This is an optimization exercise on Yosys and OpenROAD, whose aim is small area, a short achievable clock period and few clock cycles, not a production implementation.
Only simulation tests tie the RTL to the original design; equivalence was not proved.
Not every run is shown, and edits may drop behaviour that the tests do not exercise.
Power and IR drop assume default switching activity.

### Cells coloured by class, run 1

The bar under the picture is 100 um long.
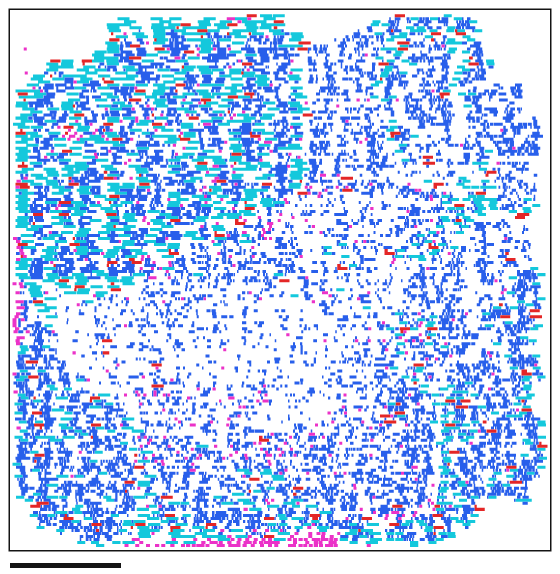
### Gate families picked out, run 1

The bar under the picture is 100 um long.
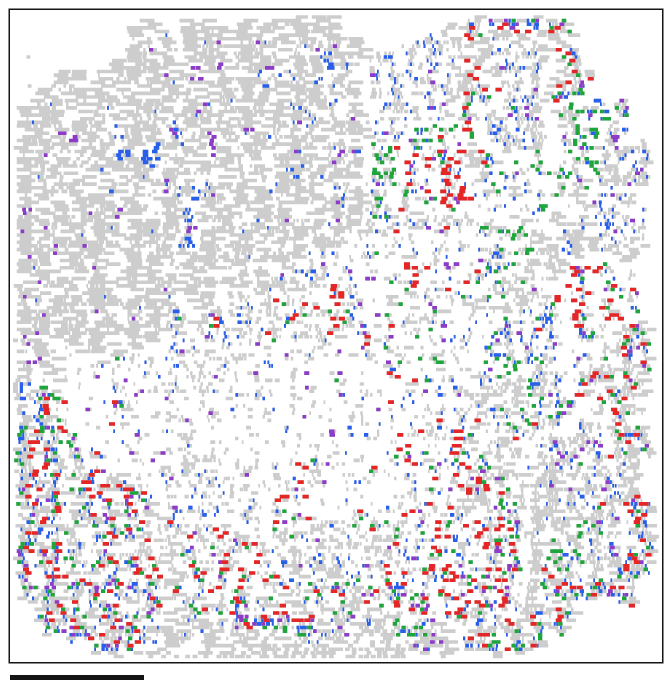
### IR drop over the die, run 1

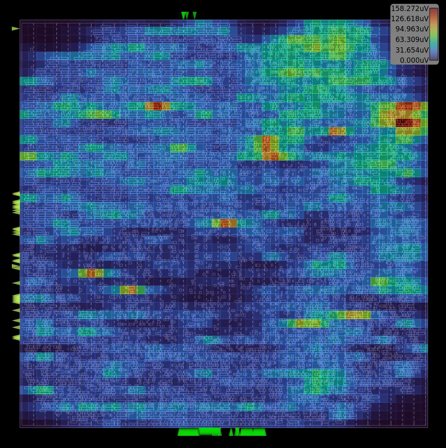
### Track usage over the die, run 1

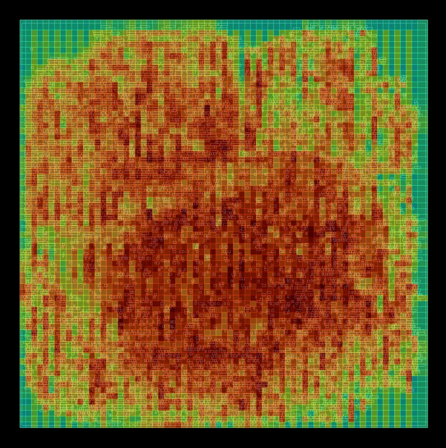
==> design/flow/design.v <==
`timescale 1ns / 1 ps
module Registers(
input clk, wr,
input [3:0] rno0, rno1, rno2,
input [31:0] din,
output [31:0] dout0, dout1, dout2);
reg [31:0] R [0:15];
assign dout0 = R[rno0];
assign dout1 = R[rno1];
assign dout2 = R[rno2];
always @ (posedge clk) begin
  if (wr) R[rno0] <= din;
end
endmodule
`timescale 1ns / 1 ps
module Multiplier(    
input clk, run, u,
output stall,
input [31:0] x, y,
output [63:0] z);
reg [5:0] S;
reg [63:0] P;
wire [31:0] w0;
wire [32:0] w1;
assign stall = (run & (S != 33));
assign z = P;
assign w0 = (P[0] ? y : 0);
assign w1 = (((S == 32) & u) ? ({P[63], P[63:32]} - {w0[31], w0}) : ({P[63], P[63:32]} + {w0[31], w0}));
always @ (posedge clk) begin S <= (run ? (S + 1) : 0);
P <= ((S == 0) ? {32'h0, x} : {w1[32:0], P[31:1]});
end
endmodule
`timescale 1ns / 1 ps
module Divider(    
input clk, run, u,
output stall,
input [31:0] x, y,
output [31:0] quot, rem);
reg [5:0] S;
reg [63:0] RQ;
wire sign;
wire [31:0] x0, w0, w1;
assign stall = (run & (S != 33));
assign quot = (~sign ? RQ[31:0] : ((RQ[63:32] == 0) ? ( - RQ[31:0]) : (( - RQ[31:0]) - 1)));
assign rem = (~sign ? RQ[63:32] : ((RQ[63:32] == 0) ? 0 : (y - RQ[63:32])));
assign sign = (x[31] & u);
assign x0 = (sign ? ( - x) : x);
assign w0 = RQ[62:31];
assign w1 = (w0 - y);
always @ (posedge clk) begin S <= (run ? (S + 1) : 0);
RQ <= ((S == 0) ? {32'h0, x0} : {(w1[31] ? w0 : w1), RQ[30:0], ~w1[31]});
end
endmodule
`timescale 1ns / 1 ps
module LeftShifter(    
input [31:0] x,
input [4:0] sc,
output [31:0] y);
wire [1:0] sc0, sc1;
wire [31:0] t1, t2;
assign y = (sc[4] ? {t2[15:0], 16'h0} : t2);
assign sc0 = sc[1:0];
assign sc1 = sc[3:2];
assign t1 = ((sc0 == 3) ? {x[28:0], 3'h0} : ((sc0 == 2) ? {x[29:0], 2'h0} : ((sc0 == 1) ? {x[30:0], 1'h0} : x)));
assign t2 = ((sc1 == 3) ? {t1[19:0], 12'h0} : ((sc1 == 2) ? {t1[23:0], 8'h0} : ((sc1 == 1) ? {t1[27:0], 4'h0} : t1)));
endmodule
`timescale 1ns / 1 ps
module RightShifter(    
input [31:0] x,
input [4:0] sc,
input md,
output [31:0] y);
wire [1:0] sc0, sc1;
wire [31:0] s1, s2;
assign y = (sc[4] ? {(md ? s2[15:0] : {16{s2[31]}}), s2[31:16]} : s2);
assign sc0 = sc[1:0];
assign sc1 = sc[3:2];
assign s1 = ((sc0 == 3) ? {(md ? x[2:0] : {3{x[31]}}), x[31:3]} : ((sc0 == 2) ? {(md ? x[1:0] : {2{x[31]}}), x[31:2]} : ((sc0 == 1) ? {(md ? x[0] : x[31]), x[31:1]} : x)));
assign s2 = ((sc1 == 3) ? {(md ? s1[11:0] : {12{x[31]}}), s1[31:12]} : ((sc1 == 2) ? {(md ? s1[7:0] : {8{x[31]}}), s1[31:8]} : ((sc1 == 1) ? {(md ? s1[3:0] : {4{x[31]}}), s1[31:4]} : s1)));
endmodule
`timescale 1ns / 1 ps
module FPAdder(    
input clk, run, u, v,
input [31:0] x, y,
output stall,
output [31:0] z);
reg [1:0] State;
reg [24:0] x3, y3, t3;
reg [26:0] Sum;
wire xs, ys, xn, yn;
wire [8:0] xe, ye;
wire [24:0] xm, ym;
wire [8:0] dx, dy, e0, e1;
wire [8:0] sx, sy;
wire [1:0] sx0, sx1, sy0, sy1;
wire sxh, syh;
wire [24:0] x0, x1, x2, y0, y1, y2;
wire [26:0] s;
wire z24, z22, z20, z18, z16, z14, z12, z10, z8, z6, z4, z2;
wire [4:0] sc;
wire [1:0] sc0, sc1;
wire [24:0] t1, t2;
assign stall = (run & (State != 3));
assign z = (v ? {{7{Sum[26]}}, Sum[25:1]} : (xn ? ((u | yn) ? 0 : y) : (yn ? x : (((t3 == 0) | e1[8]) ? 0 : {Sum[26], e1[7:0], t3[23:1]}))));
assign xs = x[31];
assign ys = y[31];
assign xn = (x[30:0] == 0);
assign yn = (y[30:0] == 0);
assign xe = (u ? 9'h96 : {1'h0, x[30:23]});
assign ye = {1'h0, y[30:23]};
assign xm = {(~u | x[23]), x[22:0], 1'h0};
assign ym = {(~u & ~v), y[22:0], 1'h0};
assign dx = (xe - ye);
assign dy = (ye - xe);
assign e0 = (dx[8] ? ye : xe);
assign e1 = ((e0 - {4'h0, sc}) + 1);
assign sx = (dy[8] ? 0 : dy);
assign sy = (dx[8] ? 0 : dx);
assign sx0 = sx[1:0];
assign sx1 = sx[3:2];
assign sy0 = sy[1:0];
assign sy1 = sy[3:2];
assign sxh = ((sx[7] | sx[6]) | sx[5]);
assign syh = ((sy[7] | sy[6]) | sy[5]);
assign x0 = ((xs & ~u) ? ( - xm) : xm);
assign x1 = ((sx0 == 3) ? {{3{xs}}, x0[24:3]} : ((sx0 == 2) ? {{2{xs}}, x0[24:2]} : ((sx0 == 1) ? {xs, x0[24:1]} : x0)));
assign x2 = ((sx1 == 3) ? {{12{xs}}, x1[24:12]} : ((sx1 == 2) ? {{8{xs}}, x1[24:8]} : ((sx1 == 1) ? {{4{xs}}, x1[24:4]} : x1)));
assign y0 = ((ys & ~u) ? ( - ym) : ym);
assign y1 = ((sy0 == 3) ? {{3{ys}}, y0[24:3]} : ((sy0 == 2) ? {{2{ys}}, y0[24:2]} : ((sy0 == 1) ? {ys, y0[24:1]} : y0)));
assign y2 = ((sy1 == 3) ? {{12{ys}}, y1[24:12]} : ((sy1 == 2) ? {{8{ys}}, y1[24:8]} : ((sy1 == 1) ? {{4{ys}}, y1[24:4]} : y1)));
assign s = ((Sum[26] ? ( - Sum) : Sum) + 1);
assign z24 = (~s[25] & ~s[24]);
assign z22 = ((z24 & ~s[23]) & ~s[22]);
assign z20 = ((z22 & ~s[21]) & ~s[20]);
assign z18 = ((z20 & ~s[19]) & ~s[18]);
assign z16 = ((z18 & ~s[17]) & ~s[16]);
assign z14 = ((z16 & ~s[15]) & ~s[14]);
assign z12 = ((z14 & ~s[13]) & ~s[12]);
assign z10 = ((z12 & ~s[11]) & ~s[10]);
assign z8 = ((z10 & ~s[9]) & ~s[8]);
assign z6 = ((z8 & ~s[7]) & ~s[6]);
assign z4 = ((z6 & ~s[5]) & ~s[4]);
assign z2 = ((z4 & ~s[3]) & ~s[2]);
assign sc = {z10, ((z18 & (((((((s[17] | s[16]) | s[15]) | s[14]) | s[13]) | s[12]) | s[11]) | s[10])) | z2), (((z22 & (((s[21] | s[20]) | s[19]) | s[18])) | (z14 & (((s[13] | s[12]) | s[11]) | s[10]))) | (z6 & (((s[5] | s[4]) | s[3]) | s[2]))), ((((((z24 & (s[23] | s[22])) | (z20 & (s[19] | s[18]))) | (z16 & (s[15] | s[14]))) | (z12 & (s[11] | s[10]))) | (z8 & (s[7] | s[6]))) | (z4 & (s[3] | s[2]))), (((((((((((((~s[25] & s[24]) | ((z24 & ~s[23]) & s[22])) | ((z24 & ~s[23]) & s[22])) | ((z22 & ~s[21]) & s[20])) | ((z20 & ~s[19]) & s[18])) | ((z18 & ~s[17]) & s[16])) | ((z16 & ~s[15]) & s[14])) | ((z14 & ~s[13]) & s[12])) | ((z12 & ~s[11]) & s[10])) | ((z10 & ~s[9]) & s[8])) | ((z8 & ~s[7]) & s[6])) | ((z6 & ~s[5]) & s[4])) | ((z4 & ~s[3]) & s[2]))};
assign sc0 = sc[1:0];
assign sc1 = sc[3:2];
assign t1 = ((sc0 == 3) ? {s[22:1], 3'h0} : ((sc0 == 2) ? {s[23:1], 2'h0} : ((sc0 == 1) ? {s[24:1], 1'h0} : s[25:1])));
assign t2 = ((sc1 == 3) ? {t1[12:0], 12'h0} : ((sc1 == 2) ? {t1[16:0], 8'h0} : ((sc1 == 1) ? {t1[20:0], 4'h0} : t1)));
always @ (posedge clk) begin State <= (run ? (State + 1) : 0);
x3 <= (sxh ? {25{xs}} : (sx[4] ? {{16{xs}}, x2[24:16]} : x2));
y3 <= (syh ? {25{ys}} : (sy[4] ? {{16{ys}}, y2[24:16]} : y2));
t3 <= (sc[4] ? {t2[8:0], 16'h0} : t2);
Sum <= ({xs, xs, x3} + {ys, ys, y3});
end
endmodule
`timescale 1ns / 1 ps
module FPMultiplier(    
input clk, run,
input [31:0] x, y,
output stall,
output [31:0] z);
reg [4:0] S;
reg [47:0] P;
wire sign;
wire [7:0] xe, ye;
wire [8:0] e0, e1;
wire [23:0] w0;
wire [24:0] w1, z0;
assign stall = (run & (S != 25));
assign z = (((xe == 0) | (ye == 0)) ? 0 : (~e1[8] ? {sign, e1[7:0], z0[23:1]} : (~e1[7] ? {sign, 8'hFF, z0[23:1]} : 0)));
assign sign = (x[31] ^ y[31]);
assign xe = x[30:23];
assign ye = y[30:23];
assign e0 = ({1'h0, xe} + {1'h0, ye});
assign e1 = ((e0 - 127) + {8'h0, P[47]});
assign w0 = (P[0] ? {1'h1, y[22:0]} : 0);
assign w1 = ({1'h0, P[47:24]} + {1'h0, w0});
assign z0 = (P[47] ? (P[47:23] + 1) : (P[46:22] + 1));
always @ (posedge clk) begin S <= (run ? (S + 1) : 0);
P <= ((S == 0) ? {24'h0, 1'h1, x[22:0]} : {w1, P[23:1]});
end
endmodule
`timescale 1ns / 1 ps
module FPDivider(    
input clk, run,
input [31:0] x, y,
output stall,
output [31:0] z);
reg [4:0] S;
reg [23:0] R;
reg [25:0] Q;
wire sign;
wire [7:0] xe, ye;
wire [8:0] e0, e1;
wire [24:0] r0, r1, d;
wire [25:0] q0;
wire [24:0] z0, z1;
assign stall = (run & (S != 26));
assign z = ((xe == 0) ? 0 : ((ye == 0) ? {sign, 8'hFF, 23'h0} : (~e1[8] ? {sign, e1[7:0], z1[23:1]} : (~e1[7] ? {sign, 8'hFF, z0[23:1]} : 0))));
assign sign = (x[31] ^ y[31]);
assign xe = x[30:23];
assign ye = y[30:23];
assign e0 = ({1'h0, xe} - {1'h0, ye});
assign e1 = ((e0 + 126) + {8'h0, Q[25]});
assign r0 = ((S == 0) ? {2'h1, x[22:0]} : {R, 1'h0});
assign r1 = (d[24] ? r0 : d);
assign d = (r0 - {2'h1, y[22:0]});
assign q0 = ((S == 0) ? 0 : Q);
assign z0 = (Q[25] ? Q[25:1] : Q[24:0]);
assign z1 = (z0 + 1);
always @ (posedge clk) begin S <= (run ? (S + 1) : 0);
R <= r1[23:0];
Q <= {q0[24:0], ~d[24]};
end
endmodule
`timescale 1ns / 1 ps
module RISC5(    
input clk, rst, irq, stallX,
input [31:0] inbus, codebus,
output [23:0] adr,
output rd, wr, ben,
output [31:0] outbus);
reg [21:0] PC;
reg [31:0] IR;
reg N, Z, C, OV, stallL1;
reg [31:0] H;
reg irq1, intEnb, intPnd, intMd;
reg [25:0] SPC;
wire [21:0] pcmux, pcmux0, nxpc;
wire cond, S, sa, sb, sc, p, q, u, v;
wire [3:0] op, ira, ira0, irb, irc;
wire [2:0] cc;
wire [15:0] imm;
wire [19:0] off;
wire [21:0] disp;
wire regwr, stall, stallL0, stallM, stallD, stallFA, stallFM, stallFD, intAck, nn, zz, cx, vv;
wire [31:0] A, B, C0, C1, aluRes, regmux, inbus1, lshout, rshout, quotient, remainder;
wire [63:0] product;
wire [31:0] fsum, fprod, fquot;
wire Add, Sub, Mul, Div, Fadd, Fsub, Fmul, Fdiv, Ldr, Str, Br, RTI;
assign adr = (stallL0 ? (B[23:0] + {{4{off[19]}}, off}) : {pcmux, 2'h0});
assign rd = ((Ldr & ~stallX) & ~stallL1);
assign wr = ((Str & ~stallX) & ~stallL1);
assign ben = ((((p & ~q) & v) & ~stallX) & ~stallL1);
assign outbus = (~ben ? A : (adr[1] ? (adr[0] ? {A[7:0], 24'h0} : {8'h0, A[7:0], 16'h0}) : (adr[0] ? {16'h0, A[7:0], 8'h0} : {24'h0, A[7:0]})));
Registers regs(.clk(clk), .wr(regwr), .rno0(ira0), .rno1(irb), .rno2(irc), .din(regmux), .dout0(A), .dout1(B), .dout2(C0));
Multiplier mulUnit(.clk(clk), .run(Mul), .u(~u), .stall(stallM), .x(B), .y(C1), .z(product));
Divider divUnit(.clk(clk), .run(Div), .u(~u), .stall(stallD), .x(B), .y(C1), .quot(quotient), .rem(remainder));
LeftShifter LshUnit(.x(B), .sc(C1[4:0]), .y(lshout));
RightShifter RshUnit(.x(B), .sc(C1[4:0]), .md(IR[16]), .y(rshout));
FPAdder faddUnit(.clk(clk), .run((Fadd | Fsub)), .u(u), .v(v), .stall(stallFA), .x(B), .y({(Fsub ^ C0[31]), C0[30:0]}), .z(fsum));
FPMultiplier fmulUnit(.clk(clk), .run(Fmul), .stall(stallFM), .x(B), .y(C0), .z(fprod));
FPDivider fdivUnit(.clk(clk), .run(Fdiv), .stall(stallFD), .x(B), .y(C0), .z(fquot));
assign pcmux = (~rst ? 22'h3FF800 : (intAck ? 1 : pcmux0));
assign pcmux0 = (stall ? PC : (RTI ? SPC[21:0] : ((Br & cond) ? (u ? (disp + nxpc) : C0[23:2]) : nxpc)));
assign nxpc = (PC + 1);
assign cond = (IR[27] ^ (((((((((cc == 0) & N) | ((cc == 1) & Z)) | ((cc == 2) & C)) | ((cc == 3) & OV)) | ((cc == 4) & (C | Z))) | ((cc == 5) & S)) | ((cc == 6) & (S | Z))) | (cc == 7)));
assign S = (N ^ OV);
assign sa = aluRes[31];
assign sb = B[31];
assign sc = C1[31];
assign p = IR[31];
assign q = IR[30];
assign u = IR[29];
assign v = IR[28];
assign op = IR[19:16];
assign ira = IR[27:24];
assign ira0 = (Br ? 4'hF : ira);
assign irb = IR[23:20];
assign irc = IR[3:0];
assign cc = IR[26:24];
assign imm = IR[15:0];
assign off = IR[19:0];
assign disp = IR[21:0];
assign regwr = (((~p & ~stall) | ((Ldr & ~stallX) & ~stallL1)) | (((Br & cond) & v) & ~stallX));
assign stall = ((((((stallL0 | stallM) | stallD) | stallFA) | stallFM) | stallFD) | stallX);
assign stallL0 = ((Ldr | Str) & ~stallL1);
assign intAck = (((intPnd & intEnb) & ~intMd) & ~stall);
assign nn = (RTI ? SPC[25] : (regwr ? regmux[31] : N));
assign zz = (RTI ? SPC[24] : (regwr ? (regmux == 0) : Z));
assign cx = (RTI ? SPC[23] : (Add ? (((sb & sc) | ((~sa & ~sb) & sc)) | (((~sa & sb) & ~sc) & sa)) : (Sub ? (((~sb & sc) | ((sa & ~sb) & ~sc)) | ((sa & sb) & sc)) : C)));
assign vv = (RTI ? SPC[22] : (Add ? (((sa & ~sb) & ~sc) | ((~sa & sb) & sc)) : (Sub ? (((sa & ~sb) & sc) | ((~sa & sb) & ~sc)) : OV)));
assign C1 = (q ? {{16{v}}, imm} : C0);
assign aluRes = (~op[3] ? (~op[2] ? (~op[1] ? (~op[0] ? (q ? (~u ? {{16{v}}, imm} : {imm, 16'h0}) : (~u ? C0 : (~v ? H : {N, Z, C, OV, 20'h0, 8'h5B}))) : lshout) : rshout) : (~op[1] ? (~op[0] ? (B & C1) : (B & ~C1)) : (~op[0] ? (B | C1) : (B ^ C1)))) : (~op[2] ? (~op[1] ? (~op[0] ? ((B + C1) + {31'h0, (u & C)}) : ((B - C1) - {31'h0, (u & C)})) : (~op[0] ? product[31:0] : quotient)) : (~op[1] ? fsum : (~op[0] ? fprod : fquot))));
assign regmux = (Ldr ? inbus1 : ((Br & v) ? {8'h0, nxpc, 2'h0} : aluRes));
assign inbus1 = (~ben ? inbus : {24'h0, (adr[1] ? (adr[0] ? inbus[31:24] : inbus[23:16]) : (adr[0] ? inbus[15:8] : inbus[7:0]))});
assign Add = (~p & (op == 8));
assign Sub = (~p & (op == 9));
assign Mul = (~p & (op == 10));
assign Div = (~p & (op == 11));
assign Fadd = (~p & (op == 12));
assign Fsub = (~p & (op == 13));
assign Fmul = (~p & (op == 14));
assign Fdiv = (~p & (op == 15));
assign Ldr = ((p & ~q) & ~u);
assign Str = ((p & ~q) & u);
assign Br = (p & q);
assign RTI = (((Br & ~u) & ~v) & IR[4]);
always @ (posedge clk) begin PC <= pcmux;
IR <= (stall ? IR : codebus);
N <= nn;
Z <= zz;
C <= (stallX ? C : cx);
OV <= (stallX ? OV : vv);
stallL1 <= (stallX ? stallL1 : stallL0);
H <= (Mul ? product[63:32] : (Div ? remainder : H));
irq1 <= irq;
intEnb <= (~rst ? 0 : ((((Br & ~u) & ~v) & IR[5]) ? IR[0] : intEnb));
intPnd <= ((rst & ~intAck) & ((~irq1 & irq) | intPnd));
intMd <= ((rst & ~RTI) & (intAck | intMd));
SPC <= (intAck ? {nn, zz, cx, vv, pcmux0} : SPC);
end
endmodule
==> design/flow/run.sh <==
#!/bin/bash
# synth_recipe.tcl (not shown) runs the flow's synth.tcl, then flattens the netlist and writes it again
# the make line also repeats each setting of config.mk as NAME=value (left out here)
make -C /OpenROAD-flow-scripts/flow DESIGN_CONFIG=/design/flow/config.mk WORK_HOME=/design/flow/orfs CLKGATE_MAP_FILE= SYNTH_SCRIPT=/design/flow/synth_recipe.tcl finish
==> design/flow/config.mk <==
export PLATFORM = sky130hd
export DESIGN_NAME = RISC5
export DESIGN_NICKNAME = RISC5
export VERILOG_FILES = /design/flow/design.v
export SDC_FILE = /design/flow/constraint.sdc
export NUM_CORES = 4
export LEC_CHECK = 0
export CAP_MARGIN = 30
export CORE_MARGIN = 2
export CORE_UTILIZATION = 35
export PLACE_DENSITY = 0.55
export SLEW_MARGIN = 30
==> design/flow/constraint.sdc <==
create_clock -name core_clock -period 13.0 [get_ports {clk}]
set_input_delay 2.6000 -clock core_clock [delete_from_list [all_inputs] [get_ports {clk}]]
set_output_delay 2.6000 -clock core_clock [all_outputs]
set_load 0.01 [all_outputs]
==> results.cfg, run 1 <==
[synth]
ys.flop_type = edfxtp_1
syn_inst = 9363
synth_edf_count = 605
yosysMostFrequentCell = nor2_1
syn_nets = 9863
post-synth-top-area-cell = edfxtp_1
async_flop_share_pct = 0
syn_area_sq_um = 82000
synth_common_cells = nor2_1, nand2_1, o21ai_0, a21oi_1, edfxtp_1
synth_area_leaders = edfxtp_1, dfxtp_1, mux4_2
avgSynthCellArea_sq_um = 8.76
yosysSeqAreaShare_pct = 31.6
ys_ff_latch = 993
netlist.area_leader.share_pct = 22.2
ys_types = 99
yosys_warnings = 7

[power]
power.group.top = combinational logic
static-leakage-power_nw = 33.7
clock_net_power_w = 0.00362
p_comb_share_pct = 60.7
pg_seq_w = 0.00445
seq_power_share_pct = 21.7
p_clk_share_pct = 17.6
vdd_ir_drop_max_v = 0.000229
switching_share_pct = 52.3
comb_power_w = 0.0125

[floorplanning]
die_area_sq_um = 238000
die_w_um = 488
num_rows = 177
initial_utilization_pct = 35.2
coreArea_sq_um = 233000
fp.dieH_um = 488
ios = 127

[routing]
first_pass_iters = 8
via_per_inst = 6.82
drtIter0Drc = 13700
drc = 0
ant_nets = 0
vias = 87000
wl_um = 518000
wire_per_inst_um = 40.6

[run]
cap_violations = 0

[grt]
grt_max_degree = 83
grt_pass1_wl_um = 689000
overflow = 0
grt_pass1_vias = 79000
antenna_found_initial = 92

[critical_path]
crit_chain = buf_6, mux4_2, a22oi_1, nand2_1, buf_4, inv_1, fa_1, nor2b_1, o21ai_0, a21boi_0, o21ai_0, a21boi_0, o21ai_0, a21oi_1, o21a_1, o2111a_1, o31a_1, o41ai_1, o21ai_0, nor4_1, nor3_1, xor2_1, mux2_2, clkdlybuf4s50_1
critPathSlowestCell = inv_1
ff2ff_path_depth = 33
reg2reg_to = SPC[24]
path_buf_inv = 4
critical_path.most_common_cell = o21ai_0
crit_path_max_fanout = 48
crit_cells = 24
arrival_ps = 8510
worstSetupEndpointType = output pin
crit_path_max_incr_delay_ps = 710
crit_type = flip-flop to output pin
critPathLaunchType = flip-flop
crit_end = adr[22]
r2r_slack_ps = 2350
path_delay_family = compound AO/OA/AOI/OAI gates
crit_required_ps = 10400

[cts]
clock_latency_ps = 880
cts.sinks = 993
tritoncts = done
cts_max_level = 3
cts_resized = 0
ctsLongestPathBuffers = 3
numCtsBuffers = 121
clk_pin_slew_ps = 70
clockRootBuffer = clkbuf_16
post-cts-setup-buffer-count = 0
ctsHoldBuffers = 0

[timing]
post-route-worst-setup-slack_ps = 1890
period_share_pct = 85.4
worst_pin_slew_ps = 1260
max_clock_freq_mhz = 90.0
rsz0062_at_grt = no
fin_skew_ps = 79.6
slew-limit-headroom_pct = 15.2
fin_tns_setup_ps = 0
period_minus_slack_ps = 11110
maxSlewViolCount = 0
hold_viol = 0
finalSetupViolations = 0

[hold_path]
holdPathStages = 2
worstHoldStart = fmulUnit.P[2]
hp-class = flip-flop to flip-flop
hold-path-endpoint = fmulUnit.P[1]

[status]
status = finished clean

[final_layout]
drive_above_1_share_pct = 13.5
nets = 9937
nFillCells = 23400
area_delta_synth_final_pct = 13.5

[placed_design]
numPortBuffers = 126
place_congestion = 1.11
post-place-ws_ps = 2760
hpwlAfterDp_um = 389000
Testbench counts for the RTL of run 1, summed over its fixed seeds: cycles 180,239.
Notes on 'Cells coloured by class' above:
class	colour	cells	share of their area
combinational and other logic	blue	7780	61%
clock drivers and dummy loads	red	230	4.7%
flops	cyan	993	29%
other buffers and delay cells	magenta	541	5.0%

Notes on 'Gate families picked out' above:
family	colour	cells	where
AND-OR and OR-AND gates	purple	348	all over the die
XOR/XNOR gates	green	477	all over the die
adder and majority cells	red	432	all over the die
NOR gates	blue	1308	all over the die

Notes on 'IR drop over the die' above:
Internal: 0.00979 W
Final Power: 0.0205 W
pwr dens: 221 nW/um^2
Switch Pwr: 0.0107 W

Notes on 'Track usage over the die' above:
Total Routing Usage GR: 42.1%
fin util: 40.0%
met1 Use GR: 52.3%
grt peak-use layer: met2
met2 Resource Use GR: 59.2%

-- run 1: layer usage --
layer / global-route usage (%) / routed length, um
met1: 52.3 / 196000
met2: 59.2 / 210000
met4: 31.0 / 44700
met5: 0.674 / 783
met3: 15.5 / 65700
-- run 1: state kept, by name, summed over array words and instances, names as in the netlist, 6 cells and up, named ones only --
register / count
regs.R: 512
divUnit.RQ: 64
mulUnit.P: 64
fmulUnit.P: 48
H: 32
IR: 32
faddUnit.Sum: 27
SPC: 26
fdivUnit.Q: 26
faddUnit.t3: 25
faddUnit.x3: 25
faddUnit.y3: 25
fdivUnit.R: 24
PC: 22
divUnit.S: 6
mulUnit.S: 6
-- run 1: metrics by stage --
step / area [sq um] / std cells / hold slack, ps / utilization (%)
after floorplan: 82000 / 9363 / 401 / -
after global placement: 88500 / 12400 / 410 / 38.0
after detailed placement: 88700 / 12400 / 418 / 38.1
after CTS: 92800 / 12700 / 420 / 39.9
after global routing: 92900 / 12700 / 456 / 39.9
final: 93000 / 12700 / 425 / 40.0
-- run 1: layout make-up --
class	instances	area (sq um)	area share [%]
diodes	70	175	0.188
clock buffers	143	3200	3.44
clock inverters	87	937	1.01
inverters	363	1370	1.47
multi-input cells	7417	53000	57.0
flip-flops and latches	993	26000	27.9
well taps	3132	3920	4.21
repair buffers	541	4450	4.78
-- run 1: cell usage in the layout (no fill, tap or decap), types with 70 or more instances in the layout --
cell type,netlist,routed
nand2_1,908,901
o31ai_1,82,80
clkdlybuf4s50_1,0,126
o21ai_0,782,773
edfxtp_1,605,605
nor2b_1,83,82
clkbuf_16,0,123
mux2_2,144,144
a211oi_1,146,143
a21oi_1,684,671
or3_1,82,81
mux4_2,294,294
inv_1,340,333
nand3_1,226,224
o211ai_1,139,139
nor3_1,234,225
mux2i_1,241,237
dfxtp_1,388,381
a221oi_1,116,112
diode_2,0,70
xnor2_1,334,333
nand2b_1,72,71
a21o_1,91,91
buf_4,1,402
a31oi_1,113,108
and3_1,77,76
nor2_1,916,880
ha_1,415,415
xor2_1,143,142
o22ai_1,138,138
and2_1,76,75
-- run 1: kinds of logic after synthesis --
family | Yosys count | share of synthesized area [%]
AOI/OAI and AO/OA | 2926 | 22.9
xor gates and xnor gates | 477 | 5.09
adders and majority gates | 432 | 6.75
buffers and inverters | 953 | 4.47
DFF | 993 | 31.6
muxes | 679 | 13.0
and+or+nand+nor | 2903 | 16.1
## Run 2: files that changed since run 1, shown whole
==> design/flow/design.v <==
`timescale 1ns / 1 ps
module Registers(
input clk, wr,
input [3:0] wno,
input [15:0] sel1, sel2,
input [31:0] din,
output [31:0] dout1, dout2);
reg [31:0] R [0:15];
reg [31:0] d1, d2;
integer i;
always @* begin
  d1 = 32'h0; d2 = 32'h0;
  for (i = 0; i < 16; i = i + 1) begin
    d1 = d1 | (R[i] & {32{sel1[i]}});
    d2 = d2 | (R[i] & {32{sel2[i]}});
  end
end
assign dout1 = d1;
assign dout2 = d2;
always @ (posedge clk) begin
  if (wr) R[wno] <= din;
end
endmodule
`timescale 1ns / 1 ps
module MulDiv(
input clk, rst, stallX,
input mul, div, fml, fdv, u,
input [31:0] x, yi, yf,
output stall,
output [31:0] z, hz);
reg [4:0] S;
reg [63:0] P;
wire run = mul | div | fml | fdv;
wire [4:0] last = mul ? 5'd8 : (fml ? 5'd6 : (div ? 5'd17 : 5'd14));
wire done = (S == last);
assign stall = run & ~done;
wire first = (S == 0);
wire msgn = mul & ~u;                       
wire [31:0] ym = fml ? {8'h0, 1'b1, yf[22:0]} : yi;
wire [63:0] mi = first ? {32'h0, (fml ? {8'h0, 1'b1, x[22:0]} : x)} : P;
wire [3:0] nib = mi[3:0];
wire neg3 = msgn & (S == 7);
wire [36:0] Y = {{5{ym[31]}}, ym};
wire [36:0] a0 = nib[0] ? Y : 37'h0;
wire [36:0] a1 = nib[1] ? {Y[35:0], 1'b0} : 37'h0;
wire [36:0] a2 = nib[2] ? {Y[34:0], 2'b0} : 37'h0;
wire [36:0] a3 = nib[3] ? {Y[33:0], 3'b0} : 37'h0;
wire [36:0] macc = {{5{mi[63]}}, mi[63:32]} + a0 + a1 + a2 + (neg3 ? ~a3 : a3) + {36'h0, neg3};
wire [63:0] mnext = {macc[35:0], mi[31:4]};
wire dsgn = div & ~u & x[31];
wire [31:0] yd = fdv ? {8'h0, 1'b1, yf[22:0]} : yi;
wire [31:0] xneg = dsgn ? (32'h0 - x) : x;
wire [63:0] di = P;
wire [31:0] w0a = di[62:31];
wire [31:0] w1a = w0a - yd;
wire [63:0] da = {(w1a[31] ? w0a : w1a), di[30:0], ~w1a[31]};
wire [31:0] w0b = da[62:31];
wire [31:0] w1b = w0b - yd;
wire [63:0] db = {(w1b[31] ? w0b : w1b), da[30:0], ~w1b[31]};
always @ (posedge clk) begin
  S <= (~rst | ~run | (done & ~stallX)) ? 5'd0 : (done ? S : S + 5'd1);
  if (~done) P <= (mul | fml) ? mnext : (~first ? db : (fdv ? {9'h0, 1'b1, x[22:0], 31'h0} : {32'h0, xneg}));
end
wire [31:0] R = P[63:32], Q = P[31:0];
wire rz = (R == 0);
wire [31:0] quot = ~dsgn ? Q : (rz ? (32'h0 - Q) : ~Q);
wire [31:0] rem = ~dsgn ? R : (rz ? 32'h0 : (yi - R));
wire sign = x[31] ^ yf[31];
wire [7:0] xe = x[30:23], ye = yf[30:23];
wire [47:0] fp = P[55:8];
wire hb = fml ? fp[47] : P[25];
wire [8:0] e1 = fml ? ({1'b0, xe} + {1'b0, ye} - 9'd127 + {8'h0, hb})
                    : ({1'b0, xe} - {1'b0, ye} + 9'd126 + {8'h0, hb});
wire [24:0] m0 = fml ? (fp[47] ? fp[47:23] : fp[46:22]) : (P[25] ? P[25:1] : P[24:0]);
wire [24:0] m1 = m0 + 25'd1;
wire [31:0] fmz = ((xe == 0) | (ye == 0)) ? 32'h0 : (~e1[8] ? {sign, e1[7:0], m1[23:1]} : (~e1[7] ? {sign, 8'hFF, m1[23:1]} : 32'h0));
wire [31:0] fdz = (xe == 0) ? 32'h0 : ((ye == 0) ? {sign, 8'hFF, 23'h0} : (~e1[8] ? {sign, e1[7:0], m1[23:1]} : (~e1[7] ? {sign, 8'hFF, m0[23:1]} : 32'h0)));
assign z = mul ? Q : (div ? quot : (fml ? fmz : fdz));
assign hz = mul ? R : rem;
endmodule
`timescale 1ns / 1 ps
`timescale 1ns / 1 ps
module LeftShifter(
input [31:0] x,
input [4:0] sc,
input rt, ar,
output [31:0] y);
wire [4:0] n = rt ? sc : (5'd0 - sc);
wire [31:0] r0 = n[0] ? {x[0], x[31:1]} : x;
wire [31:0] r1 = n[1] ? {r0[1:0], r0[31:2]} : r0;
wire [31:0] r2 = n[2] ? {r1[3:0], r1[31:4]} : r1;
wire [31:0] r3 = n[3] ? {r2[7:0], r2[31:8]} : r2;
wire [31:0] r4 = n[4] ? {r3[15:0], r3[31:16]} : r3;
wire [31:0] lm;
genvar i;
generate for (i = 0; i < 32; i = i + 1) begin : g
  assign lm[i] = (i < sc);
  assign y[i] = rt ? (ar & lm[31 - i] ? x[31] : r4[i]) : (~lm[i] & r4[i]);
end endgenerate
endmodule
`timescale 1ns / 1 ps
`timescale 1ns / 1 ps
module FPAdder(
input clk, rst, stallX, run, u, v,
input [31:0] x, y,
output stall,
output [31:0] z);
reg [1:0] State;
reg [24:0] a3, b3;
reg as3, bs3;
reg [26:0] Sum;
wire xs = x[31], ys = y[31];
wire xn = (x[30:0] == 0), yn = (y[30:0] == 0);
wire [8:0] xe = (u ? 9'h96 : {1'h0, x[30:23]});
wire [8:0] ye = {1'h0, y[30:23]};
wire [24:0] xm = {(~u | x[23]), x[22:0], 1'h0};
wire [24:0] ym = {(~u & ~v), y[22:0], 1'h0};
wire [8:0] dx = (xe - ye);
wire [8:0] dy = (ye - xe);
wire [8:0] e0 = (dx[8] ? ye : xe);
wire [24:0] x0 = ((xs & ~u) ? ( - xm) : xm);
wire [24:0] y0 = ((ys & ~u) ? ( - ym) : ym);
wire sw = dy[8];                      
wire [24:0] h0 = sw ? y0 : x0;
wire hs = sw ? ys : xs;
wire [7:0] sa = sw ? dx[7:0] : dy[7:0];
wire [24:0] h1 = (sa[1:0] == 3) ? {{3{hs}}, h0[24:3]} : ((sa[1:0] == 2) ? {{2{hs}}, h0[24:2]} : ((sa[1:0] == 1) ? {hs, h0[24:1]} : h0));
wire [24:0] h2 = (sa[3:2] == 3) ? {{12{hs}}, h1[24:12]} : ((sa[3:2] == 2) ? {{8{hs}}, h1[24:8]} : ((sa[3:2] == 1) ? {{4{hs}}, h1[24:4]} : h1));
wire [24:0] h3 = (sa[7] | sa[6] | sa[5]) ? {25{hs}} : (sa[4] ? {{16{hs}}, h2[24:16]} : h2);
wire [26:0] s = ((Sum[26] ? ( - Sum) : Sum) + 1);
wire z24, z22, z20, z18, z16, z14, z12, z10, z8, z6, z4, z2;
wire [4:0] sc;
wire [24:0] t1, t2, t3;
wire [8:0] e1 = ((e0 - {4'h0, sc}) + 1);
assign stall = (run & (State != 2));
assign z = (v ? {{7{Sum[26]}}, Sum[25:1]} : (xn ? ((u | yn) ? 0 : y) : (yn ? x : (((t3 == 0) | e1[8]) ? 0 : {Sum[26], e1[7:0], t3[23:1]}))));
assign z24 = (~s[25] & ~s[24]);
assign z22 = ((z24 & ~s[23]) & ~s[22]);
assign z20 = ((z22 & ~s[21]) & ~s[20]);
assign z18 = ((z20 & ~s[19]) & ~s[18]);
assign z16 = ((z18 & ~s[17]) & ~s[16]);
assign z14 = ((z16 & ~s[15]) & ~s[14]);
assign z12 = ((z14 & ~s[13]) & ~s[12]);
assign z10 = ((z12 & ~s[11]) & ~s[10]);
assign z8 = ((z10 & ~s[9]) & ~s[8]);
assign z6 = ((z8 & ~s[7]) & ~s[6]);
assign z4 = ((z6 & ~s[5]) & ~s[4]);
assign z2 = ((z4 & ~s[3]) & ~s[2]);
assign sc = {z10, ((z18 & (((((((s[17] | s[16]) | s[15]) | s[14]) | s[13]) | s[12]) | s[11]) | s[10])) | z2), (((z22 & (((s[21] | s[20]) | s[19]) | s[18])) | (z14 & (((s[13] | s[12]) | s[11]) | s[10]))) | (z6 & (((s[5] | s[4]) | s[3]) | s[2]))), ((((((z24 & (s[23] | s[22])) | (z20 & (s[19] | s[18]))) | (z16 & (s[15] | s[14]))) | (z12 & (s[11] | s[10]))) | (z8 & (s[7] | s[6]))) | (z4 & (s[3] | s[2]))), (((((((((((((~s[25] & s[24]) | ((z24 & ~s[23]) & s[22])) | ((z24 & ~s[23]) & s[22])) | ((z22 & ~s[21]) & s[20])) | ((z20 & ~s[19]) & s[18])) | ((z18 & ~s[17]) & s[16])) | ((z16 & ~s[15]) & s[14])) | ((z14 & ~s[13]) & s[12])) | ((z12 & ~s[11]) & s[10])) | ((z10 & ~s[9]) & s[8])) | ((z8 & ~s[7]) & s[6])) | ((z6 & ~s[5]) & s[4])) | ((z4 & ~s[3]) & s[2]))};
assign t1 = ((sc[1:0] == 3) ? {s[22:1], 3'h0} : ((sc[1:0] == 2) ? {s[23:1], 2'h0} : ((sc[1:0] == 1) ? {s[24:1], 1'h0} : s[25:1])));
assign t2 = ((sc[3:2] == 3) ? {t1[12:0], 12'h0} : ((sc[3:2] == 2) ? {t1[16:0], 8'h0} : ((sc[3:2] == 1) ? {t1[20:0], 4'h0} : t1)));
assign t3 = (sc[4] ? {t2[8:0], 16'h0} : t2);
always @ (posedge clk) begin
  State <= (~rst | ~run | (~stall & ~stallX)) ? 2'd0 : (stall ? State + 2'd1 : State);
  a3 <= sw ? x0 : y0;
  as3 <= sw ? xs : ys;
  b3 <= h3;
  bs3 <= hs;
  Sum <= ({as3, as3, a3} + {bs3, bs3, b3});
end
endmodule
`timescale 1ns / 1 ps
`timescale 1ns / 1 ps
`timescale 1ns / 1 ps
module RISC5(    
input clk, rst, irq, stallX,
input [31:0] inbus, codebus,
output [23:0] adr,
output rd, wr, ben,
output [31:0] outbus);
reg [21:0] PC;
reg [31:0] IR;
reg N, Z, C, OV, stallL1;
reg [31:0] H;
reg irq1, intEnb, intPnd, intMd;
reg [25:0] SPC;
wire [21:0] pcmux, pcmux0, nxpc;
wire cond, S, sa, sb, sc, p, q, u, v;
wire [3:0] op, ira, ira0, irb, irc;
wire [2:0] cc;
wire [15:0] imm;
wire [19:0] off;
wire [21:0] disp;
wire regwr, stall, stallU, stallL0, stallMD, stallFA, intAck, intAckU, nn, zz, cx, vv;
wire [31:0] B, C0, C1, aluRes, regmux, inbus1, shout, mdres, mdh;
wire [31:0] fsum;
wire Add, Sub, Mul, Div, Fadd, Fsub, Fmul, Fdiv, Ldr, Str, Br, RTI;
wire ldst = stallL0 & rst;
assign adr = (ldst ? (B[23:0] + {{4{off[19]}}, off}) : {pcmux, 2'h0});
assign rd = (Ldr & ~stallL1);
assign wr = (Str & ~stallL1);
assign ben = (((p & ~q) & v) & ~stallL1);
assign outbus = (~v ? C0 : {C0[7:0], C0[7:0], C0[7:0], C0[7:0]});
reg [15:0] selB, selC;
wire [3:0] nrb = codebus[23:20];
wire [3:0] nrc = (codebus[31] & ~codebus[30]) ? codebus[27:24] : codebus[3:0];
Registers regs(.clk(clk), .wr(regwr), .wno(ira0), .sel1(selB), .sel2(selC), .din(regmux), .dout1(B), .dout2(C0));
MulDiv mdUnit(.clk(clk), .rst(rst), .stallX(stallX), .mul(Mul), .div(Div), .fml(Fmul), .fdv(Fdiv), .u(u), .x(B), .yi(C1), .yf(C0), .stall(stallMD), .z(mdres), .hz(mdh));
LeftShifter shUnit(.x(B), .sc(C1[4:0]), .rt(op[1]), .ar(~IR[16]), .y(shout));
FPAdder faddUnit(.clk(clk), .rst(rst), .stallX(stallX), .run((Fadd | Fsub)), .u(u), .v(v), .stall(stallFA), .x(B), .y({(Fsub ^ C0[31]), C0[30:0]}), .z(fsum));
assign pcmux = (~rst ? 22'h3FF800 : (intAckU ? 1 : pcmux0));
assign pcmux0 = (stallU ? PC : (RTI ? SPC[21:0] : ((Br & cond) ? (u ? (disp + nxpc) : C0[23:2]) : nxpc)));
assign nxpc = (PC + 1);
assign cond = (IR[27] ^ (((((((((cc == 0) & N) | ((cc == 1) & Z)) | ((cc == 2) & C)) | ((cc == 3) & OV)) | ((cc == 4) & (C | Z))) | ((cc == 5) & S)) | ((cc == 6) & (S | Z))) | (cc == 7)));
assign S = (N ^ OV);
assign sa = aluRes[31];
assign sb = B[31];
assign sc = C1[31];
assign p = IR[31];
assign q = IR[30];
assign u = IR[29];
assign v = IR[28];
assign op = IR[19:16];
assign ira = IR[27:24];
assign ira0 = (Br ? 4'hF : ira);
assign irb = IR[23:20];
assign irc = IR[3:0];
assign cc = IR[26:24];
assign imm = IR[15:0];
assign off = IR[19:0];
assign disp = IR[21:0];
assign regwr = (((~p & ~stall) | ((Ldr & ~stallX) & ~stallL1)) | (((Br & cond) & v) & ~stallX));
assign stallU = ((stallL0 | stallMD) | stallFA);
assign stall = stallU | stallX;
assign stallL0 = ((Ldr | Str) & ~stallL1);
assign intAckU = (((intPnd & intEnb) & ~intMd) & ~stallU);
assign intAck = intAckU & ~stallX;
assign nn = (RTI ? SPC[25] : (regwr ? regmux[31] : N));
assign zz = (RTI ? SPC[24] : (regwr ? (regmux == 0) : Z));
assign cx = (RTI ? SPC[23] : (Add ? (((sb & sc) | ((~sa & ~sb) & sc)) | (((~sa & sb) & ~sc) & sa)) : (Sub ? (((~sb & sc) | ((sa & ~sb) & ~sc)) | ((sa & sb) & sc)) : C)));
assign vv = (RTI ? SPC[22] : (Add ? (((sa & ~sb) & ~sc) | ((~sa & sb) & sc)) : (Sub ? (((sa & ~sb) & sc) | ((~sa & sb) & ~sc)) : OV)));
assign C1 = (q ? {{16{v}}, imm} : C0);
assign aluRes = (~op[3] ? (~op[2] ? (~op[1] ? (~op[0] ? (q ? (~u ? {{16{v}}, imm} : {imm, 16'h0}) : (~u ? C0 : (~v ? H : {N, Z, C, OV, 20'h0, 8'h5B}))) : shout) : shout) : (~op[1] ? (~op[0] ? (B & C1) : (B & ~C1)) : (~op[0] ? (B | C1) : (B ^ C1)))) : (~op[2] ? (~op[1] ? (~op[0] ? ((B + C1) + {31'h0, (u & C)}) : ((B - C1) - {31'h0, (u & C)})) : mdres) : (~op[1] ? fsum : mdres)));
assign regmux = (Ldr ? inbus1 : ((Br & v) ? {8'h0, nxpc, 2'h0} : aluRes));
assign inbus1 = (~v ? inbus : {24'h0, (adr[1] ? (adr[0] ? inbus[31:24] : inbus[23:16]) : (adr[0] ? inbus[15:8] : inbus[7:0]))});
assign Add = (~p & (op == 8));
assign Sub = (~p & (op == 9));
assign Mul = (~p & (op == 10));
assign Div = (~p & (op == 11));
assign Fadd = (~p & (op == 12));
assign Fsub = (~p & (op == 13));
assign Fmul = (~p & (op == 14));
assign Fdiv = (~p & (op == 15));
assign Ldr = ((p & ~q) & ~u);
assign Str = ((p & ~q) & u);
assign Br = (p & q);
assign RTI = (((Br & ~u) & ~v) & IR[4]);
always @ (posedge clk) begin
PC <= (~rst | ~stallX) ? pcmux : PC;
if (~rst | ~stall) begin
  IR <= codebus;
  selB <= 16'h1 << nrb;
  selC <= 16'h1 << nrc;
end
N <= nn;
Z <= zz;
C <= (stallX ? C : cx);
OV <= (stallX ? OV : vv);
stallL1 <= (~rst ? 1'b0 : (stallX ? stallL1 : stallL0));
H <= ((Mul | Div) & ~stallMD) ? mdh : H;
irq1 <= irq;
intEnb <= (~rst ? 0 : ((((Br & ~u) & ~v) & IR[5]) ? IR[0] : intEnb));
intPnd <= ((rst & ~intAck) & ((~irq1 & irq) | intPnd));
intMd <= ((rst & ~RTI) & (intAck | intMd));
SPC <= (intAck ? {nn, zz, cx, vv, pcmux0} : SPC);
end
endmodule
### Hierarchy map of the flops, run 2

The bar under the picture is 100 um long. Other sequential cells in the stronger grey, the rest of the logic in the fainter grey.
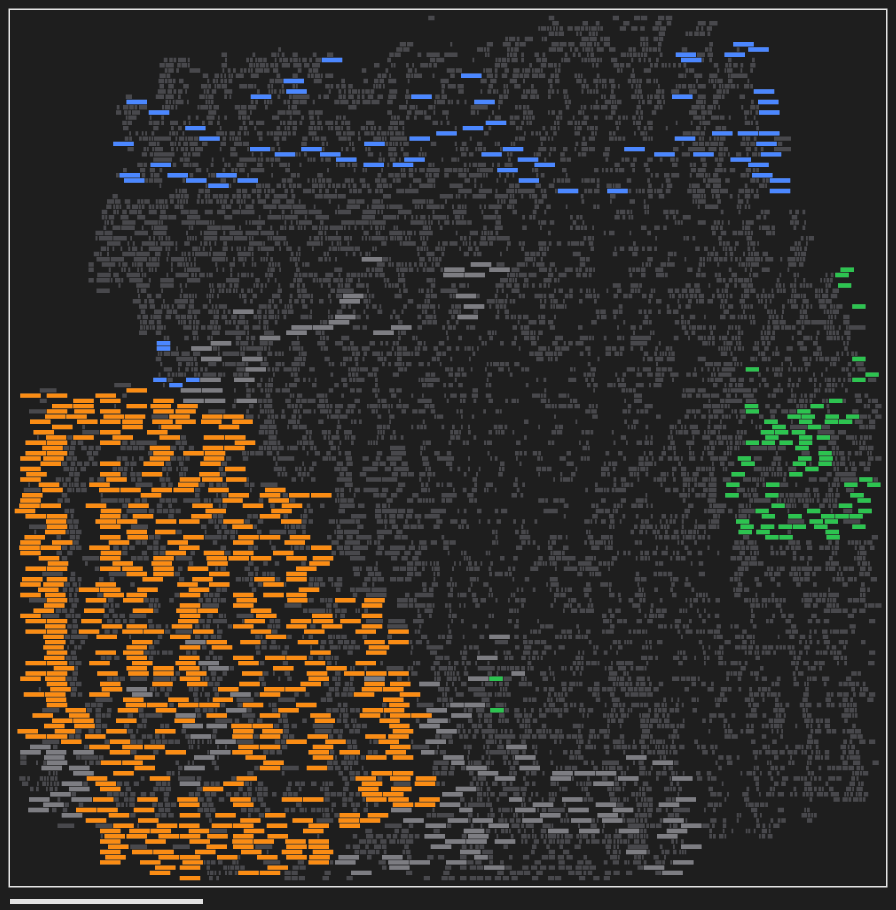
scope	colour	flops
faddUnit	green	80
regs	orange	512
mdUnit	blue	69
not coloured	151

### Track usage over the die, run 2

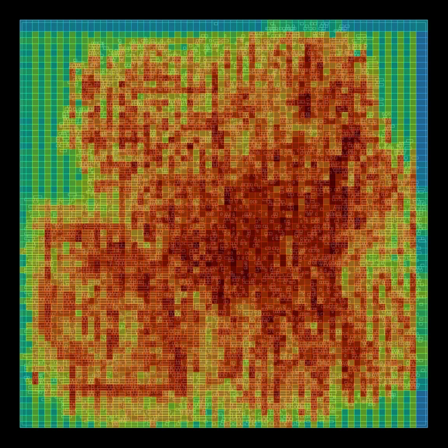
GR Layer Usage met3: 11.7%
met2 Resource Use GR: 57.9%
met1 Use GR: 48.0%
Total Routing Usage GR: 39.2%
WL per Instance: 38.0 um

==> results.cfg, run 2 <==
[final_layout]
layout_commonest_cell = nand2_1
layoutNonFillerInstCount = 11000
drive_above_1_share_pct = 8.87
largestRegisters = regs.R x512, mdUnit.P x64, H x32
largest-register = regs.R
final_cell_mix = nand2_1, nor2_1, edfxtp_1
largest_reg_flops = 512

[timing]
period_minus_slack_ps = 12090
slew-limit-headroom_pct = 21.6
maxSlewViolCount = 0
finalSetupViolations = 0
fin_skew_ps = 75.6
rsz0062_at_grt = no
period_share_pct = 93.0

[routing]
drc = 0
wl_um = 418000
drtIter0Drc = 11400
ant_nets = 0
vias = 73600

[cts]
cts_max_level = 3
cts.sinks = 812
ctsLongestPathBuffers = 3
tritoncts = done

[critical_path]
critPathSlowestCell = edfxtp_1
critical_path.most_common_cell = o21ai_0
crit_type = flip-flop to flip-flop
crit_required_ps = 13500
arrival_ps = 12590
r2r_slack_ps = 910
worstSetupEndpointType = flip-flop

[synth]
synth_edf_count = 720
yosysSeqAreaShare_pct = 33.1
synth_common_cells = nand2_1, nor2_1, edfxtp_1, a21oi_1, o21ai_0
ys.flop_type = edfxtp_1
syn_inst = 8158
synth_area_leaders = edfxtp_1, ha_1, nand2_1
syn_area_sq_um = 71000
post-synth-top-area-cell = edfxtp_1
yosys_warnings = 4
ys_ff_latch = 812
yosysMostFrequentCell = nand2_1
avgSynthCellArea_sq_um = 8.70
syn_nets = 8734
ys_types = 104

[placed_design]
hpwlAfterDp_um = 312000
numPortBuffers = 126
place_congestion = 1.12
dp_cells = 10800

[floorplanning]
die_w_um = 454
ios = 127
fp.dieH_um = 454
die_area_sq_um = 206000
num_rows = 165

[status]
status = finished clean

[grt]
grt_max_degree = 75
overflow = 0

[power]
power_density_nw_per_um2 = 224

[run]
cap_violations = 0
Testbench counts for the RTL of run 2, summed over its fixed seeds: cycles 96,917.
run 2: critical path: cells and delay by family (launching register included):
| kind | cells | cell delay [ps] |
|---|---|---|
| XOR/XNOR | 2 | 770 |
| AO/OA/AOI/OAI | 24 | 6490 |
| multiplexers | 2 | 550 |
| adder cells (fa/ha/maj) | 2 | 540 |
| flip-flops | 1 | 770 |
| AND/OR/NAND/NOR | 11 | 1610 |
| buffers and inverters | 3 | 950 |
run 2: final timing paths:
check / end / cells past startpoint
worst min-delay path: faddUnit.Sum[0] / 0
worst max-delay path: mdUnit.P[37] / 44
worst max register to register: mdUnit.P[37] / 44
worst min register to register: faddUnit.Sum[0] / 0
run 2: cells by family after synthesis:
family | after synthesis | synth area share [%]
xor gates and xnor gates | 461 | 5.70
adders and majority gates | 509 | 10.2
and+or+nand+nor | 2515 | 16.3
muxes | 276 | 4.47
buffers and inverters | 945 | 5.07
DFF | 812 | 33.1
AOI/OAI and AO/OA | 2640 | 25.2
run 2: power breakdown:
group	leakage, nW	switching, W	internal [W]
logic	21.2	0.00754	0.00396
registers	7.48	0.000400	0.00332
clock network	1.45	0.00121	0.00148
run 2: through the flow:
| step | cell area [sq um] | hold slack [ps] | utilization [%] | setup slack [ps] |
|---|---|---|---|---|
| 2_1_floorplan | 71000 | 310 | - | 2770 |
| 3_3_place_gp | 76800 | 330 | 38.0 | 1190 |
| 3_5_place_dp | 76900 | 326 | 38.1 | 1130 |
| 4_1_cts | 79900 | 340 | 39.6 | 1060 |
| 5_1_grt | 80000 | 344 | 39.6 | 344 |
| 6_report | 80100 | 338 | 39.7 | 913 |
run 2: cell type report:
type                    count  area (sq um)
diodes                     21          52.6
repair buffers            498          4100
flip-flops and latches    812         23500
multi-input cells        6401         44500
well taps                2672          3340
fillers                 20300        122000
inverters                 426          1600
clock inverters            49           617
clock buffers             119          2430
run 2: per-layer routing:
metal / share of wire (%) / wire, um / GRT usage, %
met1: 37 / 156000 / 48.0
met2: 42 / 175000 / 57.9
met3: 12 / 48400 / 11.7
met4: 9.2 / 38500 / 29.4
met5: 0.052 / 216 / 0
## Run 3: files that changed since run 2, shown whole
==> design/flow/design.v <==
`timescale 1ns / 1 ps
module Registers(
input clk, wr,
input [3:0] wno,
input [15:0] sel1, sel2,
input [31:0] din,
output [31:0] dout1, dout2);
reg [31:0] R [0:15];
reg [31:0] d1, d2;
integer i;
always @* begin
  d1 = 32'h0; d2 = 32'h0;
  for (i = 0; i < 16; i = i + 1) begin
    d1 = d1 | (R[i] & {32{sel1[i]}});
    d2 = d2 | (R[i] & {32{sel2[i]}});
  end
end
assign dout1 = d1;
assign dout2 = d2;
always @ (posedge clk) begin
  if (wr) R[wno] <= din;
end
endmodule
`timescale 1ns / 1 ps
module Div2(
input [63:0] P,
input [31:0] Y, Y3,
output [63:0] Pn);
wire [31:0] w0a = P[62:31];
wire [31:0] u2 = P[61:30];
wire [31:0] t1, t2r, t2s;
PAdd #(32) sub1(.a(w0a), .b(~Y), .ci(1'b1), .s(t1));
PAdd #(32) sub2(.a(u2), .b(~Y), .ci(1'b1), .s(t2r));
PAdd #(32) sub3(.a(u2), .b(~Y3), .ci(1'b1), .s(t2s));
wire q1 = ~t1[31];
wire [31:0] w0b = q1 ? {t1[30:0], P[30]} : u2;
wire [31:0] t2 = q1 ? t2s : t2r;
wire q2 = ~t2[31];
assign Pn = {(q2 ? t2 : w0b), P[29:0], q1, q2};
endmodule
module MulDiv(
input clk, rst, stallX,
input mul, div, fml, fdv, u,
input [31:0] x, yi, yf,
output stall,
output [31:0] z, hz);
reg [3:0] S;
reg [63:0] P;
reg [31:0] Y, Y3;
reg [8:0] E;
wire run = mul | div | fml | fdv;
wire [3:0] last = mul ? 4'd5 : (fml ? 4'd4 : (div ? 4'd9 : 4'd8));
wire done = (S == last);
assign stall = run & ~done;
wire first = (S == 0);
wire dsgn = div & ~u & x[31];
wire fp = fml | fdv;
wire [31:0] yo = fp ? {8'h0, 1'b1, yf[22:0]} : yi;
wire [31:0] xneg, y3;
PAdd #(32) nadd(.a(x ^ {32{dsgn}}), .b(32'h0), .ci(dsgn), .s(xneg));
PAdd #(32) y3add(.a(yo), .b({yo[30:0], 1'b0}), .ci(1'b0), .s(y3));
wire [7:0] xe = x[30:23], ye = yf[30:23];
wire [8:0] eb = fml ? ({1'b0, xe} + {1'b0, ye} - 9'd127) : ({1'b0, xe} - {1'b0, ye} + 9'd126);
wire [63:0] P0 = fml ? {32'h0, 8'h0, 1'b1, x[22:0]} : (fdv ? {9'h0, 1'b1, x[22:0], 31'h0} : {32'h0, xneg});
wire neg = mul & ~u & (S == 4);            
wire [7:0] b = P[7:0];
wire [40:0] YM = {{9{Y[31]}}, Y};
wire [40:0] h0 = {{9{P[63]}}, P[63:32]};
wire [40:0] a0 = b[0] ? YM : 41'h0;
wire [40:0] a1 = b[1] ? {YM[39:0], 1'b0} : 41'h0;
wire [40:0] a2 = b[2] ? {YM[38:0], 2'b0} : 41'h0;
wire [40:0] a3 = b[3] ? {YM[37:0], 3'b0} : 41'h0;
wire [40:0] a4 = b[4] ? {YM[36:0], 4'b0} : 41'h0;
wire [40:0] a5 = b[5] ? {YM[35:0], 5'b0} : 41'h0;
wire [40:0] a6 = b[6] ? {YM[34:0], 6'b0} : 41'h0;
wire [40:0] a7 = (b[7] ? {YM[33:0], 7'b0} : 41'h0) ^ {41{neg}};
wire [40:0] s1 = h0 ^ a0 ^ a1, c1 = {((h0 & a0) | (h0 & a1) | (a0 & a1)), 1'b0};
wire [40:0] s2 = a2 ^ a3 ^ a4, c2 = {((a2 & a3) | (a2 & a4) | (a3 & a4)), 1'b0};
wire [40:0] s3 = a5 ^ a6 ^ a7, c3 = {((a5 & a6) | (a5 & a7) | (a6 & a7)), 1'b0};
wire [40:0] s4 = s1 ^ c1 ^ s2, c4 = {((s1 & c1) | (s1 & s2) | (c1 & s2)), 1'b0};
wire [40:0] s5 = c2 ^ s3 ^ c3, c5 = {((c2 & s3) | (c2 & c3) | (s3 & c3)), 1'b0};
wire [40:0] s6 = s4 ^ c4 ^ s5, c6 = {((s4 & c4) | (s4 & s5) | (c4 & s5)), 1'b0};
wire [40:0] s7 = s6 ^ c6 ^ c5, c7 = {((s6 & c6) | (s6 & c5) | (c6 & c5)), 1'b0};
wire [40:0] macc;
PAdd #(41) maddr(.a(s7), .b(c7), .ci(neg), .s(macc));
wire [63:0] mnext = {macc[39:0], P[31:8]};
wire [63:0] d1, d2;
Div2 dv1(.P(P), .Y(Y), .Y3(Y3), .Pn(d1));
Div2 dv2(.P(d1), .Y(Y), .Y3(Y3), .Pn(d2));
always @ (posedge clk) begin
  S <= (~rst | ~run | (done & ~stallX)) ? 4'd0 : (done ? S : S + 4'd1);
  if (first) begin
    P <= P0;
    Y <= yo;
    Y3 <= y3;
    E <= eb;
  end else if (~done)
    P <= (mul | fml) ? mnext : ((fdv & (S == 7)) ? d1 : d2);
end
wire [31:0] R = P[63:32], Q = P[31:0];
wire rz = (R == 0);
wire [31:0] qneg, rneg;
PAdd #(32) qadd(.a(~Q), .b(32'h0), .ci(rz), .s(qneg));      
PAdd #(32) radd(.a(Y), .b(~R), .ci(1'b1), .s(rneg));        
wire [31:0] quot = ~dsgn ? Q : qneg;
wire [31:0] rem = ~dsgn ? R : (rz ? 32'h0 : rneg);
wire sign = x[31] ^ yf[31];
wire [47:0] fpp = P[55:8];
wire hb = fml ? fpp[47] : P[25];
wire [8:0] e1 = E + {8'h0, hb};
wire [24:0] m0 = fml ? (fpp[47] ? fpp[47:23] : fpp[46:22]) : (P[25] ? P[25:1] : P[24:0]);
wire [24:0] m1;
PAdd #(25) madd(.a(m0), .b(25'h0), .ci(1'b1), .s(m1));
wire [31:0] fmz = ((xe == 0) | (ye == 0)) ? 32'h0 : (~e1[8] ? {sign, e1[7:0], m1[23:1]} : (~e1[7] ? {sign, 8'hFF, m1[23:1]} : 32'h0));
wire [31:0] fdz = (xe == 0) ? 32'h0 : ((ye == 0) ? {sign, 8'hFF, 23'h0} : (~e1[8] ? {sign, e1[7:0], m1[23:1]} : (~e1[7] ? {sign, 8'hFF, m0[23:1]} : 32'h0)));
assign z = mul ? Q : (div ? quot : (fml ? fmz : fdz));
assign hz = mul ? R : rem;
endmodule
`timescale 1ns / 1 ps
`timescale 1ns / 1 ps
module LeftShifter(
input [31:0] x,
input [4:0] sc,
input rt, ar,
output [31:0] y);
wire [4:0] n = rt ? sc : (5'd0 - sc);
wire [31:0] r0 = n[0] ? {x[0], x[31:1]} : x;
wire [31:0] r1 = n[1] ? {r0[1:0], r0[31:2]} : r0;
wire [31:0] r2 = n[2] ? {r1[3:0], r1[31:4]} : r1;
wire [31:0] r3 = n[3] ? {r2[7:0], r2[31:8]} : r2;
wire [31:0] r4 = n[4] ? {r3[15:0], r3[31:16]} : r3;
wire [31:0] lm;
genvar i;
generate for (i = 0; i < 32; i = i + 1) begin : g
  assign lm[i] = (i < sc);
  assign y[i] = rt ? (ar & lm[31 - i] ? x[31] : r4[i]) : (~lm[i] & r4[i]);
end endgenerate
endmodule
`timescale 1ns / 1 ps
module PAdd #(parameter N = 32) (
input [N-1:0] a, b,
input ci,
output [N-1:0] s);
localparam L = (N <= 2) ? 1 : (N <= 4) ? 2 : (N <= 8) ? 3 : (N <= 16) ? 4 : (N <= 32) ? 5 : 6;
wire [(L+1)*N-1:0] G, P;
genvar l, i;
generate
  for (i = 0; i < N; i = i + 1) begin : g0
    if (i == 0) begin : b0
      assign G[0] = (a[0] & b[0]) | ((a[0] ^ b[0]) & ci);
      assign P[0] = 1'b0;
    end else begin : bi
      assign G[i] = a[i] & b[i];
      assign P[i] = a[i] ^ b[i];
    end
  end
  for (l = 0; l < L; l = l + 1) begin : lv
    for (i = 0; i < N; i = i + 1) begin : bt
      if ((i >> l) & 1) begin : cmb
        localparam integer J = ((i >> (l + 1)) << (l + 1)) + (1 << l) - 1;
        assign G[(l+1)*N + i] = G[l*N + i] | (P[l*N + i] & G[l*N + J]);
        assign P[(l+1)*N + i] = P[l*N + i] & P[l*N + J];
      end else begin : pass
        assign G[(l+1)*N + i] = G[l*N + i];
        assign P[(l+1)*N + i] = P[l*N + i];
      end
    end
  end
  for (i = 0; i < N; i = i + 1) begin : sm
    if (i == 0) begin : s0
      assign s[0] = a[0] ^ b[0] ^ ci;
    end else begin : si
      assign s[i] = a[i] ^ b[i] ^ G[L*N + i - 1];
    end
  end
endgenerate
endmodule
`timescale 1ns / 1 ps
module FPAdder(
input clk, rst, stallX, run, u, v,
input [31:0] x, y,
output stall,
output [31:0] z);
reg [1:0] State;
reg [24:0] a3, b3;
reg as3, bs3;
reg [26:0] r;      
reg rs;            
wire xs = x[31], ys = y[31];
wire xn = (x[30:0] == 0), yn = (y[30:0] == 0);
wire [8:0] xe = (u ? 9'h96 : {1'h0, x[30:23]});
wire [8:0] ye = {1'h0, y[30:23]};
wire [24:0] xm = {(~u | x[23]), x[22:0], 1'h0};
wire [24:0] ym = {(~u & ~v), y[22:0], 1'h0};
wire [8:0] dx = (xe - ye);
wire [8:0] dy = (ye - xe);
wire [8:0] e0 = (dx[8] ? ye : xe);
wire [24:0] x0, y0;
PAdd #(25) xneg(.a(xm ^ {25{xs & ~u}}), .b(25'h0), .ci(xs & ~u), .s(x0));
PAdd #(25) yneg(.a(ym ^ {25{ys & ~u}}), .b(25'h0), .ci(ys & ~u), .s(y0));
wire sw = dy[8];                      
wire [24:0] h0 = sw ? y0 : x0;
wire hs = sw ? ys : xs;
wire [7:0] sa = sw ? dx[7:0] : dy[7:0];
wire [24:0] h1 = (sa[1:0] == 3) ? {{3{hs}}, h0[24:3]} : ((sa[1:0] == 2) ? {{2{hs}}, h0[24:2]} : ((sa[1:0] == 1) ? {hs, h0[24:1]} : h0));
wire [24:0] h2 = (sa[3:2] == 3) ? {{12{hs}}, h1[24:12]} : ((sa[3:2] == 2) ? {{8{hs}}, h1[24:8]} : ((sa[3:2] == 1) ? {{4{hs}}, h1[24:4]} : h1));
wire [24:0] h3 = (sa[7] | sa[6] | sa[5]) ? {25{hs}} : (sa[4] ? {{16{hs}}, h2[24:16]} : h2);
wire [26:0] Sum, s1;
PAdd #(27) sadd(.a({as3, as3, a3}), .b({bs3, bs3, b3}), .ci(1'b0), .s(Sum));
PAdd #(27) aadd(.a(Sum ^ {27{Sum[26]}}), .b({26'h0, Sum[26]}), .ci(1'b1), .s(s1));    
wire [26:0] s = r;
wire z24, z22, z20, z18, z16, z14, z12, z10, z8, z6, z4, z2;
wire [4:0] sc;
wire [24:0] t1, t2, t3;
wire [8:0] e1 = ((e0 - {4'h0, sc}) + 1);
assign stall = (run & (State != 2));
assign z = (v ? {{7{rs}}, r[25:1]} : (xn ? ((u | yn) ? 0 : y) : (yn ? x : (((t3 == 0) | e1[8]) ? 0 : {rs, e1[7:0], t3[23:1]}))));
assign z24 = (~s[25] & ~s[24]);
assign z22 = ((z24 & ~s[23]) & ~s[22]);
assign z20 = ((z22 & ~s[21]) & ~s[20]);
assign z18 = ((z20 & ~s[19]) & ~s[18]);
assign z16 = ((z18 & ~s[17]) & ~s[16]);
assign z14 = ((z16 & ~s[15]) & ~s[14]);
assign z12 = ((z14 & ~s[13]) & ~s[12]);
assign z10 = ((z12 & ~s[11]) & ~s[10]);
assign z8 = ((z10 & ~s[9]) & ~s[8]);
assign z6 = ((z8 & ~s[7]) & ~s[6]);
assign z4 = ((z6 & ~s[5]) & ~s[4]);
assign z2 = ((z4 & ~s[3]) & ~s[2]);
assign sc = {z10, ((z18 & (((((((s[17] | s[16]) | s[15]) | s[14]) | s[13]) | s[12]) | s[11]) | s[10])) | z2), (((z22 & (((s[21] | s[20]) | s[19]) | s[18])) | (z14 & (((s[13] | s[12]) | s[11]) | s[10]))) | (z6 & (((s[5] | s[4]) | s[3]) | s[2]))), ((((((z24 & (s[23] | s[22])) | (z20 & (s[19] | s[18]))) | (z16 & (s[15] | s[14]))) | (z12 & (s[11] | s[10]))) | (z8 & (s[7] | s[6]))) | (z4 & (s[3] | s[2]))), (((((((((((((~s[25] & s[24]) | ((z24 & ~s[23]) & s[22])) | ((z24 & ~s[23]) & s[22])) | ((z22 & ~s[21]) & s[20])) | ((z20 & ~s[19]) & s[18])) | ((z18 & ~s[17]) & s[16])) | ((z16 & ~s[15]) & s[14])) | ((z14 & ~s[13]) & s[12])) | ((z12 & ~s[11]) & s[10])) | ((z10 & ~s[9]) & s[8])) | ((z8 & ~s[7]) & s[6])) | ((z6 & ~s[5]) & s[4])) | ((z4 & ~s[3]) & s[2]))};
assign t1 = ((sc[1:0] == 3) ? {s[22:1], 3'h0} : ((sc[1:0] == 2) ? {s[23:1], 2'h0} : ((sc[1:0] == 1) ? {s[24:1], 1'h0} : s[25:1])));
assign t2 = ((sc[3:2] == 3) ? {t1[12:0], 12'h0} : ((sc[3:2] == 2) ? {t1[16:0], 8'h0} : ((sc[3:2] == 1) ? {t1[20:0], 4'h0} : t1)));
assign t3 = (sc[4] ? {t2[8:0], 16'h0} : t2);
always @ (posedge clk) begin
  State <= (~rst | ~run | (~stall & ~stallX)) ? 2'd0 : (stall ? State + 2'd1 : State);
  a3 <= sw ? x0 : y0;
  as3 <= sw ? xs : ys;
  b3 <= h3;
  bs3 <= hs;
  r <= v ? Sum : s1;
  rs <= Sum[26];
end
endmodule
`timescale 1ns / 1 ps
`timescale 1ns / 1 ps
`timescale 1ns / 1 ps
module RISC5(
input clk, rst, irq, stallX,
input [31:0] inbus, codebus,
output [23:0] adr,
output rd, wr, ben,
output [31:0] outbus);
reg [21:0] PC;          
reg [31:0] IR;
reg [15:0] selB, selC;  
reg [21:0] BT;          
reg ival;               
reg mem2;               
reg ldL, ldB;           
reg [3:0] ldR;          
reg [23:0] DA;          
reg [31:0] SD;          
reg N, Z, C, OV;
reg [31:0] H;
reg irq1, intEnb, intPnd, intMd;
reg [25:0] SPC;
wire p = IR[31], q = IR[30], u = IR[29], v = IR[28];
wire [3:0] op = IR[19:16];
wire [3:0] ira = IR[27:24];
wire [2:0] cc = IR[26:24];
wire [15:0] imm = IR[15:0];
wire [19:0] off = IR[19:0];
wire ex = ival & ~mem2;             
wire Rg = ex & ~p;
wire Add = Rg & (op == 8);
wire Sub = Rg & (op == 9);
wire Mul = Rg & (op == 10);
wire Div = Rg & (op == 11);
wire Fadd = Rg & (op == 12);
wire Fsub = Rg & (op == 13);
wire Fmul = Rg & (op == 14);
wire Fdiv = Rg & (op == 15);
wire LdSt = ex & p & ~q;
wire Br = ex & p & q;
wire RTI = Br & ~u & ~v & IR[4];
wire [31:0] B, C0, C1, aluRes, regmux, inbus1, shout, mdres, mdh, fsum, sum;
wire stallMD, stallFA;
wire busy = stallMD | stallFA;
wire S = N ^ OV;
wire cond = (IR[27] ^ (((((((((cc == 0) & N) | ((cc == 1) & Z)) | ((cc == 2) & C)) | ((cc == 3) & OV)) | ((cc == 4) & (C | Z))) | ((cc == 5) & S)) | ((cc == 6) & (S | Z))) | (cc == 7)));
wire [21:0] nxpc;
PAdd #(22) incpc(.a(PC), .b(22'h0), .ci(1'b1), .s(nxpc));
wire [21:0] pcmux0 = busy ? PC : (RTI ? SPC[21:0] : ((Br & cond) ? (u ? BT : C0[23:2]) : nxpc));
wire intAckU = intPnd & intEnb & ~intMd & ex & ~busy & ~LdSt;
wire intAck = intAckU & ~stallX;
wire [21:0] pcmux = ~ival ? PC : (intAckU ? 22'h1 : pcmux0);
wire fetch = ~mem2 & (~ival | ~busy);
wire [21:0] bt;
PAdd #(22) btadd(.a(pcmux), .b(codebus[21:0]), .ci(1'b1), .s(bt));
assign adr = mem2 ? DA : {pcmux, 2'h0};
assign rd = mem2 & ldL;
assign wr = mem2 & ~ldL;
assign ben = ldB;
assign outbus = ldB ? {SD[7:0], SD[7:0], SD[7:0], SD[7:0]} : SD;
wire regwr = (((Rg & ~busy) | (Br & cond & v)) & ~stallX) | (mem2 & ldL & ~stallX);
wire [3:0] wno = mem2 ? ldR : (Br ? 4'hF : ira);
wire [3:0] nrb = codebus[23:20];
wire [3:0] nrc = (codebus[31] & ~codebus[30]) ? codebus[27:24] : codebus[3:0];
Registers regs(.clk(clk), .wr(regwr), .wno(wno), .sel1(selB), .sel2(selC), .din(regmux), .dout1(B), .dout2(C0));
MulDiv mdUnit(.clk(clk), .rst(rst), .stallX(stallX), .mul(Mul), .div(Div), .fml(Fmul), .fdv(Fdiv), .u(u), .x(B), .yi(C1), .yf(C0), .stall(stallMD), .z(mdres), .hz(mdh));
LeftShifter shUnit(.x(B), .sc(C1[4:0]), .rt(op[1]), .ar(~IR[16]), .y(shout));
FPAdder faddUnit(.clk(clk), .rst(rst), .stallX(stallX), .run((Fadd | Fsub)), .u(u), .v(v), .stall(stallFA), .x(B), .y({(Fsub ^ C0[31]), C0[30:0]}), .z(fsum));
assign C1 = (q ? {{16{v}}, imm} : C0);
wire sb_ = op[0];
wire cin = sb_ ? ~(u & C) : (u & C);
PAdd #(32) alu(.a(B), .b(C1 ^ {32{sb_}}), .ci(cin), .s(sum));
wire sa = sum[31];
wire sb = B[31];
wire sc = C1[31];
wire o3 = op[3], o2 = op[2], o1 = op[1], o0 = op[0];
wire rMov = Rg & ~o3 & ~o2 & ~o1 & ~o0;
wire rSh = Rg & ~o3 & ~o2 & (o1 | o0);
wire rAnd = Rg & ~o3 & o2 & ~o1 & ~o0;
wire rAnn = Rg & ~o3 & o2 & ~o1 & o0;
wire rIor = Rg & ~o3 & o2 & o1 & ~o0;
wire rXor = Rg & ~o3 & o2 & o1 & o0;
wire rSum = Rg & o3 & ~o2 & ~o1;
wire rMD = Rg & o3 & o1;
wire rFA = Rg & o3 & o2 & ~o1;
wire rLink = Br & v;
assign aluRes = ({32{rMov & q & ~u}} & {{16{v}}, imm}) | ({32{rMov & q & u}} & {imm, 16'h0})
  | ({32{rMov & ~q & ~u}} & C0) | ({32{rMov & ~q & u & ~v}} & H) | ({32{rMov & ~q & u & v}} & {N, Z, C, OV, 20'h0, 8'h5B})
  | ({32{rSh}} & shout) | ({32{rAnd}} & (B & C1)) | ({32{rAnn}} & (B & ~C1)) | ({32{rIor}} & (B | C1)) | ({32{rXor}} & (B ^ C1))
  | ({32{rSum}} & sum) | ({32{rMD}} & mdres) | ({32{rFA}} & fsum);
assign regmux = ({32{mem2}} & inbus1) | ({32{rLink}} & {8'h0, nxpc, 2'h0}) | aluRes;
assign inbus1 = (~ldB ? inbus : {24'h0, (DA[1] ? (DA[0] ? inbus[31:24] : inbus[23:16]) : (DA[0] ? inbus[15:8] : inbus[7:0]))});
wire nn = (RTI ? SPC[25] : (regwr ? regmux[31] : N));
wire zz = (RTI ? SPC[24] : (regwr ? (regmux == 0) : Z));
wire cx = (RTI ? SPC[23] : (Add ? (((sb & sc) | ((~sa & ~sb) & sc)) | (((~sa & sb) & ~sc) & sa)) : (Sub ? (((~sb & sc) | ((sa & ~sb) & ~sc)) | ((sa & sb) & sc)) : C)));
wire vv = (RTI ? SPC[22] : (Add ? (((sa & ~sb) & ~sc) | ((~sa & sb) & sc)) : (Sub ? (((sa & ~sb) & sc) | ((~sa & sb) & ~sc)) : OV)));
wire [23:0] da;
PAdd #(24) dadd(.a(B[23:0]), .b({{4{off[19]}}, off}), .ci(1'b0), .s(da));
always @ (posedge clk) begin
  if (~rst) begin
    PC <= 22'h3FF800;
    ival <= 1'b0;
    mem2 <= 1'b0;
  end else if (~stallX) begin
    if (fetch) begin
      PC <= pcmux;
      IR <= codebus;
      selB <= 16'h1 << nrb;
      selC <= 16'h1 << nrc;
      BT <= bt;
      ival <= 1'b1;
    end
    mem2 <= LdSt;
  end
  if (LdSt) begin
    DA <= da;
    SD <= C0;
    ldL <= ~u;
    ldB <= v;
    ldR <= ira;
  end
  N <= nn;
  Z <= zz;
  C <= (stallX ? C : cx);
  OV <= (stallX ? OV : vv);
  H <= ((Mul | Div) & ~stallMD) ? mdh : H;
  irq1 <= irq;
  intEnb <= (~rst ? 0 : ((((Br & ~u) & ~v) & IR[5]) ? IR[0] : intEnb));
  intPnd <= ((rst & ~intAck) & ((~irq1 & irq) | intPnd));
  intMd <= ((rst & ~RTI) & (intAck | intMd));
  SPC <= (intAck ? {nn, zz, cx, vv, pcmux0} : SPC);
end
endmodule
==> design/flow/config.mk <==
export PLATFORM = sky130hd
export DESIGN_NAME = RISC5
export DESIGN_NICKNAME = RISC5
export VERILOG_FILES = /design/flow/design.v
export SDC_FILE = /design/flow/constraint.sdc
export NUM_CORES = 4
export LEC_CHECK = 0
export CAP_MARGIN = 30
export CORE_MARGIN = 2
export CORE_UTILIZATION = 35
export PLACE_DENSITY = 0.55
export SETUP_SLACK_MARGIN = 5
export SLEW_MARGIN = 30
export TNS_END_PERCENT = 100
### Track usage over the die, run 3

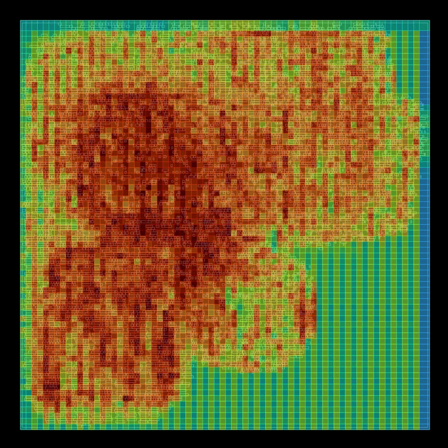
Total Routing Usage GR: 34.7%
GR Layer Usage met3: 11.5%

### Gate families picked out, run 3

The bar under the picture is 100 um long.
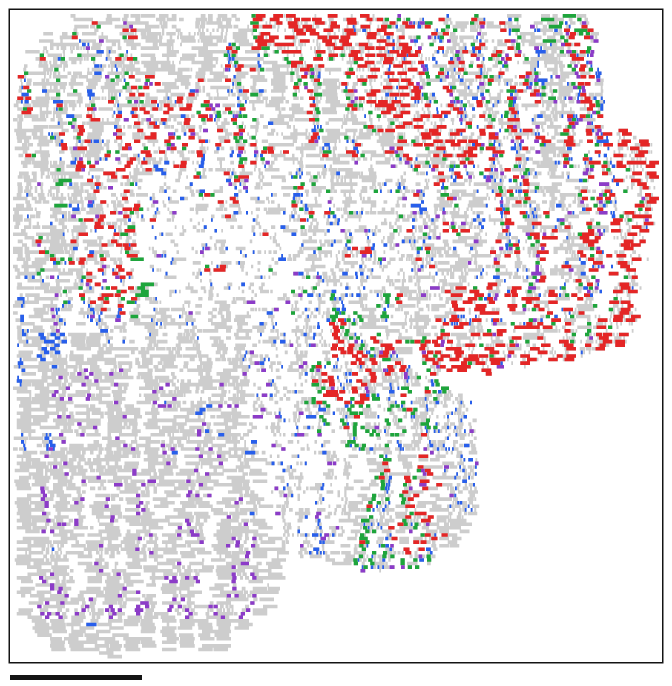
family	colour	cells
XOR/XNOR gates	green	543
AND-OR and OR-AND gates	purple	494
adder and majority cells	red	885
NOR gates	blue	983

==> results.cfg, run 3 <==
[cts]
cts.sinks = 965
tritoncts = done
ctsLongestPathBuffers = 3

[floorplanning]
ios = 127
die_w_um = 495
num_rows = 180
die_area_sq_um = 245000

[synth]
ys_types = 111
yosys_warnings = 4
ys_ff_latch = 965
syn_nets = 10000
yosysMostFrequentCell = edfxtp_1
avgSynthCellArea_sq_um = 9.31
yosysSeqAreaShare_pct = 32.9
ys.flop_type = edfxtp_1
synth_edf_count = 852

[timing]
post-route-worst-setup-slack_ps = 4530
slew-limit-headroom_pct = 20.1
period_minus_slack_ps = 8470
period_share_pct = 65.1
rsz0062_at_grt = yes
fin_skew_ps = 127
finalSetupViolations = 0
holdWs_ps = 467

[critical_path]
arrival_ps = 9010
reg2reg_to = mdUnit.P[35]
ff2ff_path_depth = 39
crit_required_ps = 13540
critPathSlowestCell = o41a_1
r2r_slack_ps = 4530

[placed_design]
dp_cells = 12200

[routing]
wl_met2_um = 179000
m1WireLength_um = 170000
wl_um = 442000
routed.top_layer = met5

[hold_path]
holdPathStages = 1
hold-path-endpoint = N

[power]
power_density_nw_per_um2 = 173

[grt]
overflow = 0

[final_layout]
nFillCells = 23400
layoutNonFillerInstCount = 12700
layout_commonest_cell = edfxtp_1

[status]
status = finished clean
Testbench counts for the RTL of run 3, summed over its fixed seeds: cycles 78,827.
-- run 3: cell types whose count changed after synthesis, sizes merged, moves of 72 or more --
cell,before,now
buf,106,196
ha,391,582
fa,117,303
edfxtp,720,852
xor2,106,197
nor2,760,688
inv,417,812
-- run 3: how the worst max path moves through the flow --
stage / cells past startpoint / to / start
floorplan: 34 / mdUnit.P[42] / mdUnit.P[31]
global placement: 36 / mdUnit.P[59] / mdUnit.P[30]
detailed placement: 33 / mdUnit.P[59] / mdUnit.Y3[0]
CTS: 37 / mdUnit.P[62] / mdUnit.P[31]
global route: 39 / mdUnit.P[49] / mdUnit.P[31]
finish: 39 / mdUnit.P[35] / mdUnit.Y3[0]
-- run 3: metrics by stage --
stage	area [sq um]	power, W	utilization (%)
after floorplan	84800	0.00955	-
after global placement	90700	0.0126	37.7
after detailed placement	90800	0.0127	37.8
after CTS	97500	0.0166	40.6
after global routing	99200	0.0180	41.3
final	99200	0.0172	41.3
-- run 3: logic make-up after synthesis --
logic type | synth area share [%]
compound gates | 20.8
xor+xnor | 5.66
fa+ha+maj | 15.8
buf+inv | 6.37
flops | 32.9
mux | 5.39
simple gates | 13.1
-- run 3: cell type report --
cell class / instances / area [sq um] / share of cell area (%)
diodes: 33 / 82.6 / 0.0832
clock buffers: 119 / 2720 / 2.74
clock inverters: 79 / 1040 / 1.05
inverters: 817 / 3120 / 3.15
multi-input cells: 6763 / 53500 / 53.9
flip-flops and latches: 965 / 27900 / 28.1
well taps: 3185 / 3990 / 4.02
repair buffers: 744 / 6890 / 6.95
-- run 3: metal layers --
layer,vias up,track usage (%)
li1,34000,-
met1,40700,44.8
met2,6388,49.4
met3,1547,11.5
met4,18,22.8
met5,-,0.568
-- run 3: timing repair --
| item | 4_1_cts | 5_1_grt |
|---|---|---|
| pin swaps | 100 | 91 |
| gates cloned | 7 | 6 |
| setup endpoints to repair | 288 | 110 |
| resized for setup | 283 | 163 |
| setup buffers | 180 | 81 |
-- run 3: worst max-delay path, delay by kind of cell, from the launching register on --
family | cells | cell delay [ps]
compound gates | 18 | 4080
xor+xnor | 1 | 160
fa+ha+maj | 3 | 730
buf+inv | 10 | 1380
flops | 1 | 390
mux | 1 | 180
simple gates | 6 | 1220
-- run 3: power breakdown --
group	leakage, nW	switching [W]	internal (W)
Sequential	8.91	0.000244	0.00357
Clock	1.80	0.00146	0.00187
Combinational	29.6	0.00625	0.00377
Total	40.3	0.00796	0.00920
==> inputs of run 4 (changes only) <==
--- a/design/flow/design.v
+++ b/design/flow/design.v
@@ -42,3 +42,3 @@
 input clk, rst, stallX,
-input mul, div, fml, fdv, u,
+input run, mul, div, fml, fdv, u,
 input [31:0] x, yi, yf,
@@ -46,3 +46,3 @@
 output [31:0] z, hz);
-reg [3:0] S;
+reg [4:0] S;
 reg [63:0] P;
@@ -50,7 +50,5 @@
 reg [8:0] E;
-wire run = mul | div | fml | fdv;
-wire [3:0] last = mul ? 4'd5 : (fml ? 4'd4 : (div ? 4'd9 : 4'd8));
-wire done = (S == last);
+reg done, first, neg;
+wire [4:0] last = mul ? 5'd5 : (fml ? 5'd4 : (div ? 5'd17 : 5'd14));
 assign stall = run & ~done;
-wire first = (S == 0);
 wire dsgn = div & ~u & x[31];
@@ -64,3 +62,2 @@
 wire [63:0] P0 = fml ? {32'h0, 8'h0, 1'b1, x[22:0]} : (fdv ? {9'h0, 1'b1, x[22:0], 31'h0} : {32'h0, xneg});
-wire neg = mul & ~u & (S == 4);            
 wire [7:0] b = P[7:0];
@@ -86,7 +83,16 @@
 wire [63:0] mnext = {macc[39:0], P[31:8]};
-wire [63:0] d1, d2;
+wire [63:0] d1;
 Div2 dv1(.P(P), .Y(Y), .Y3(Y3), .Pn(d1));
-Div2 dv2(.P(d1), .Y(Y), .Y3(Y3), .Pn(d2));
 always @ (posedge clk) begin
-  S <= (~rst | ~run | (done & ~stallX)) ? 4'd0 : (done ? S : S + 4'd1);
+  if (~rst | ~run | (done & ~stallX)) begin
+    S <= 5'd0;
+    done <= 1'b0;
+    first <= 1'b1;
+    neg <= 1'b0;
+  end else if (~done) begin
+    S <= S + 5'd1;
+    done <= (S + 5'd1 == last);
+    first <= 1'b0;
+    neg <= mul & ~u & (S + 5'd1 == 5'd4);     
+  end
   if (first) begin
@@ -97,3 +103,3 @@
   end else if (~done)
-    P <= (mul | fml) ? mnext : ((fdv & (S == 7)) ? d1 : d2);
+    P <= (mul | fml) ? mnext : d1;
 end
@@ -254,3 +260,3 @@
 reg [31:0] IR;
-reg [15:0] selB, selC;  
+reg [31:0] B, C0;       
 reg [21:0] BT;          
@@ -266,2 +272,4 @@
 reg [25:0] SPC;
+reg dRg, dAdd, dSub, dMD, dMul, dDiv, dFml, dFdv, dFA, dFsub, dLdSt, dBr, dRTI, dSTI;
+reg rMovI, rMovU, rMovC, rMovH, rMovF, rSh, rAnd, rAnn, rIor, rXor, rSum, rMD, rFA;
 wire p = IR[31], q = IR[30], u = IR[29], v = IR[28];
@@ -273,15 +281,9 @@
 wire ex = ival & ~mem2;             
-wire Rg = ex & ~p;
-wire Add = Rg & (op == 8);
-wire Sub = Rg & (op == 9);
-wire Mul = Rg & (op == 10);
-wire Div = Rg & (op == 11);
-wire Fadd = Rg & (op == 12);
-wire Fsub = Rg & (op == 13);
-wire Fmul = Rg & (op == 14);
-wire Fdiv = Rg & (op == 15);
-wire LdSt = ex & p & ~q;
-wire Br = ex & p & q;
-wire RTI = Br & ~u & ~v & IR[4];
-wire [31:0] B, C0, C1, aluRes, regmux, inbus1, shout, mdres, mdh, fsum, sum;
+wire Rg = ex & dRg;
+wire Add = ex & dAdd;
+wire Sub = ex & dSub;
+wire LdSt = ex & dLdSt;
+wire Br = ex & dBr;
+wire RTI = ex & dRTI;
+wire [31:0] rB, rC, C1, aluRes, regmux, inbus1, shout, mdres, mdh, fsum, sum;
 wire stallMD, stallFA;
@@ -292,6 +294,11 @@
 PAdd #(22) incpc(.a(PC), .b(22'h0), .ci(1'b1), .s(nxpc));
-wire [21:0] pcmux0 = busy ? PC : (RTI ? SPC[21:0] : ((Br & cond) ? (u ? BT : C0[23:2]) : nxpc));
-wire intAckU = intPnd & intEnb & ~intMd & ex & ~busy & ~LdSt;
+wire tk = Br & cond;                
+wire [21:0] pcmux0 = busy ? PC : (RTI ? SPC[21:0] : (tk ? (u ? BT : C0[23:2]) : nxpc));
+wire intAckU = intPnd & intEnb & ~intMd & ex & ~busy & ~dLdSt;
 wire intAck = intAckU & ~stallX;
-wire [21:0] pcmux = ~ival ? PC : (intAckU ? 22'h1 : pcmux0);
+wire sPC = ~ival | busy;
+wire sI = intAckU;
+wire sT = ~sPC & ~sI & ~RTI & tk;
+wire [21:0] pcmux = ({22{sPC}} & PC) | {21'h0, sI} | ({22{~sI & RTI}} & SPC[21:0])
+  | ({22{sT & u}} & BT) | ({22{sT & ~u}} & C0[23:2]) | ({22{ival & ~busy & ~sI & ~RTI & ~tk}} & nxpc);
 wire fetch = ~mem2 & (~ival | ~busy);
@@ -304,10 +311,13 @@
 assign outbus = ldB ? {SD[7:0], SD[7:0], SD[7:0], SD[7:0]} : SD;
-wire regwr = (((Rg & ~busy) | (Br & cond & v)) & ~stallX) | (mem2 & ldL & ~stallX);
-wire [3:0] wno = mem2 ? ldR : (Br ? 4'hF : ira);
+wire regwr = (((Rg & ~busy) | (tk & v)) & ~stallX) | (mem2 & ldL & ~stallX);
+wire [3:0] wno = mem2 ? ldR : (dBr ? 4'hF : ira);
 wire [3:0] nrb = codebus[23:20];
 wire [3:0] nrc = (codebus[31] & ~codebus[30]) ? codebus[27:24] : codebus[3:0];
-Registers regs(.clk(clk), .wr(regwr), .wno(wno), .sel1(selB), .sel2(selC), .din(regmux), .dout1(B), .dout2(C0));
-MulDiv mdUnit(.clk(clk), .rst(rst), .stallX(stallX), .mul(Mul), .div(Div), .fml(Fmul), .fdv(Fdiv), .u(u), .x(B), .yi(C1), .yf(C0), .stall(stallMD), .z(mdres), .hz(mdh));
+wire [3:0] irc0 = (p & ~q) ? ira : IR[3:0];
+Registers regs(.clk(clk), .wr(regwr), .wno(wno), .sel1(16'h1 << nrb), .sel2(16'h1 << nrc), .din(regmux), .dout1(rB), .dout2(rC));
+wire fwdB = regwr & (wno == (mem2 ? IR[23:20] : nrb));
+wire fwdC = regwr & (wno == (mem2 ? irc0 : nrc));
+MulDiv mdUnit(.clk(clk), .rst(rst), .stallX(stallX), .run(ex & dMD), .mul(dMul), .div(dDiv), .fml(dFml), .fdv(dFdv), .u(u), .x(B), .yi(C1), .yf(C0), .stall(stallMD), .z(mdres), .hz(mdh));
 LeftShifter shUnit(.x(B), .sc(C1[4:0]), .rt(op[1]), .ar(~IR[16]), .y(shout));
-FPAdder faddUnit(.clk(clk), .rst(rst), .stallX(stallX), .run((Fadd | Fsub)), .u(u), .v(v), .stall(stallFA), .x(B), .y({(Fsub ^ C0[31]), C0[30:0]}), .z(fsum));
+FPAdder faddUnit(.clk(clk), .rst(rst), .stallX(stallX), .run(ex & dFA), .u(u), .v(v), .stall(stallFA), .x(B), .y({(dFsub ^ C0[31]), C0[30:0]}), .z(fsum));
 assign C1 = (q ? {{16{v}}, imm} : C0);
@@ -319,18 +329,7 @@
 wire sc = C1[31];
-wire o3 = op[3], o2 = op[2], o1 = op[1], o0 = op[0];
-wire rMov = Rg & ~o3 & ~o2 & ~o1 & ~o0;
-wire rSh = Rg & ~o3 & ~o2 & (o1 | o0);
-wire rAnd = Rg & ~o3 & o2 & ~o1 & ~o0;
-wire rAnn = Rg & ~o3 & o2 & ~o1 & o0;
-wire rIor = Rg & ~o3 & o2 & o1 & ~o0;
-wire rXor = Rg & ~o3 & o2 & o1 & o0;
-wire rSum = Rg & o3 & ~o2 & ~o1;
-wire rMD = Rg & o3 & o1;
-wire rFA = Rg & o3 & o2 & ~o1;
-wire rLink = Br & v;
-assign aluRes = ({32{rMov & q & ~u}} & {{16{v}}, imm}) | ({32{rMov & q & u}} & {imm, 16'h0})
-  | ({32{rMov & ~q & ~u}} & C0) | ({32{rMov & ~q & u & ~v}} & H) | ({32{rMov & ~q & u & v}} & {N, Z, C, OV, 20'h0, 8'h5B})
+assign aluRes = ({32{rMovI}} & {{16{v}}, imm}) | ({32{rMovU}} & {imm, 16'h0})
+  | ({32{rMovC}} & C0) | ({32{rMovH}} & H) | ({32{rMovF}} & {N, Z, C, OV, 20'h0, 8'h5B})
   | ({32{rSh}} & shout) | ({32{rAnd}} & (B & C1)) | ({32{rAnn}} & (B & ~C1)) | ({32{rIor}} & (B | C1)) | ({32{rXor}} & (B ^ C1))
   | ({32{rSum}} & sum) | ({32{rMD}} & mdres) | ({32{rFA}} & fsum);
-assign regmux = ({32{mem2}} & inbus1) | ({32{rLink}} & {8'h0, nxpc, 2'h0}) | aluRes;
+assign regmux = mem2 ? inbus1 : (dBr ? {8'h0, nxpc, 2'h0} : aluRes);
 assign inbus1 = (~ldB ? inbus : {24'h0, (DA[1] ? (DA[0] ? inbus[31:24] : inbus[23:16]) : (DA[0] ? inbus[15:8] : inbus[7:0]))});
@@ -342,2 +341,5 @@
 PAdd #(24) dadd(.a(B[23:0]), .b({{4{off[19]}}, off}), .ci(1'b0), .s(da));
+wire fp = codebus[31], fq = codebus[30], fu = codebus[29], fv = codebus[28];
+wire [3:0] fo = codebus[19:16];
+wire fmov = ~fp & (fo == 0);
 always @ (posedge clk) begin
@@ -351,6 +353,36 @@
       IR <= codebus;
-      selB <= 16'h1 << nrb;
-      selC <= 16'h1 << nrc;
       BT <= bt;
       ival <= 1'b1;
+      B <= fwdB ? regmux : rB;
+      C0 <= fwdC ? regmux : rC;
+      dRg <= ~fp;
+      dAdd <= ~fp & (fo == 8);
+      dSub <= ~fp & (fo == 9);
+      dMD <= ~fp & fo[3] & fo[1];
+      dMul <= ~fp & (fo == 10);
+      dDiv <= ~fp & (fo == 11);
+      dFml <= ~fp & (fo == 14);
+      dFdv <= ~fp & (fo == 15);
+      dFA <= ~fp & fo[3] & fo[2] & ~fo[1];
+      dFsub <= ~fp & (fo == 13);
+      dLdSt <= fp & ~fq;
+      dBr <= fp & fq;
+      dRTI <= fp & fq & ~fu & ~fv & codebus[4];
+      dSTI <= fp & fq & ~fu & ~fv & codebus[5];
+      rMovI <= fmov & fq & ~fu;
+      rMovU <= fmov & fq & fu;
+      rMovC <= fmov & ~fq & ~fu;
+      rMovH <= fmov & ~fq & fu & ~fv;
+      rMovF <= fmov & ~fq & fu & fv;
+      rSh <= ~fp & ~fo[3] & ~fo[2] & (fo[1] | fo[0]);
+      rAnd <= ~fp & (fo == 4);
+      rAnn <= ~fp & (fo == 5);
+      rIor <= ~fp & (fo == 6);
+      rXor <= ~fp & (fo == 7);
+      rSum <= ~fp & fo[3] & ~fo[2] & ~fo[1];
+      rMD <= ~fp & fo[3] & fo[1];
+      rFA <= ~fp & fo[3] & fo[2] & ~fo[1];
+    end else if (mem2) begin
+      if (fwdB) B <= regmux;
+      if (fwdC) C0 <= regmux;
     end
@@ -369,5 +401,5 @@
   OV <= (stallX ? OV : vv);
-  H <= ((Mul | Div) & ~stallMD) ? mdh : H;
+  H <= (ex & (dMul | dDiv) & ~stallMD) ? mdh : H;
   irq1 <= irq;
-  intEnb <= (~rst ? 0 : ((((Br & ~u) & ~v) & IR[5]) ? IR[0] : intEnb));
+  intEnb <= (~rst ? 0 : ((ex & dSTI) ? IR[0] : intEnb));
   intPnd <= ((rst & ~intAck) & ((~irq1 & irq) | intPnd));
### Where the registers sit, run 4

Other sequential cells in the stronger grey, the rest of the logic in the fainter grey.
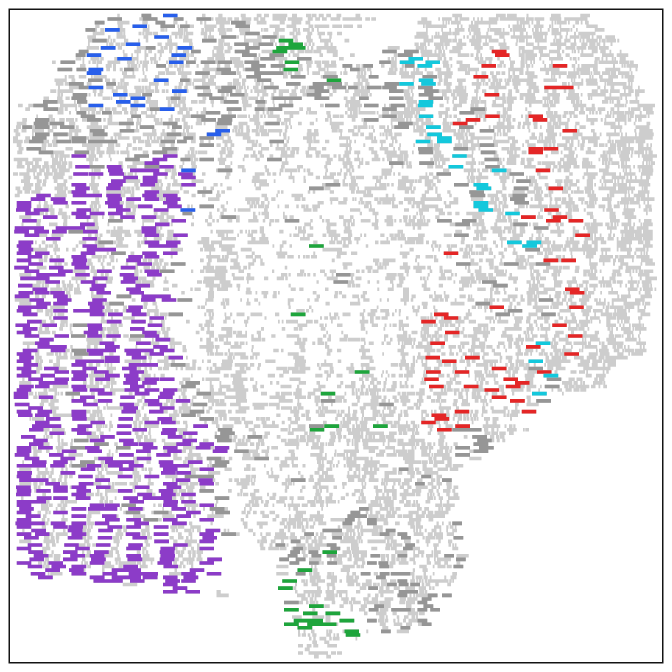
netlist name	colour	flops
mdUnit.P	red	64
regs.R	purple	512
SD	green	32
SPC	blue	26
mdUnit.Y	cyan	31
not coloured	365

### Gate families picked out, run 4

The bar under the picture is 100 um long.
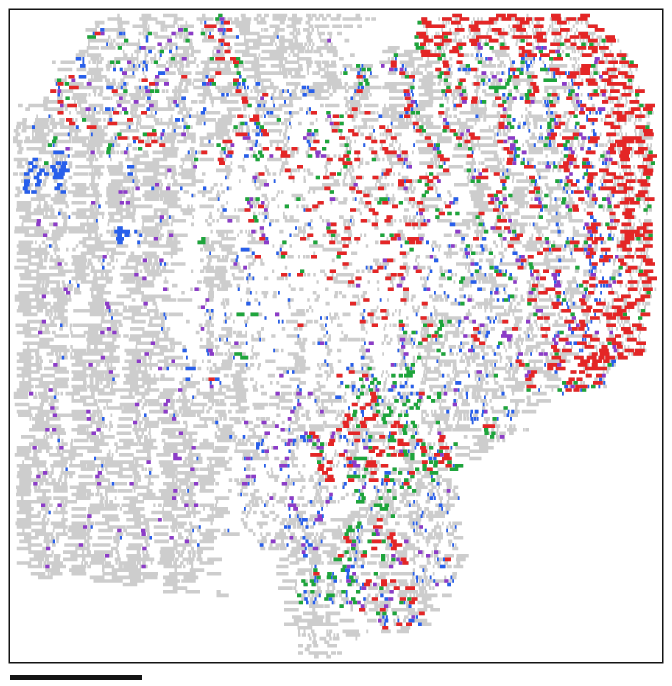
family	colour	cells
AND-OR and OR-AND gates	purple	422
NOR gates	blue	924
XOR/XNOR gates	green	491
adder and majority cells	red	780

==> results.cfg, run 4 <==
[critical_path]
path_buf_inv = 3
critical_path.most_common_cell = nand2_1
crit_required_ps = 10400
path_delay_family = buffers and inverters
crit_path_max_fanout = 25
arrival_ps = 5430
critPathSlowestCell = o21ai_0
r2r_slack_ps = 5120

[run]
cap_violations = 0

[timing]
maxSlewViolCount = 0
finalSetupViolations = 0
hold_viol = 0
rsz0062_at_grt = yes
slew-limit-headroom_pct = 22.5
period_minus_slack_ps = 8030
post-route-worst-setup-slack_ps = 4970
fin_skew_ps = 81.5
period_share_pct = 61.7
holdWs_ps = 476

[synth]
ys_ff_latch = 1030
yosysSeqAreaShare_pct = 35.6
syn_nets = 9682
ys_types = 109
ys.flop_type = edfxtp_1
yosysMostFrequentCell = edfxtp_1
synth_edf_count = 913
syn_area_sq_um = 83500
async_flop_share_pct = 0
syn_inst = 8834
yosys_warnings = 4
avgSynthCellArea_sq_um = 9.45

[routing]
wl_um = 430000
via_per_inst = 6.40
first_pass_iters = 9

[floorplanning]
initial_utilization_pct = 35.1
die_area_sq_um = 242000
num_rows = 179
die_w_um = 492
ios = 127

[status]
status = finished clean

[final_layout]
layoutNonFillerInstCount = 12200
stdcell_area_sq_um = 93900
final_cell_mix = edfxtp_1, nand2_1, inv_1
largest-register = regs.R
layout_commonest_cell = edfxtp_1
finish.utilization_pct = 39.5

[grt]
use_met3_pct = 11.2
overflow = 0
use_met1_pct = 42.3
gr-usage-all-layers_pct = 34.6
grt_max_degree = 71
grt_busiest_layer = met2
grt_util_met2_pct = 50.4

[cts]
tritoncts = done
ctsLongestPathBuffers = 3
cts.sinks = 1030
clk_pin_slew_ps = 70

[power]
seq_power_share_pct = 27.2
static-leakage-power_nw = 36.3
p_int_w = 0.00890
p_total_w = 0.0162
p_clk_share_pct = 21.3
power.net_switching_w = 0.00732
p_comb_share_pct = 51.5
switching_share_pct = 45.1
power_density_nw_per_um2 = 173

[placed_design]
postPlaceCellArea_sq_um = 89600
hpwlAfterDp_um = 302000
dp_cells = 11900
Testbench counts for the RTL of run 4, summed over its fixed seeds: cycles 90,573.
## run 4: changes by cell type after synthesis, sizes merged, moves of 73 or more
cell	change
nor2	-73
a221oi	-79
ha	-90
o21ai	-75
a22o	-105
a22oi	+135
## run 4: final timing paths
kind,startpoint,end,cells after the start
setup / recovery,rFA,adr[22],9
hold / removal,intEnb,intEnb,2
setup reg to reg,IR[1],SPC[24],26
hold reg to reg,intEnb,intEnb,2
## run 4: metal layers
| layer | share of wire [%] | routed length [um] | vias up |
|---|---|---|---|
| met1 | 37 | 157000 | 38200 |
| met4 | 9.5 | 40700 | 24 |
| li1 | - | - | 32500 |
| met2 | 42 | 180000 | 5720 |
| met5 | 0.036 | 153 | - |
| met3 | 12 | 51600 | 1564 |
## run 4: worst min-delay path, delay by kind of cell (launching register included)
kind               cells  cell delay, ps
DFF                    1             310
and+or+nand+nor        1              50
AOI/OAI and AO/OA      1              70
## run 4: cell families (layout without fill, tap and decap cells)
logic type | Yosys count | after routing | synth area share [%]
AO/OA/AOI/OAI | 2452 | 2452 | 19.9
XOR/XNOR | 491 | 491 | 5.16
adder cells (fa/ha/maj) | 780 | 780 | 14.3
buffers and inverters | 1309 | 1437 | 5.98
flip-flops | 1030 | 1030 | 35.6
multiplexers | 385 | 385 | 5.92
other | 0 | 43 | 0
AND/OR/NAND/NOR | 2387 | 2387 | 13.1
## run 4: timing repair
action,CTS,global route
gates resized for setup,4,15
hold buffers,0,0
endpoints found under the setup margin,3,5
setup buffers,0,12
## run 4: power by group through the flow
stage | sequential [W] | clock, W | combinational (W)
finish | 0.00441 | 0.00346 | 0.00835
CTS | 0.00440 | 0.00349 | 0.00806
global route | 0.00443 | 0.00361 | 0.00898
detailed placement | 0.00446 | 0 | 0.00798
global placement | 0.00445 | 0 | 0.00795
floorplan | 0.00425 | 0 | 0.00535
## run 4: cell type report
class | instances | area, sq um
clock buffer | 142 | 3080
clock inverter | 78 | 837
antenna | 43 | 108
multi-input combinational | 6495 | 49500
inverter | 767 | 2890
fill | 23300 | 144000
tap | 3167 | 3960
sequential | 1030 | 29800
timing repair buffer | 450 | 3760
==> inputs of run 5 (changes only) <==
--- a/design/flow/design.v
+++ b/design/flow/design.v
@@ -51,3 +51,3 @@
 reg done, first, neg;
-wire [4:0] last = mul ? 5'd5 : (fml ? 5'd4 : (div ? 5'd17 : 5'd14));
+wire [4:0] last = mul ? 5'd5 : (fml ? 5'd4 : (div ? 5'd9 : 5'd8));
 assign stall = run & ~done;
@@ -83,4 +83,6 @@
 wire [63:0] mnext = {macc[39:0], P[31:8]};
-wire [63:0] d1;
+wire [63:0] d1, d2;
 Div2 dv1(.P(P), .Y(Y), .Y3(Y3), .Pn(d1));
+Div2 dv2(.P(d1), .Y(Y), .Y3(Y3), .Pn(d2));
+reg half;
 always @ (posedge clk) begin
@@ -91,2 +93,3 @@
     neg <= 1'b0;
+    half <= 1'b0;
   end else if (~done) begin
@@ -96,2 +99,3 @@
     neg <= mul & ~u & (S + 5'd1 == 5'd4);     
+    half <= fdv & (S + 5'd1 == 5'd7);
   end
@@ -103,3 +107,3 @@
   end else if (~done)
-    P <= (mul | fml) ? mnext : d1;
+    P <= (mul | fml) ? mnext : (half ? d1 : d2);
 end
@@ -194,2 +198,4 @@
 reg rs;            
+reg [8:0] e0r;     
+reg xnr, ynr;      
 wire xs = x[31], ys = y[31];
@@ -220,5 +226,5 @@
 wire [24:0] t1, t2, t3;
-wire [8:0] e1 = ((e0 - {4'h0, sc}) + 1);
+wire [8:0] e1 = ((e0r - {4'h0, sc}) + 1);
 assign stall = (run & (State != 2));
-assign z = (v ? {{7{rs}}, r[25:1]} : (xn ? ((u | yn) ? 0 : y) : (yn ? x : (((t3 == 0) | e1[8]) ? 0 : {rs, e1[7:0], t3[23:1]}))));
+assign z = (v ? {{7{rs}}, r[25:1]} : (xnr ? ((u | ynr) ? 0 : y) : (ynr ? x : (((t3 == 0) | e1[8]) ? 0 : {rs, e1[7:0], t3[23:1]}))));
 assign z24 = (~s[25] & ~s[24]);
@@ -244,2 +250,5 @@
   b3 <= h3;
+  e0r <= e0;
+  xnr <= xn;
+  ynr <= yn;
   bs3 <= hs;
@@ -260,4 +269,3 @@
 reg [31:0] IR;
-reg [31:0] B, C0;       
-reg [21:0] BT;          
+reg [31:0] B, Cq;       
 reg ival;               
@@ -272,3 +280,3 @@
 reg [25:0] SPC;
-reg dRg, dAdd, dSub, dMD, dMul, dDiv, dFml, dFdv, dFA, dFsub, dLdSt, dBr, dRTI, dSTI;
+reg dImm, dRg, dAdd, dSub, dMD, dMul, dDiv, dFml, dFdv, dFA, dFsub, dLdSt, dBr, dRTI, dSTI;
 reg rMovI, rMovU, rMovC, rMovH, rMovF, rSh, rAnd, rAnn, rIor, rXor, rSum, rMD, rFA;
@@ -287,3 +295,3 @@
 wire RTI = ex & dRTI;
-wire [31:0] rB, rC, C1, aluRes, regmux, inbus1, shout, mdres, mdh, fsum, sum;
+wire [31:0] rB, rC, C0, C1, aluRes, regmux, inbus1, shout, mdres, mdh, fsum, sum;
 wire stallMD, stallFA;
@@ -292,4 +300,5 @@
 wire cond = (IR[27] ^ (((((((((cc == 0) & N) | ((cc == 1) & Z)) | ((cc == 2) & C)) | ((cc == 3) & OV)) | ((cc == 4) & (C | Z))) | ((cc == 5) & S)) | ((cc == 6) & (S | Z))) | (cc == 7)));
-wire [21:0] nxpc;
+wire [21:0] nxpc, BT;
 PAdd #(22) incpc(.a(PC), .b(22'h0), .ci(1'b1), .s(nxpc));
+PAdd #(22) btadd(.a(PC), .b(IR[21:0]), .ci(1'b1), .s(BT));    
 wire tk = Br & cond;                
@@ -304,4 +313,2 @@
 wire fetch = ~mem2 & (~ival | ~busy);
-wire [21:0] bt;
-PAdd #(22) btadd(.a(pcmux), .b(codebus[21:0]), .ci(1'b1), .s(bt));
 assign adr = mem2 ? DA : {pcmux, 2'h0};
@@ -318,3 +325,3 @@
 wire fwdB = regwr & (wno == (mem2 ? IR[23:20] : nrb));
-wire fwdC = regwr & (wno == (mem2 ? irc0 : nrc));
+wire fwdC = regwr & (wno == (mem2 ? irc0 : nrc)) & ~(mem2 & dImm);
 MulDiv mdUnit(.clk(clk), .rst(rst), .stallX(stallX), .run(ex & dMD), .mul(dMul), .div(dDiv), .fml(dFml), .fdv(dFdv), .u(u), .x(B), .yi(C1), .yf(C0), .stall(stallMD), .z(mdres), .hz(mdh));
@@ -322,17 +329,22 @@
 FPAdder faddUnit(.clk(clk), .rst(rst), .stallX(stallX), .run(ex & dFA), .u(u), .v(v), .stall(stallFA), .x(B), .y({(dFsub ^ C0[31]), C0[30:0]}), .z(fsum));
-assign C1 = (q ? {{16{v}}, imm} : C0);
-wire sb_ = op[0];
-wire cin = sb_ ? ~(u & C) : (u & C);
-PAdd #(32) alu(.a(B), .b(C1 ^ {32{sb_}}), .ci(cin), .s(sum));
+assign C0 = Cq;
+assign C1 = Cq;
+wire cin = dSub ? ~(u & C) : (u & C);
+PAdd #(32) alu(.a(B), .b(Cq), .ci(cin), .s(sum));
+wire [31:0] ht = B ^ Cq;
+wire [31:0] ho = B | Cq;
+wire zs = (ht[0] == cin) & (ht[31:1] == ho[30:0]);
 wire sa = sum[31];
 wire sb = B[31];
-wire sc = C1[31];
-assign aluRes = ({32{rMovI}} & {{16{v}}, imm}) | ({32{rMovU}} & {imm, 16'h0})
-  | ({32{rMovC}} & C0) | ({32{rMovH}} & H) | ({32{rMovF}} & {N, Z, C, OV, 20'h0, 8'h5B})
-  | ({32{rSh}} & shout) | ({32{rAnd}} & (B & C1)) | ({32{rAnn}} & (B & ~C1)) | ({32{rIor}} & (B | C1)) | ({32{rXor}} & (B ^ C1))
-  | ({32{rSum}} & sum) | ({32{rMD}} & mdres) | ({32{rFA}} & fsum);
-assign regmux = mem2 ? inbus1 : (dBr ? {8'h0, nxpc, 2'h0} : aluRes);
+wire sc = Cq[31] ^ dSub;
+wire [31:0] other = ({32{rMovI & ~mem2}} & {{16{v}}, imm}) | ({32{rMovU & ~mem2}} & {imm, 16'h0})
+  | ({32{rMovC & ~mem2}} & C0) | ({32{rMovH & ~mem2}} & H) | ({32{rMovF & ~mem2}} & {N, Z, C, OV, 20'h0, 8'h5B})
+  | ({32{rSh & ~mem2}} & shout) | ({32{rAnd & ~mem2}} & (B & C1)) | ({32{rAnn & ~mem2}} & (B & ~C1)) | ({32{rIor & ~mem2}} & (B | C1)) | ({32{rXor & ~mem2}} & (B ^ C1))
+  | ({32{rMD & ~mem2}} & mdres) | ({32{rFA & ~mem2}} & fsum)
+  | ({32{dBr & ~mem2}} & {8'h0, nxpc, 2'h0}) | ({32{mem2}} & inbus1);
+assign regmux = other | ({32{rSum & ~mem2}} & sum);
+wire zres = (rSum & ~mem2) ? zs : (other == 0);
 assign inbus1 = (~ldB ? inbus : {24'h0, (DA[1] ? (DA[0] ? inbus[31:24] : inbus[23:16]) : (DA[0] ? inbus[15:8] : inbus[7:0]))});
 wire nn = (RTI ? SPC[25] : (regwr ? regmux[31] : N));
-wire zz = (RTI ? SPC[24] : (regwr ? (regmux == 0) : Z));
+wire zz = (RTI ? SPC[24] : (regwr ? zres : Z));
 wire cx = (RTI ? SPC[23] : (Add ? (((sb & sc) | ((~sa & ~sb) & sc)) | (((~sa & sb) & ~sc) & sa)) : (Sub ? (((~sb & sc) | ((sa & ~sb) & ~sc)) | ((sa & sb) & sc)) : C)));
@@ -344,2 +356,4 @@
 wire fmov = ~fp & (fo == 0);
+wire fsub = ~fp & (fo == 9);
+wire fimm = ~fp & fq & ~(fo[3] & fo[2]);    
 always @ (posedge clk) begin
@@ -353,9 +367,9 @@
       IR <= codebus;
-      BT <= bt;
       ival <= 1'b1;
       B <= fwdB ? regmux : rB;
-      C0 <= fwdC ? regmux : rC;
+      Cq <= (fimm ? {{16{fv}}, codebus[15:0]} : (fwdC ? regmux : rC)) ^ {32{fsub}};
+      dImm <= fimm;
       dRg <= ~fp;
       dAdd <= ~fp & (fo == 8);
-      dSub <= ~fp & (fo == 9);
+      dSub <= fsub;
       dMD <= ~fp & fo[3] & fo[1];
@@ -386,3 +400,3 @@
       if (fwdB) B <= regmux;
-      if (fwdC) C0 <= regmux;
+      if (fwdC) Cq <= regmux ^ {32{dSub}};
     end
### Track usage over the die, run 5

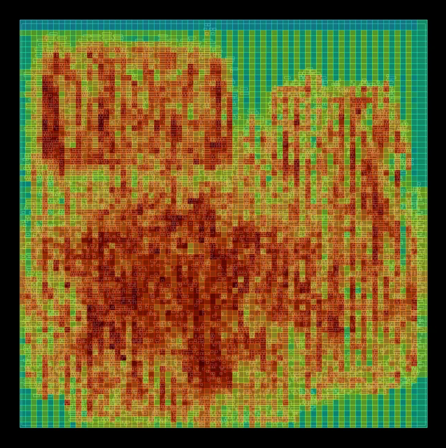
met1 Use GR: 46.3%
Total Routing Usage GR: 36.4%
fin util: 40.8%
GR Layer Usage met3: 9.39%

### Cells coloured by class, run 5

The bar under the picture is 200 um long.
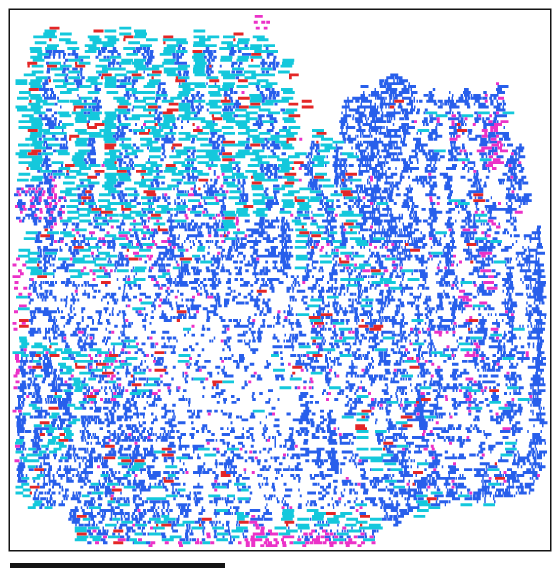
class	colour	cells	share of their area
clock drivers and dummy loads	red	236	4.5%
combinational and other logic	blue	7796	59%
other buffers and delay cells	magenta	617	5.7%
flops	cyan	1020	30%

==> results.cfg, run 5 <==
[synth]
netlist.area_leader.share_pct = 30.8
syn_nets = 10300
async_flop_share_pct = 0
syn_inst = 9375
ys.flop_type = edfxtp_1
avgSynthCellArea_sq_um = 9.27
synth-simple-area-share_pct = 13.4
synth-compound-area-share_pct = 21.0
synth_common_cells = edfxtp_1, inv_1, nand2_1, nor2_1, a21oi_1
ys_ff_latch = 1020
yosysSeqAreaShare_pct = 33.8
synthAdderAreaFrac_pct = 15.1
synth_top_family_by_area = compound AO/OA/AOI/OAI gates
ys_types = 106
syn_area_sq_um = 86900
synth_edf_count = 892
synth-xor-area-share_pct = 5.97
yosys_warnings = 4
synthMuxAreaShare_pct = 4.86
post-synth-top-area-cell = edfxtp_1
yosysMostFrequentCell = edfxtp_1

[critical_path]
path_delay_family = compound AO/OA/AOI/OAI gates
path_buf_inv = 5
critical_path.most_common_cell = buf_12
critPathLaunchType = flip-flop
arrival_ps = 9720
critPathSlowestCell = edfxtp_1
worstSetupEndpointType = flip-flop
crit_path_max_fanout = 10
crit_required_ps = 13680
crit_path_max_incr_delay_ps = 720
crit_type = flip-flop to flip-flop

[final_layout]
nFillCells = 24500
area_delta_synth_final_pct = 15.8
drive_above_1_share_pct = 11.5
largest_reg_flops = 512
final_cell_mix = edfxtp_1, inv_1, nand2_1
nets = 10500
largest-register = regs.R
layout_commonest_cell = edfxtp_1
largestRegisters = regs.R x512, mdUnit.P x64

[placed_design]
place_congestion = 1.06
hpwlAfterDp_um = 336000
numPortBuffers = 126

[timing]
period_share_pct = 69.5
rsz0062_at_grt = yes
hold_viol = 0
fin_tns_setup_ps = 0
finalSetupViolations = 0
slew-limit-headroom_pct = 22.9
fin_skew_ps = 73.9
worst_pin_slew_ps = 1150
period_minus_slack_ps = 9040
holdWs_ps = 469
max_clock_freq_mhz = 111
maxSlewViolCount = 0

[cts]
clock_latency_ps = 870
clk_pin_slew_ps = 60
cts_max_level = 4
numCtsBuffers = 130
clockRootBuffer = clkbuf_16
tritoncts = done
ctsLongestPathBuffers = 3
cts.sinks = 1020

[floorplanning]
die_area_sq_um = 252000
ios = 127
initial_utilization_pct = 35.3
fp.dieH_um = 502
coreArea_sq_um = 246000
die_w_um = 502
num_rows = 182

[routing]
wl_um = 474000
drc = 0
first_pass_iters = 7
drtIter0Drc = 12600
via_per_inst = 6.45
ant_nets = 0
vias = 83900

[hold_path]
hp-class = flip-flop to flip-flop

[power]
p_int_w = 0.0139
power_density_nw_per_um2 = 274
power.net_switching_w = 0.0136
p_clk_share_pct = 13.7
vdd_ir_drop_max_v = 0.000347
static-leakage-power_nw = 38.9
seq_power_share_pct = 15.9
p_comb_share_pct = 70.4
switching_share_pct = 49.4

[grt]
grt_max_degree = 63
grt_pass1_wl_um = 644000
grt_pass1_vias = 79700
overflow = 0
antenna_found_initial = 44

[run]
cap_violations = 0

[status]
status = finished clean
Testbench counts for the RTL of run 5, summed over its fixed seeds: cycles 78,827.
[run 5: power by group through the flow]
stage               logic (W)  registers (W)  clock network (W)
detailed placement     0.0153        0.00446                  0
floorplan              0.0102        0.00420                  0
global route           0.0205        0.00440            0.00392
finish                 0.0194        0.00440            0.00377
CTS                    0.0182        0.00438            0.00379
global placement       0.0153        0.00445                  0
[run 5: cells by family after synthesis]
group | count (synthesis)
AO/OA/AOI/OAI | 2654
buffers and inverters | 1343
multiplexers | 390
adder cells (fa/ha/maj) | 867
XOR/XNOR | 589
AND/OR/NAND/NOR | 2512
flip-flops | 1020
[run 5: layout make-up]
| cell class | count | area, sq um | share of cell area [%] |
|---|---|---|---|
| antenna | 31 | 77.6 | 0.0771 |
| clock buffer | 166 | 3510 | 3.49 |
| sequential | 1020 | 29400 | 29.2 |
| inverter | 783 | 2970 | 2.95 |
| clock inverter | 70 | 867 | 0.862 |
| multi-input combinational | 7013 | 54200 | 53.9 |
| timing repair buffer | 617 | 5460 | 5.42 |
| tap | 3312 | 4140 | 4.12 |
[run 5: what timing repair did]
item,in CTS,in global routing
cloned,7,0
setup endpoints to repair,71,64
buffers inserted,104,53
pin swaps,81,51
hold buffers,0,0
resized for setup,193,64
[run 5: worst paths after layout]
kind,startpoint,end,slack [ps],cells after the start
worst max-delay path,mdUnit.P[46],mdUnit.P[55],3960,34
worst min-delay path,intEnb,intEnb,470,2
worst min register to register,intEnb,intEnb,470,2
worst max register to register,mdUnit.P[46],mdUnit.P[55],3960,34
[run 5: per-layer routing]
layer | track usage (%) | vias up | wire, um
li1 | - | 34900 | -
met2 | 54.2 | 6014 | 200000
met1 | 46.3 | 41500 | 182000
met4 | 24.7 | 34 | 39300
met5 | 0 | - | 255
met3 | 9.39 | 1525 | 51800
[run 5: worst min-delay path: stages (launching register included)]
cell,delay [ps]
dfxtp_1,310
nand2_1,60
a21oi_1,50
[run 5: through the flow]
step	utilization (%)	total power, W	setup slack (ps)	cells	area (sq um)
after global routing	40.8	0.0288	3760	13000	101000
after global placement	37.9	0.0198	1680	12600	93500
after CTS	40.5	0.0264	4000	12900	99800
after floorplan	-	0.0144	4800	9375	87100
after detailed placement	38.0	0.0197	1630	12600	93500
final	40.8	0.0276	3960	13000	101000
==> inputs of run 6 (changes only) <==
--- a/design/flow/design.v
+++ b/design/flow/design.v
@@ -51,3 +51,3 @@
 reg done, first, neg;
-wire [4:0] last = mul ? 5'd5 : (fml ? 5'd4 : (div ? 5'd9 : 5'd8));
+wire [4:0] last = mul ? 5'd5 : (fml ? 5'd4 : (div ? 5'd17 : 5'd14));
 assign stall = run & ~done;
@@ -83,6 +83,4 @@
 wire [63:0] mnext = {macc[39:0], P[31:8]};
-wire [63:0] d1, d2;
+wire [63:0] d1;
 Div2 dv1(.P(P), .Y(Y), .Y3(Y3), .Pn(d1));
-Div2 dv2(.P(d1), .Y(Y), .Y3(Y3), .Pn(d2));
-reg half;
 always @ (posedge clk) begin
@@ -93,3 +91,2 @@
     neg <= 1'b0;
-    half <= 1'b0;
   end else if (~done) begin
@@ -99,3 +96,2 @@
     neg <= mul & ~u & (S + 5'd1 == 5'd4);     
-    half <= fdv & (S + 5'd1 == 5'd7);
   end
@@ -107,3 +103,3 @@
   end else if (~done)
-    P <= (mul | fml) ? mnext : (half ? d1 : d2);
+    P <= (mul | fml) ? mnext : d1;
 end
@@ -270,2 +266,3 @@
 reg [31:0] B, Cq;       
+reg [21:0] BT, nxpc;    
 reg ival;               
@@ -300,5 +297,2 @@
 wire cond = (IR[27] ^ (((((((((cc == 0) & N) | ((cc == 1) & Z)) | ((cc == 2) & C)) | ((cc == 3) & OV)) | ((cc == 4) & (C | Z))) | ((cc == 5) & S)) | ((cc == 6) & (S | Z))) | (cc == 7)));
-wire [21:0] nxpc, BT;
-PAdd #(22) incpc(.a(PC), .b(22'h0), .ci(1'b1), .s(nxpc));
-PAdd #(22) btadd(.a(PC), .b(IR[21:0]), .ci(1'b1), .s(BT));    
 wire tk = Br & cond;                
@@ -313,2 +307,5 @@
 wire fetch = ~mem2 & (~ival | ~busy);
+wire [21:0] bt, nx;
+PAdd #(22) btadd(.a(pcmux), .b(codebus[21:0]), .ci(1'b1), .s(bt));
+PAdd #(22) incpc(.a(pcmux), .b(22'h0), .ci(1'b1), .s(nx));
 assign adr = mem2 ? DA : {pcmux, 2'h0};
@@ -366,2 +363,4 @@
       PC <= pcmux;
+      BT <= bt;
+      nxpc <= nx;
       IR <= codebus;
==> design/flow/flow/run.sh (new file) <==
#!/bin/bash
set -o pipefail
sed 's/SETUP_SLACK_MARGIN=[0-9.]*/SETUP_SLACK_MARGIN=8.5/' standard.sh > standard_m.sh
bash standard_m.sh > standard.log 2>&1
==> design/flow/standard.sh (new file) <==
#!/bin/bash
# synth_recipe.tcl (not shown) runs the flow's synth.tcl, then flattens the netlist and writes it again
# the make line also repeats each setting of config.mk as NAME=value (left out here)
make -C /OpenROAD-flow-scripts/flow DESIGN_CONFIG=/design/flow/config.mk WORK_HOME=/design/flow/orfs CLKGATE_MAP_FILE= SYNTH_SCRIPT=/design/flow/synth_recipe.tcl "${@:-finish}"
removed: design/flow/run.sh
### IR drop over the die, run 6

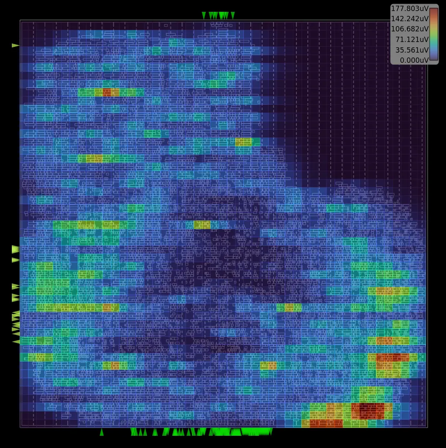
Switch Pwr: 0.00895 W
Final Power: 0.0198 W

### Track usage over the die, run 6

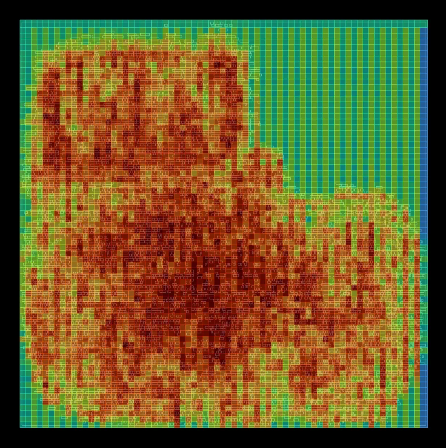
WL per Instance: 36.1 um
met2 Resource Use GR: 51.5%

==> results.cfg, run 6 <==
[timing]
period_share_pct = 48.7
maxSlewViolCount = 0
hold_viol = 0
period_minus_slack_ps = 6330
fin_tns_setup_ps = 0
max_clock_freq_mhz = 158
rsz0062_at_grt = yes
finalSetupViolations = 0
slew-limit-headroom_pct = 20.2
fin_skew_ps = 107
worst_pin_slew_ps = 1180

[final_layout]
largestRegisters = regs.R x512, mdUnit.P x64
finish.utilization_pct = 46.0
largest_reg_flops = 512
layout_commonest_cell = edfxtp_1
nets = 10200
largest-register = regs.R
stdcell_area_sq_um = 109000
final_cell_mix = edfxtp_1, nand2_1, inv_1
drive_above_1_share_pct = 25.8

[cts]
clock_latency_ps = 880
numCtsBuffers = 119
tritoncts = done
clk_pin_slew_ps = 70
clockRootBuffer = clkbuf_16
ctsLongestPathBuffers = 3
cts_max_level = 3

[grt]
overflow = 0
grt_pass1_vias = 78900
antenna_found_initial = 38
gr-usage-all-layers_pct = 36.1
grt_pass1_wl_um = 623000

[power]
static-leakage-power_nw = 41.7
power_density_nw_per_um2 = 182
vdd_ir_drop_max_v = 0.000227

[placed_design]
numPortBuffers = 126
postPlaceCellArea_sq_um = 91000
hpwlAfterDp_um = 298000
place_congestion = 1.09

[synth]
netlist.area_leader.share_pct = 33.7
syn_nets = 9430
post-synth-top-area-cell = edfxtp_1
ys_ff_latch = 1063
synth_common_cells = edfxtp_1, nand2_1, inv_1, nor2_1, ha_1
syn_inst = 8601
yosysMostFrequentCell = edfxtp_1
ys_types = 103
avgSynthCellArea_sq_um = 9.70
async_flop_share_pct = 0
synth_edf_count = 936
yosysSeqAreaShare_pct = 36.7
ys.flop_type = edfxtp_1

[floorplanning]
coreArea_sq_um = 237000
ios = 127
die_w_um = 492
die_area_sq_um = 242000
initial_utilization_pct = 35.1
fp.dieH_um = 492
num_rows = 179

[critical_path]
crit_required_ps = 10400
critPathSlowestCell = edfxtp_1
critPathLaunchType = flip-flop
crit_path_max_incr_delay_ps = 570
crit_type = flip-flop to output pin
crit_path_max_fanout = 6
path_buf_inv = 4
arrival_ps = 3730
path_delay_family = compound AO/OA/AOI/OAI gates

[routing]
drtIter0Drc = 13200
wl_um = 458000
first_pass_iters = 7
drc = 0
via_per_inst = 6.56
vias = 83300
ant_nets = 0

[status]
status = finished clean

[run]
cap_violations = 0
Testbench counts for the RTL of run 6, summed over its fixed seeds: cycles 90,573.
[run 6: cell count changes after synthesis, sizes merged, moves of 72 or more]
cell   before  now
a21oi     579  438
a22oi     268  340
ha        560  470
nand3     236  163
nor2      732  599
o21ai     490  372
[run 6: cells by family after synthesis]
group	after synthesis	share of synthesized area, %
and+or+nand+nor	2292	12.9
xor gates and xnor gates	514	5.40
adders and majority gates	762	14.0
buffers and inverters	1250	5.70
muxes	355	5.22
AOI/OAI and AO/OA	2365	20.0
DFF	1063	36.7
[run 6: final timing paths]
check,start,endpoint,slack (ps),depth (start not counted)
worst max-delay path,OV,adr[13],6670,13
worst min-delay path,intEnb,intEnb,480,2
worst min register to register,intEnb,intEnb,480,2
worst max register to register,mdUnit.P[7],mdUnit.P[62],7020,26
[run 6: repair_timing]
| item | CTS | global route |
|---|---|---|
| pin swaps | 307 | 246 |
| gates cloned | 52 | 14 |
| hold buffers | 0 | 0 |
| resized for setup | 1258 | 584 |
| setup buffers | 522 | 186 |
| setup endpoints to repair | 1329 | 1072 |
[run 6: routing by layer]
| metal | vias up | wire [um] | track usage [%] | part of all wire (%) |
|---|---|---|---|---|
| met5 | - | 160 | 0 | 0.035 |
| met4 | 26 | 42500 | 26.9 | 9.3 |
| met3 | 1863 | 60900 | 11.2 | 13 |
| met2 | 6837 | 187000 | 51.5 | 41 |
| met1 | 41100 | 167000 | 45.7 | 37 |
| li1 | 33500 | - | - | - |
[run 6: area by class of cell]
type                       instances  area, sq um  share of cell area, %
antenna                           34         85.1                 0.0780
inverter                         732         2970                   2.72
clock buffer                     143         3170                   2.91
sequential                      1063        30700                   28.1
timing repair inverter             4         32.5                 0.0298
multi-input combinational       6300        54900                   50.3
clock inverter                    83          847                  0.776
timing repair buffer            1163        12400                   11.4
tap                             3167         3960                   3.63
[run 6: power by group]
part | switching, W | internal, W | total [W]
registers | 0.000399 | 0.00410 | 0.00450
clock network | 0.00163 | 0.00192 | 0.00355
logic | 0.00692 | 0.00486 | 0.0118
total | 0.00895 | 0.0109 | 0.0198
[run 6: stage by stage]
step	power [W]	hold slack, ps	setup slack [ps]
CTS	0.0185	478	6810
global route	0.0206	510	6630
global placement	0.0130	460	5980
finish	0.0198	476	6670
floorplan	0.0102	424	7290
detailed placement	0.0131	467	6010

==> notes/layouts.md <==
Pictures saved along the way, in no particular order.

Cells coloured by class.
The bar under the picture is 100 um long.
(a)
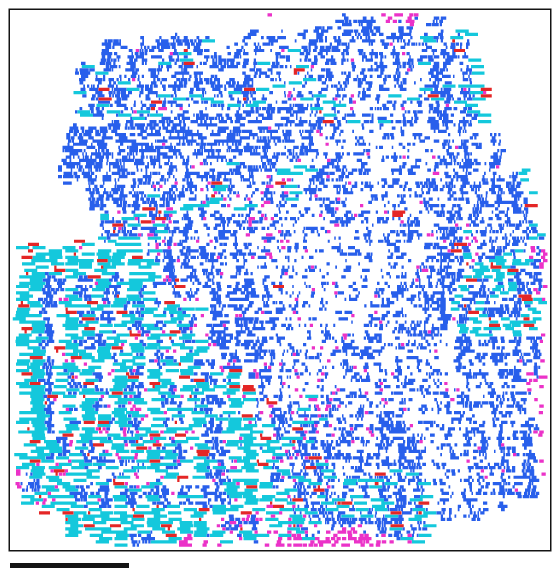
(b)
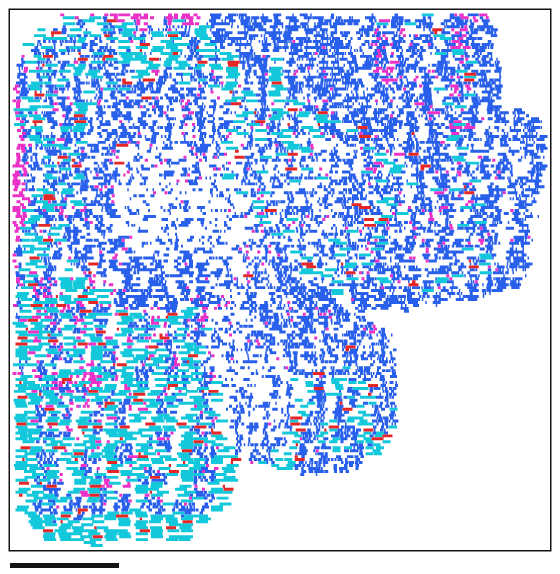
(c)
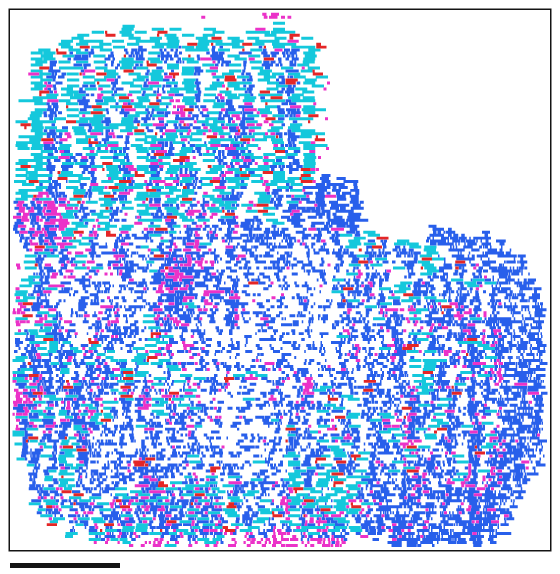
(d)
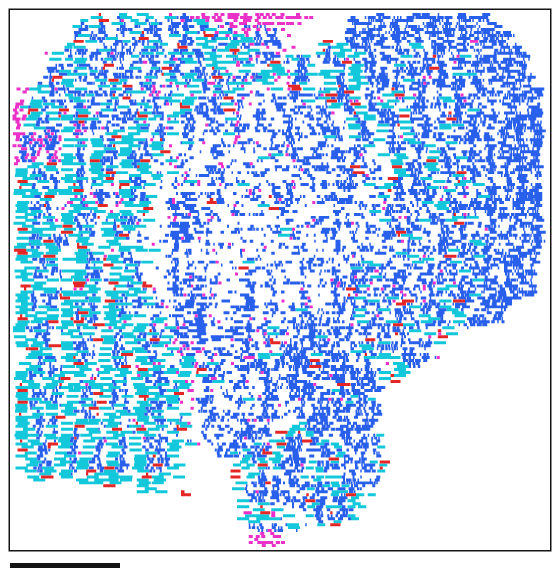
- run 3 = (b)
- run 4 = (d)
- run 6 = (c)
- run 2 = (a)
The one with the smallest die is (a).
The one with the fewest sequential cells is (a).

Key to (d):
class	colour	cells	share of their area
flops	cyan	1030	33%
clock drivers and dummy loads	red	220	4.4%
combinational and other logic	blue	7262	58%
other buffers and delay cells	magenta	450	4.2%


==> notes/layouts.md <==
Pictures saved along the way, in no particular order.

Hierarchy map of the flops.
The bar under the picture is 100 um long. Other sequential cells in the stronger grey, the rest of the logic in the fainter grey.
Plate I
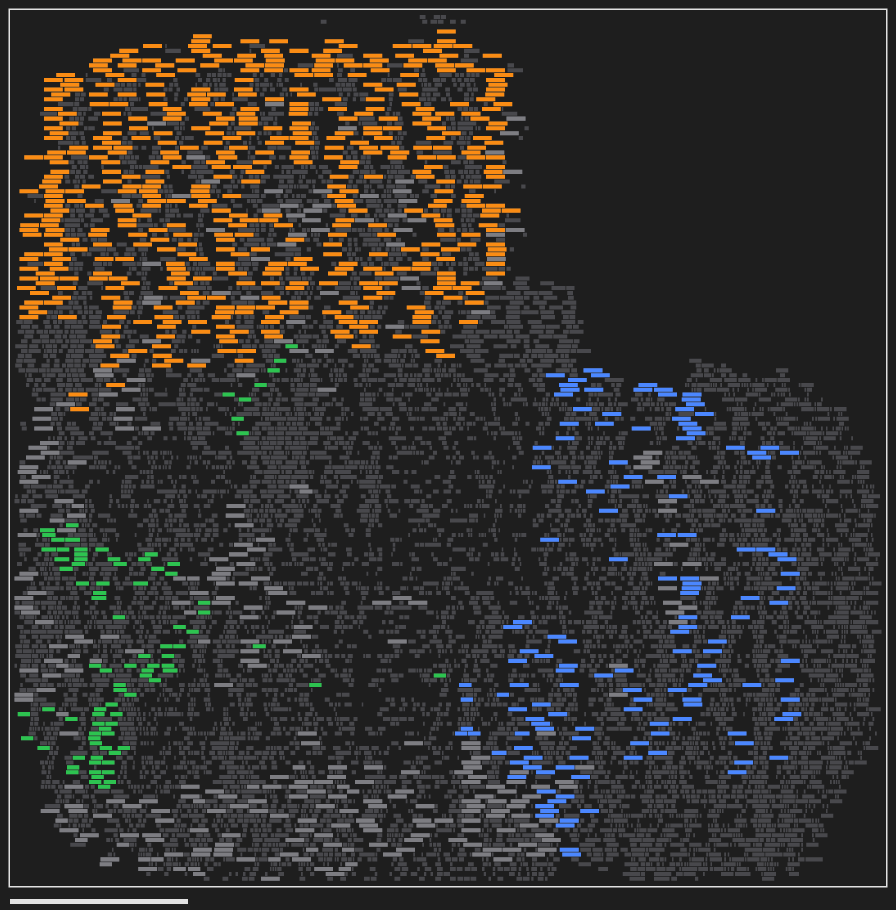
Plate II
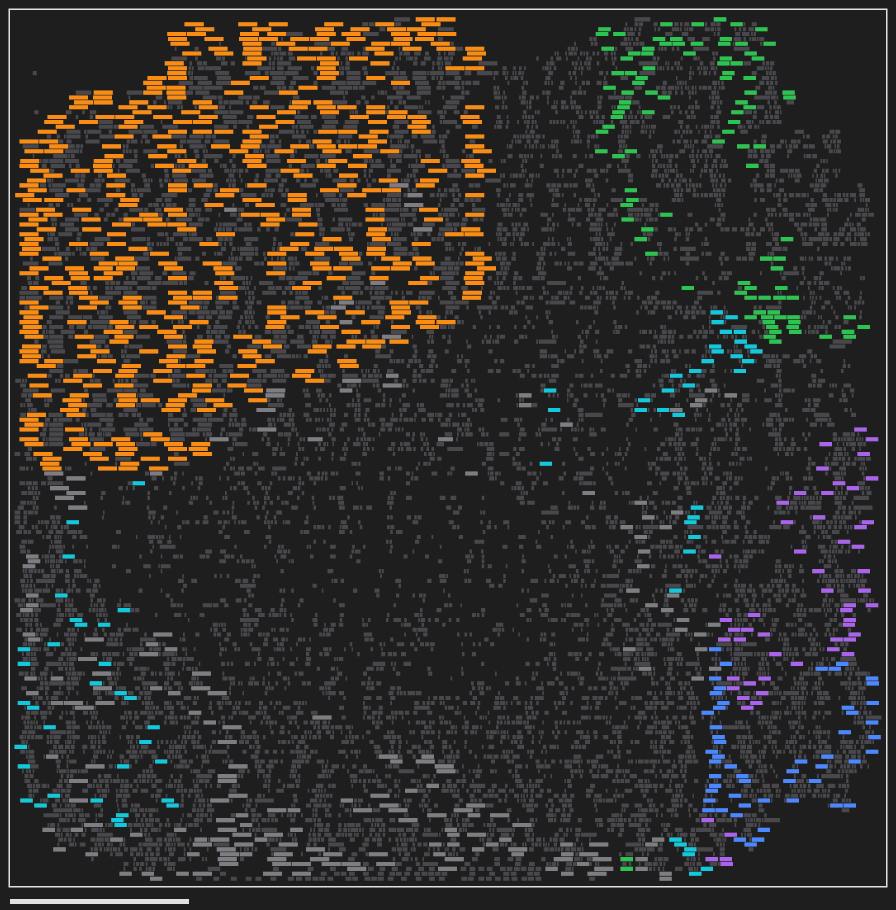
Plate III
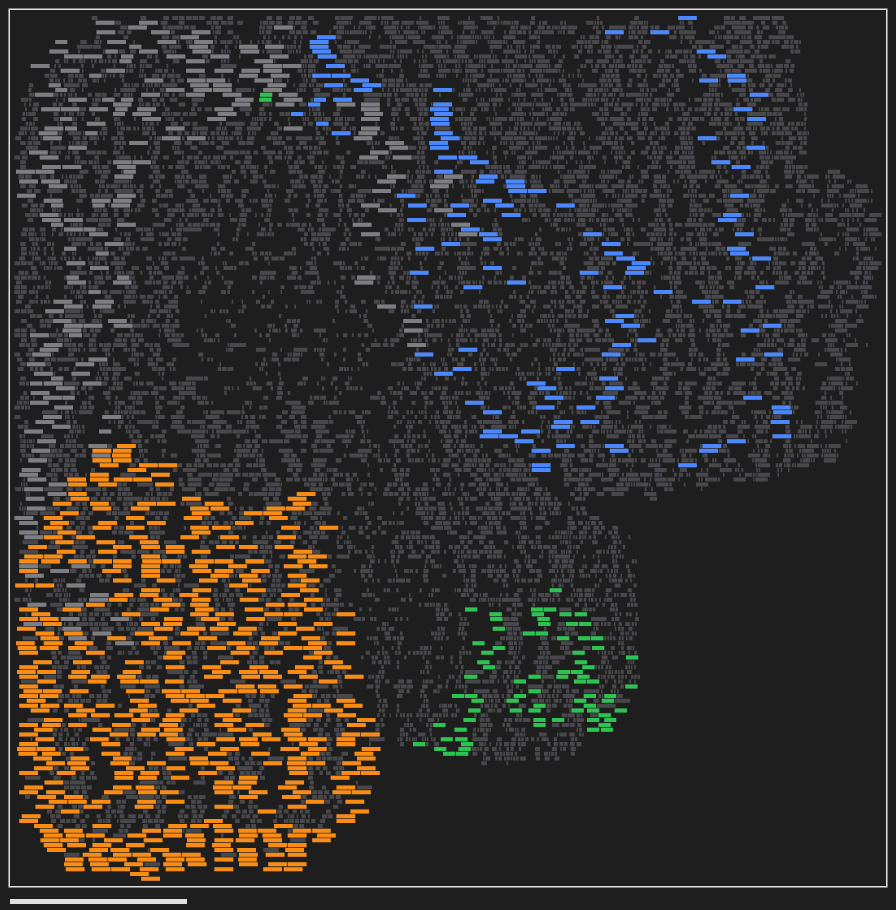
run 1 -> Plate II
run 3 -> Plate III
run 6 -> Plate I

Key to Plate II:
scope	colour	flops
faddUnit	green	104
regs	orange	512
divUnit	cyan	70
fmulUnit	blue	53
fdivUnit	purple	55
not coloured	199

-- what the ideal ports hide --
The results above use ideal ports. As a check the final layouts listed here were re-extracted and re-timed, cells and wires unchanged.
Step 1 sets driving cells, clkbuf_16 on the clock port and buf_2 on the other inputs (assumed; they add their load-dependent delay and slew).
Step 2 also shifts input and output timing later by t, the mid clock arrival at the registers, as if the neighbouring blocks saw the same clock.
Three values: ideal ports, drivers, drivers and shift; two values: the first two.
run	t, ns	setup slack, ns
run 1	0.943	1.893 / 1.789 / 2.353
run 2	0.877	0.913 / 0.913 / 0.913
run 3	0.911	4.534 / 4.534 / 4.534
run 4	0.919	4.974 / 4.874 / 4.540
run 5	0.934	3.960 / 3.960 / 3.960
run 6	0.918	6.672 / 6.582 / 6.733
After both steps every run listed still meets setup and hold.
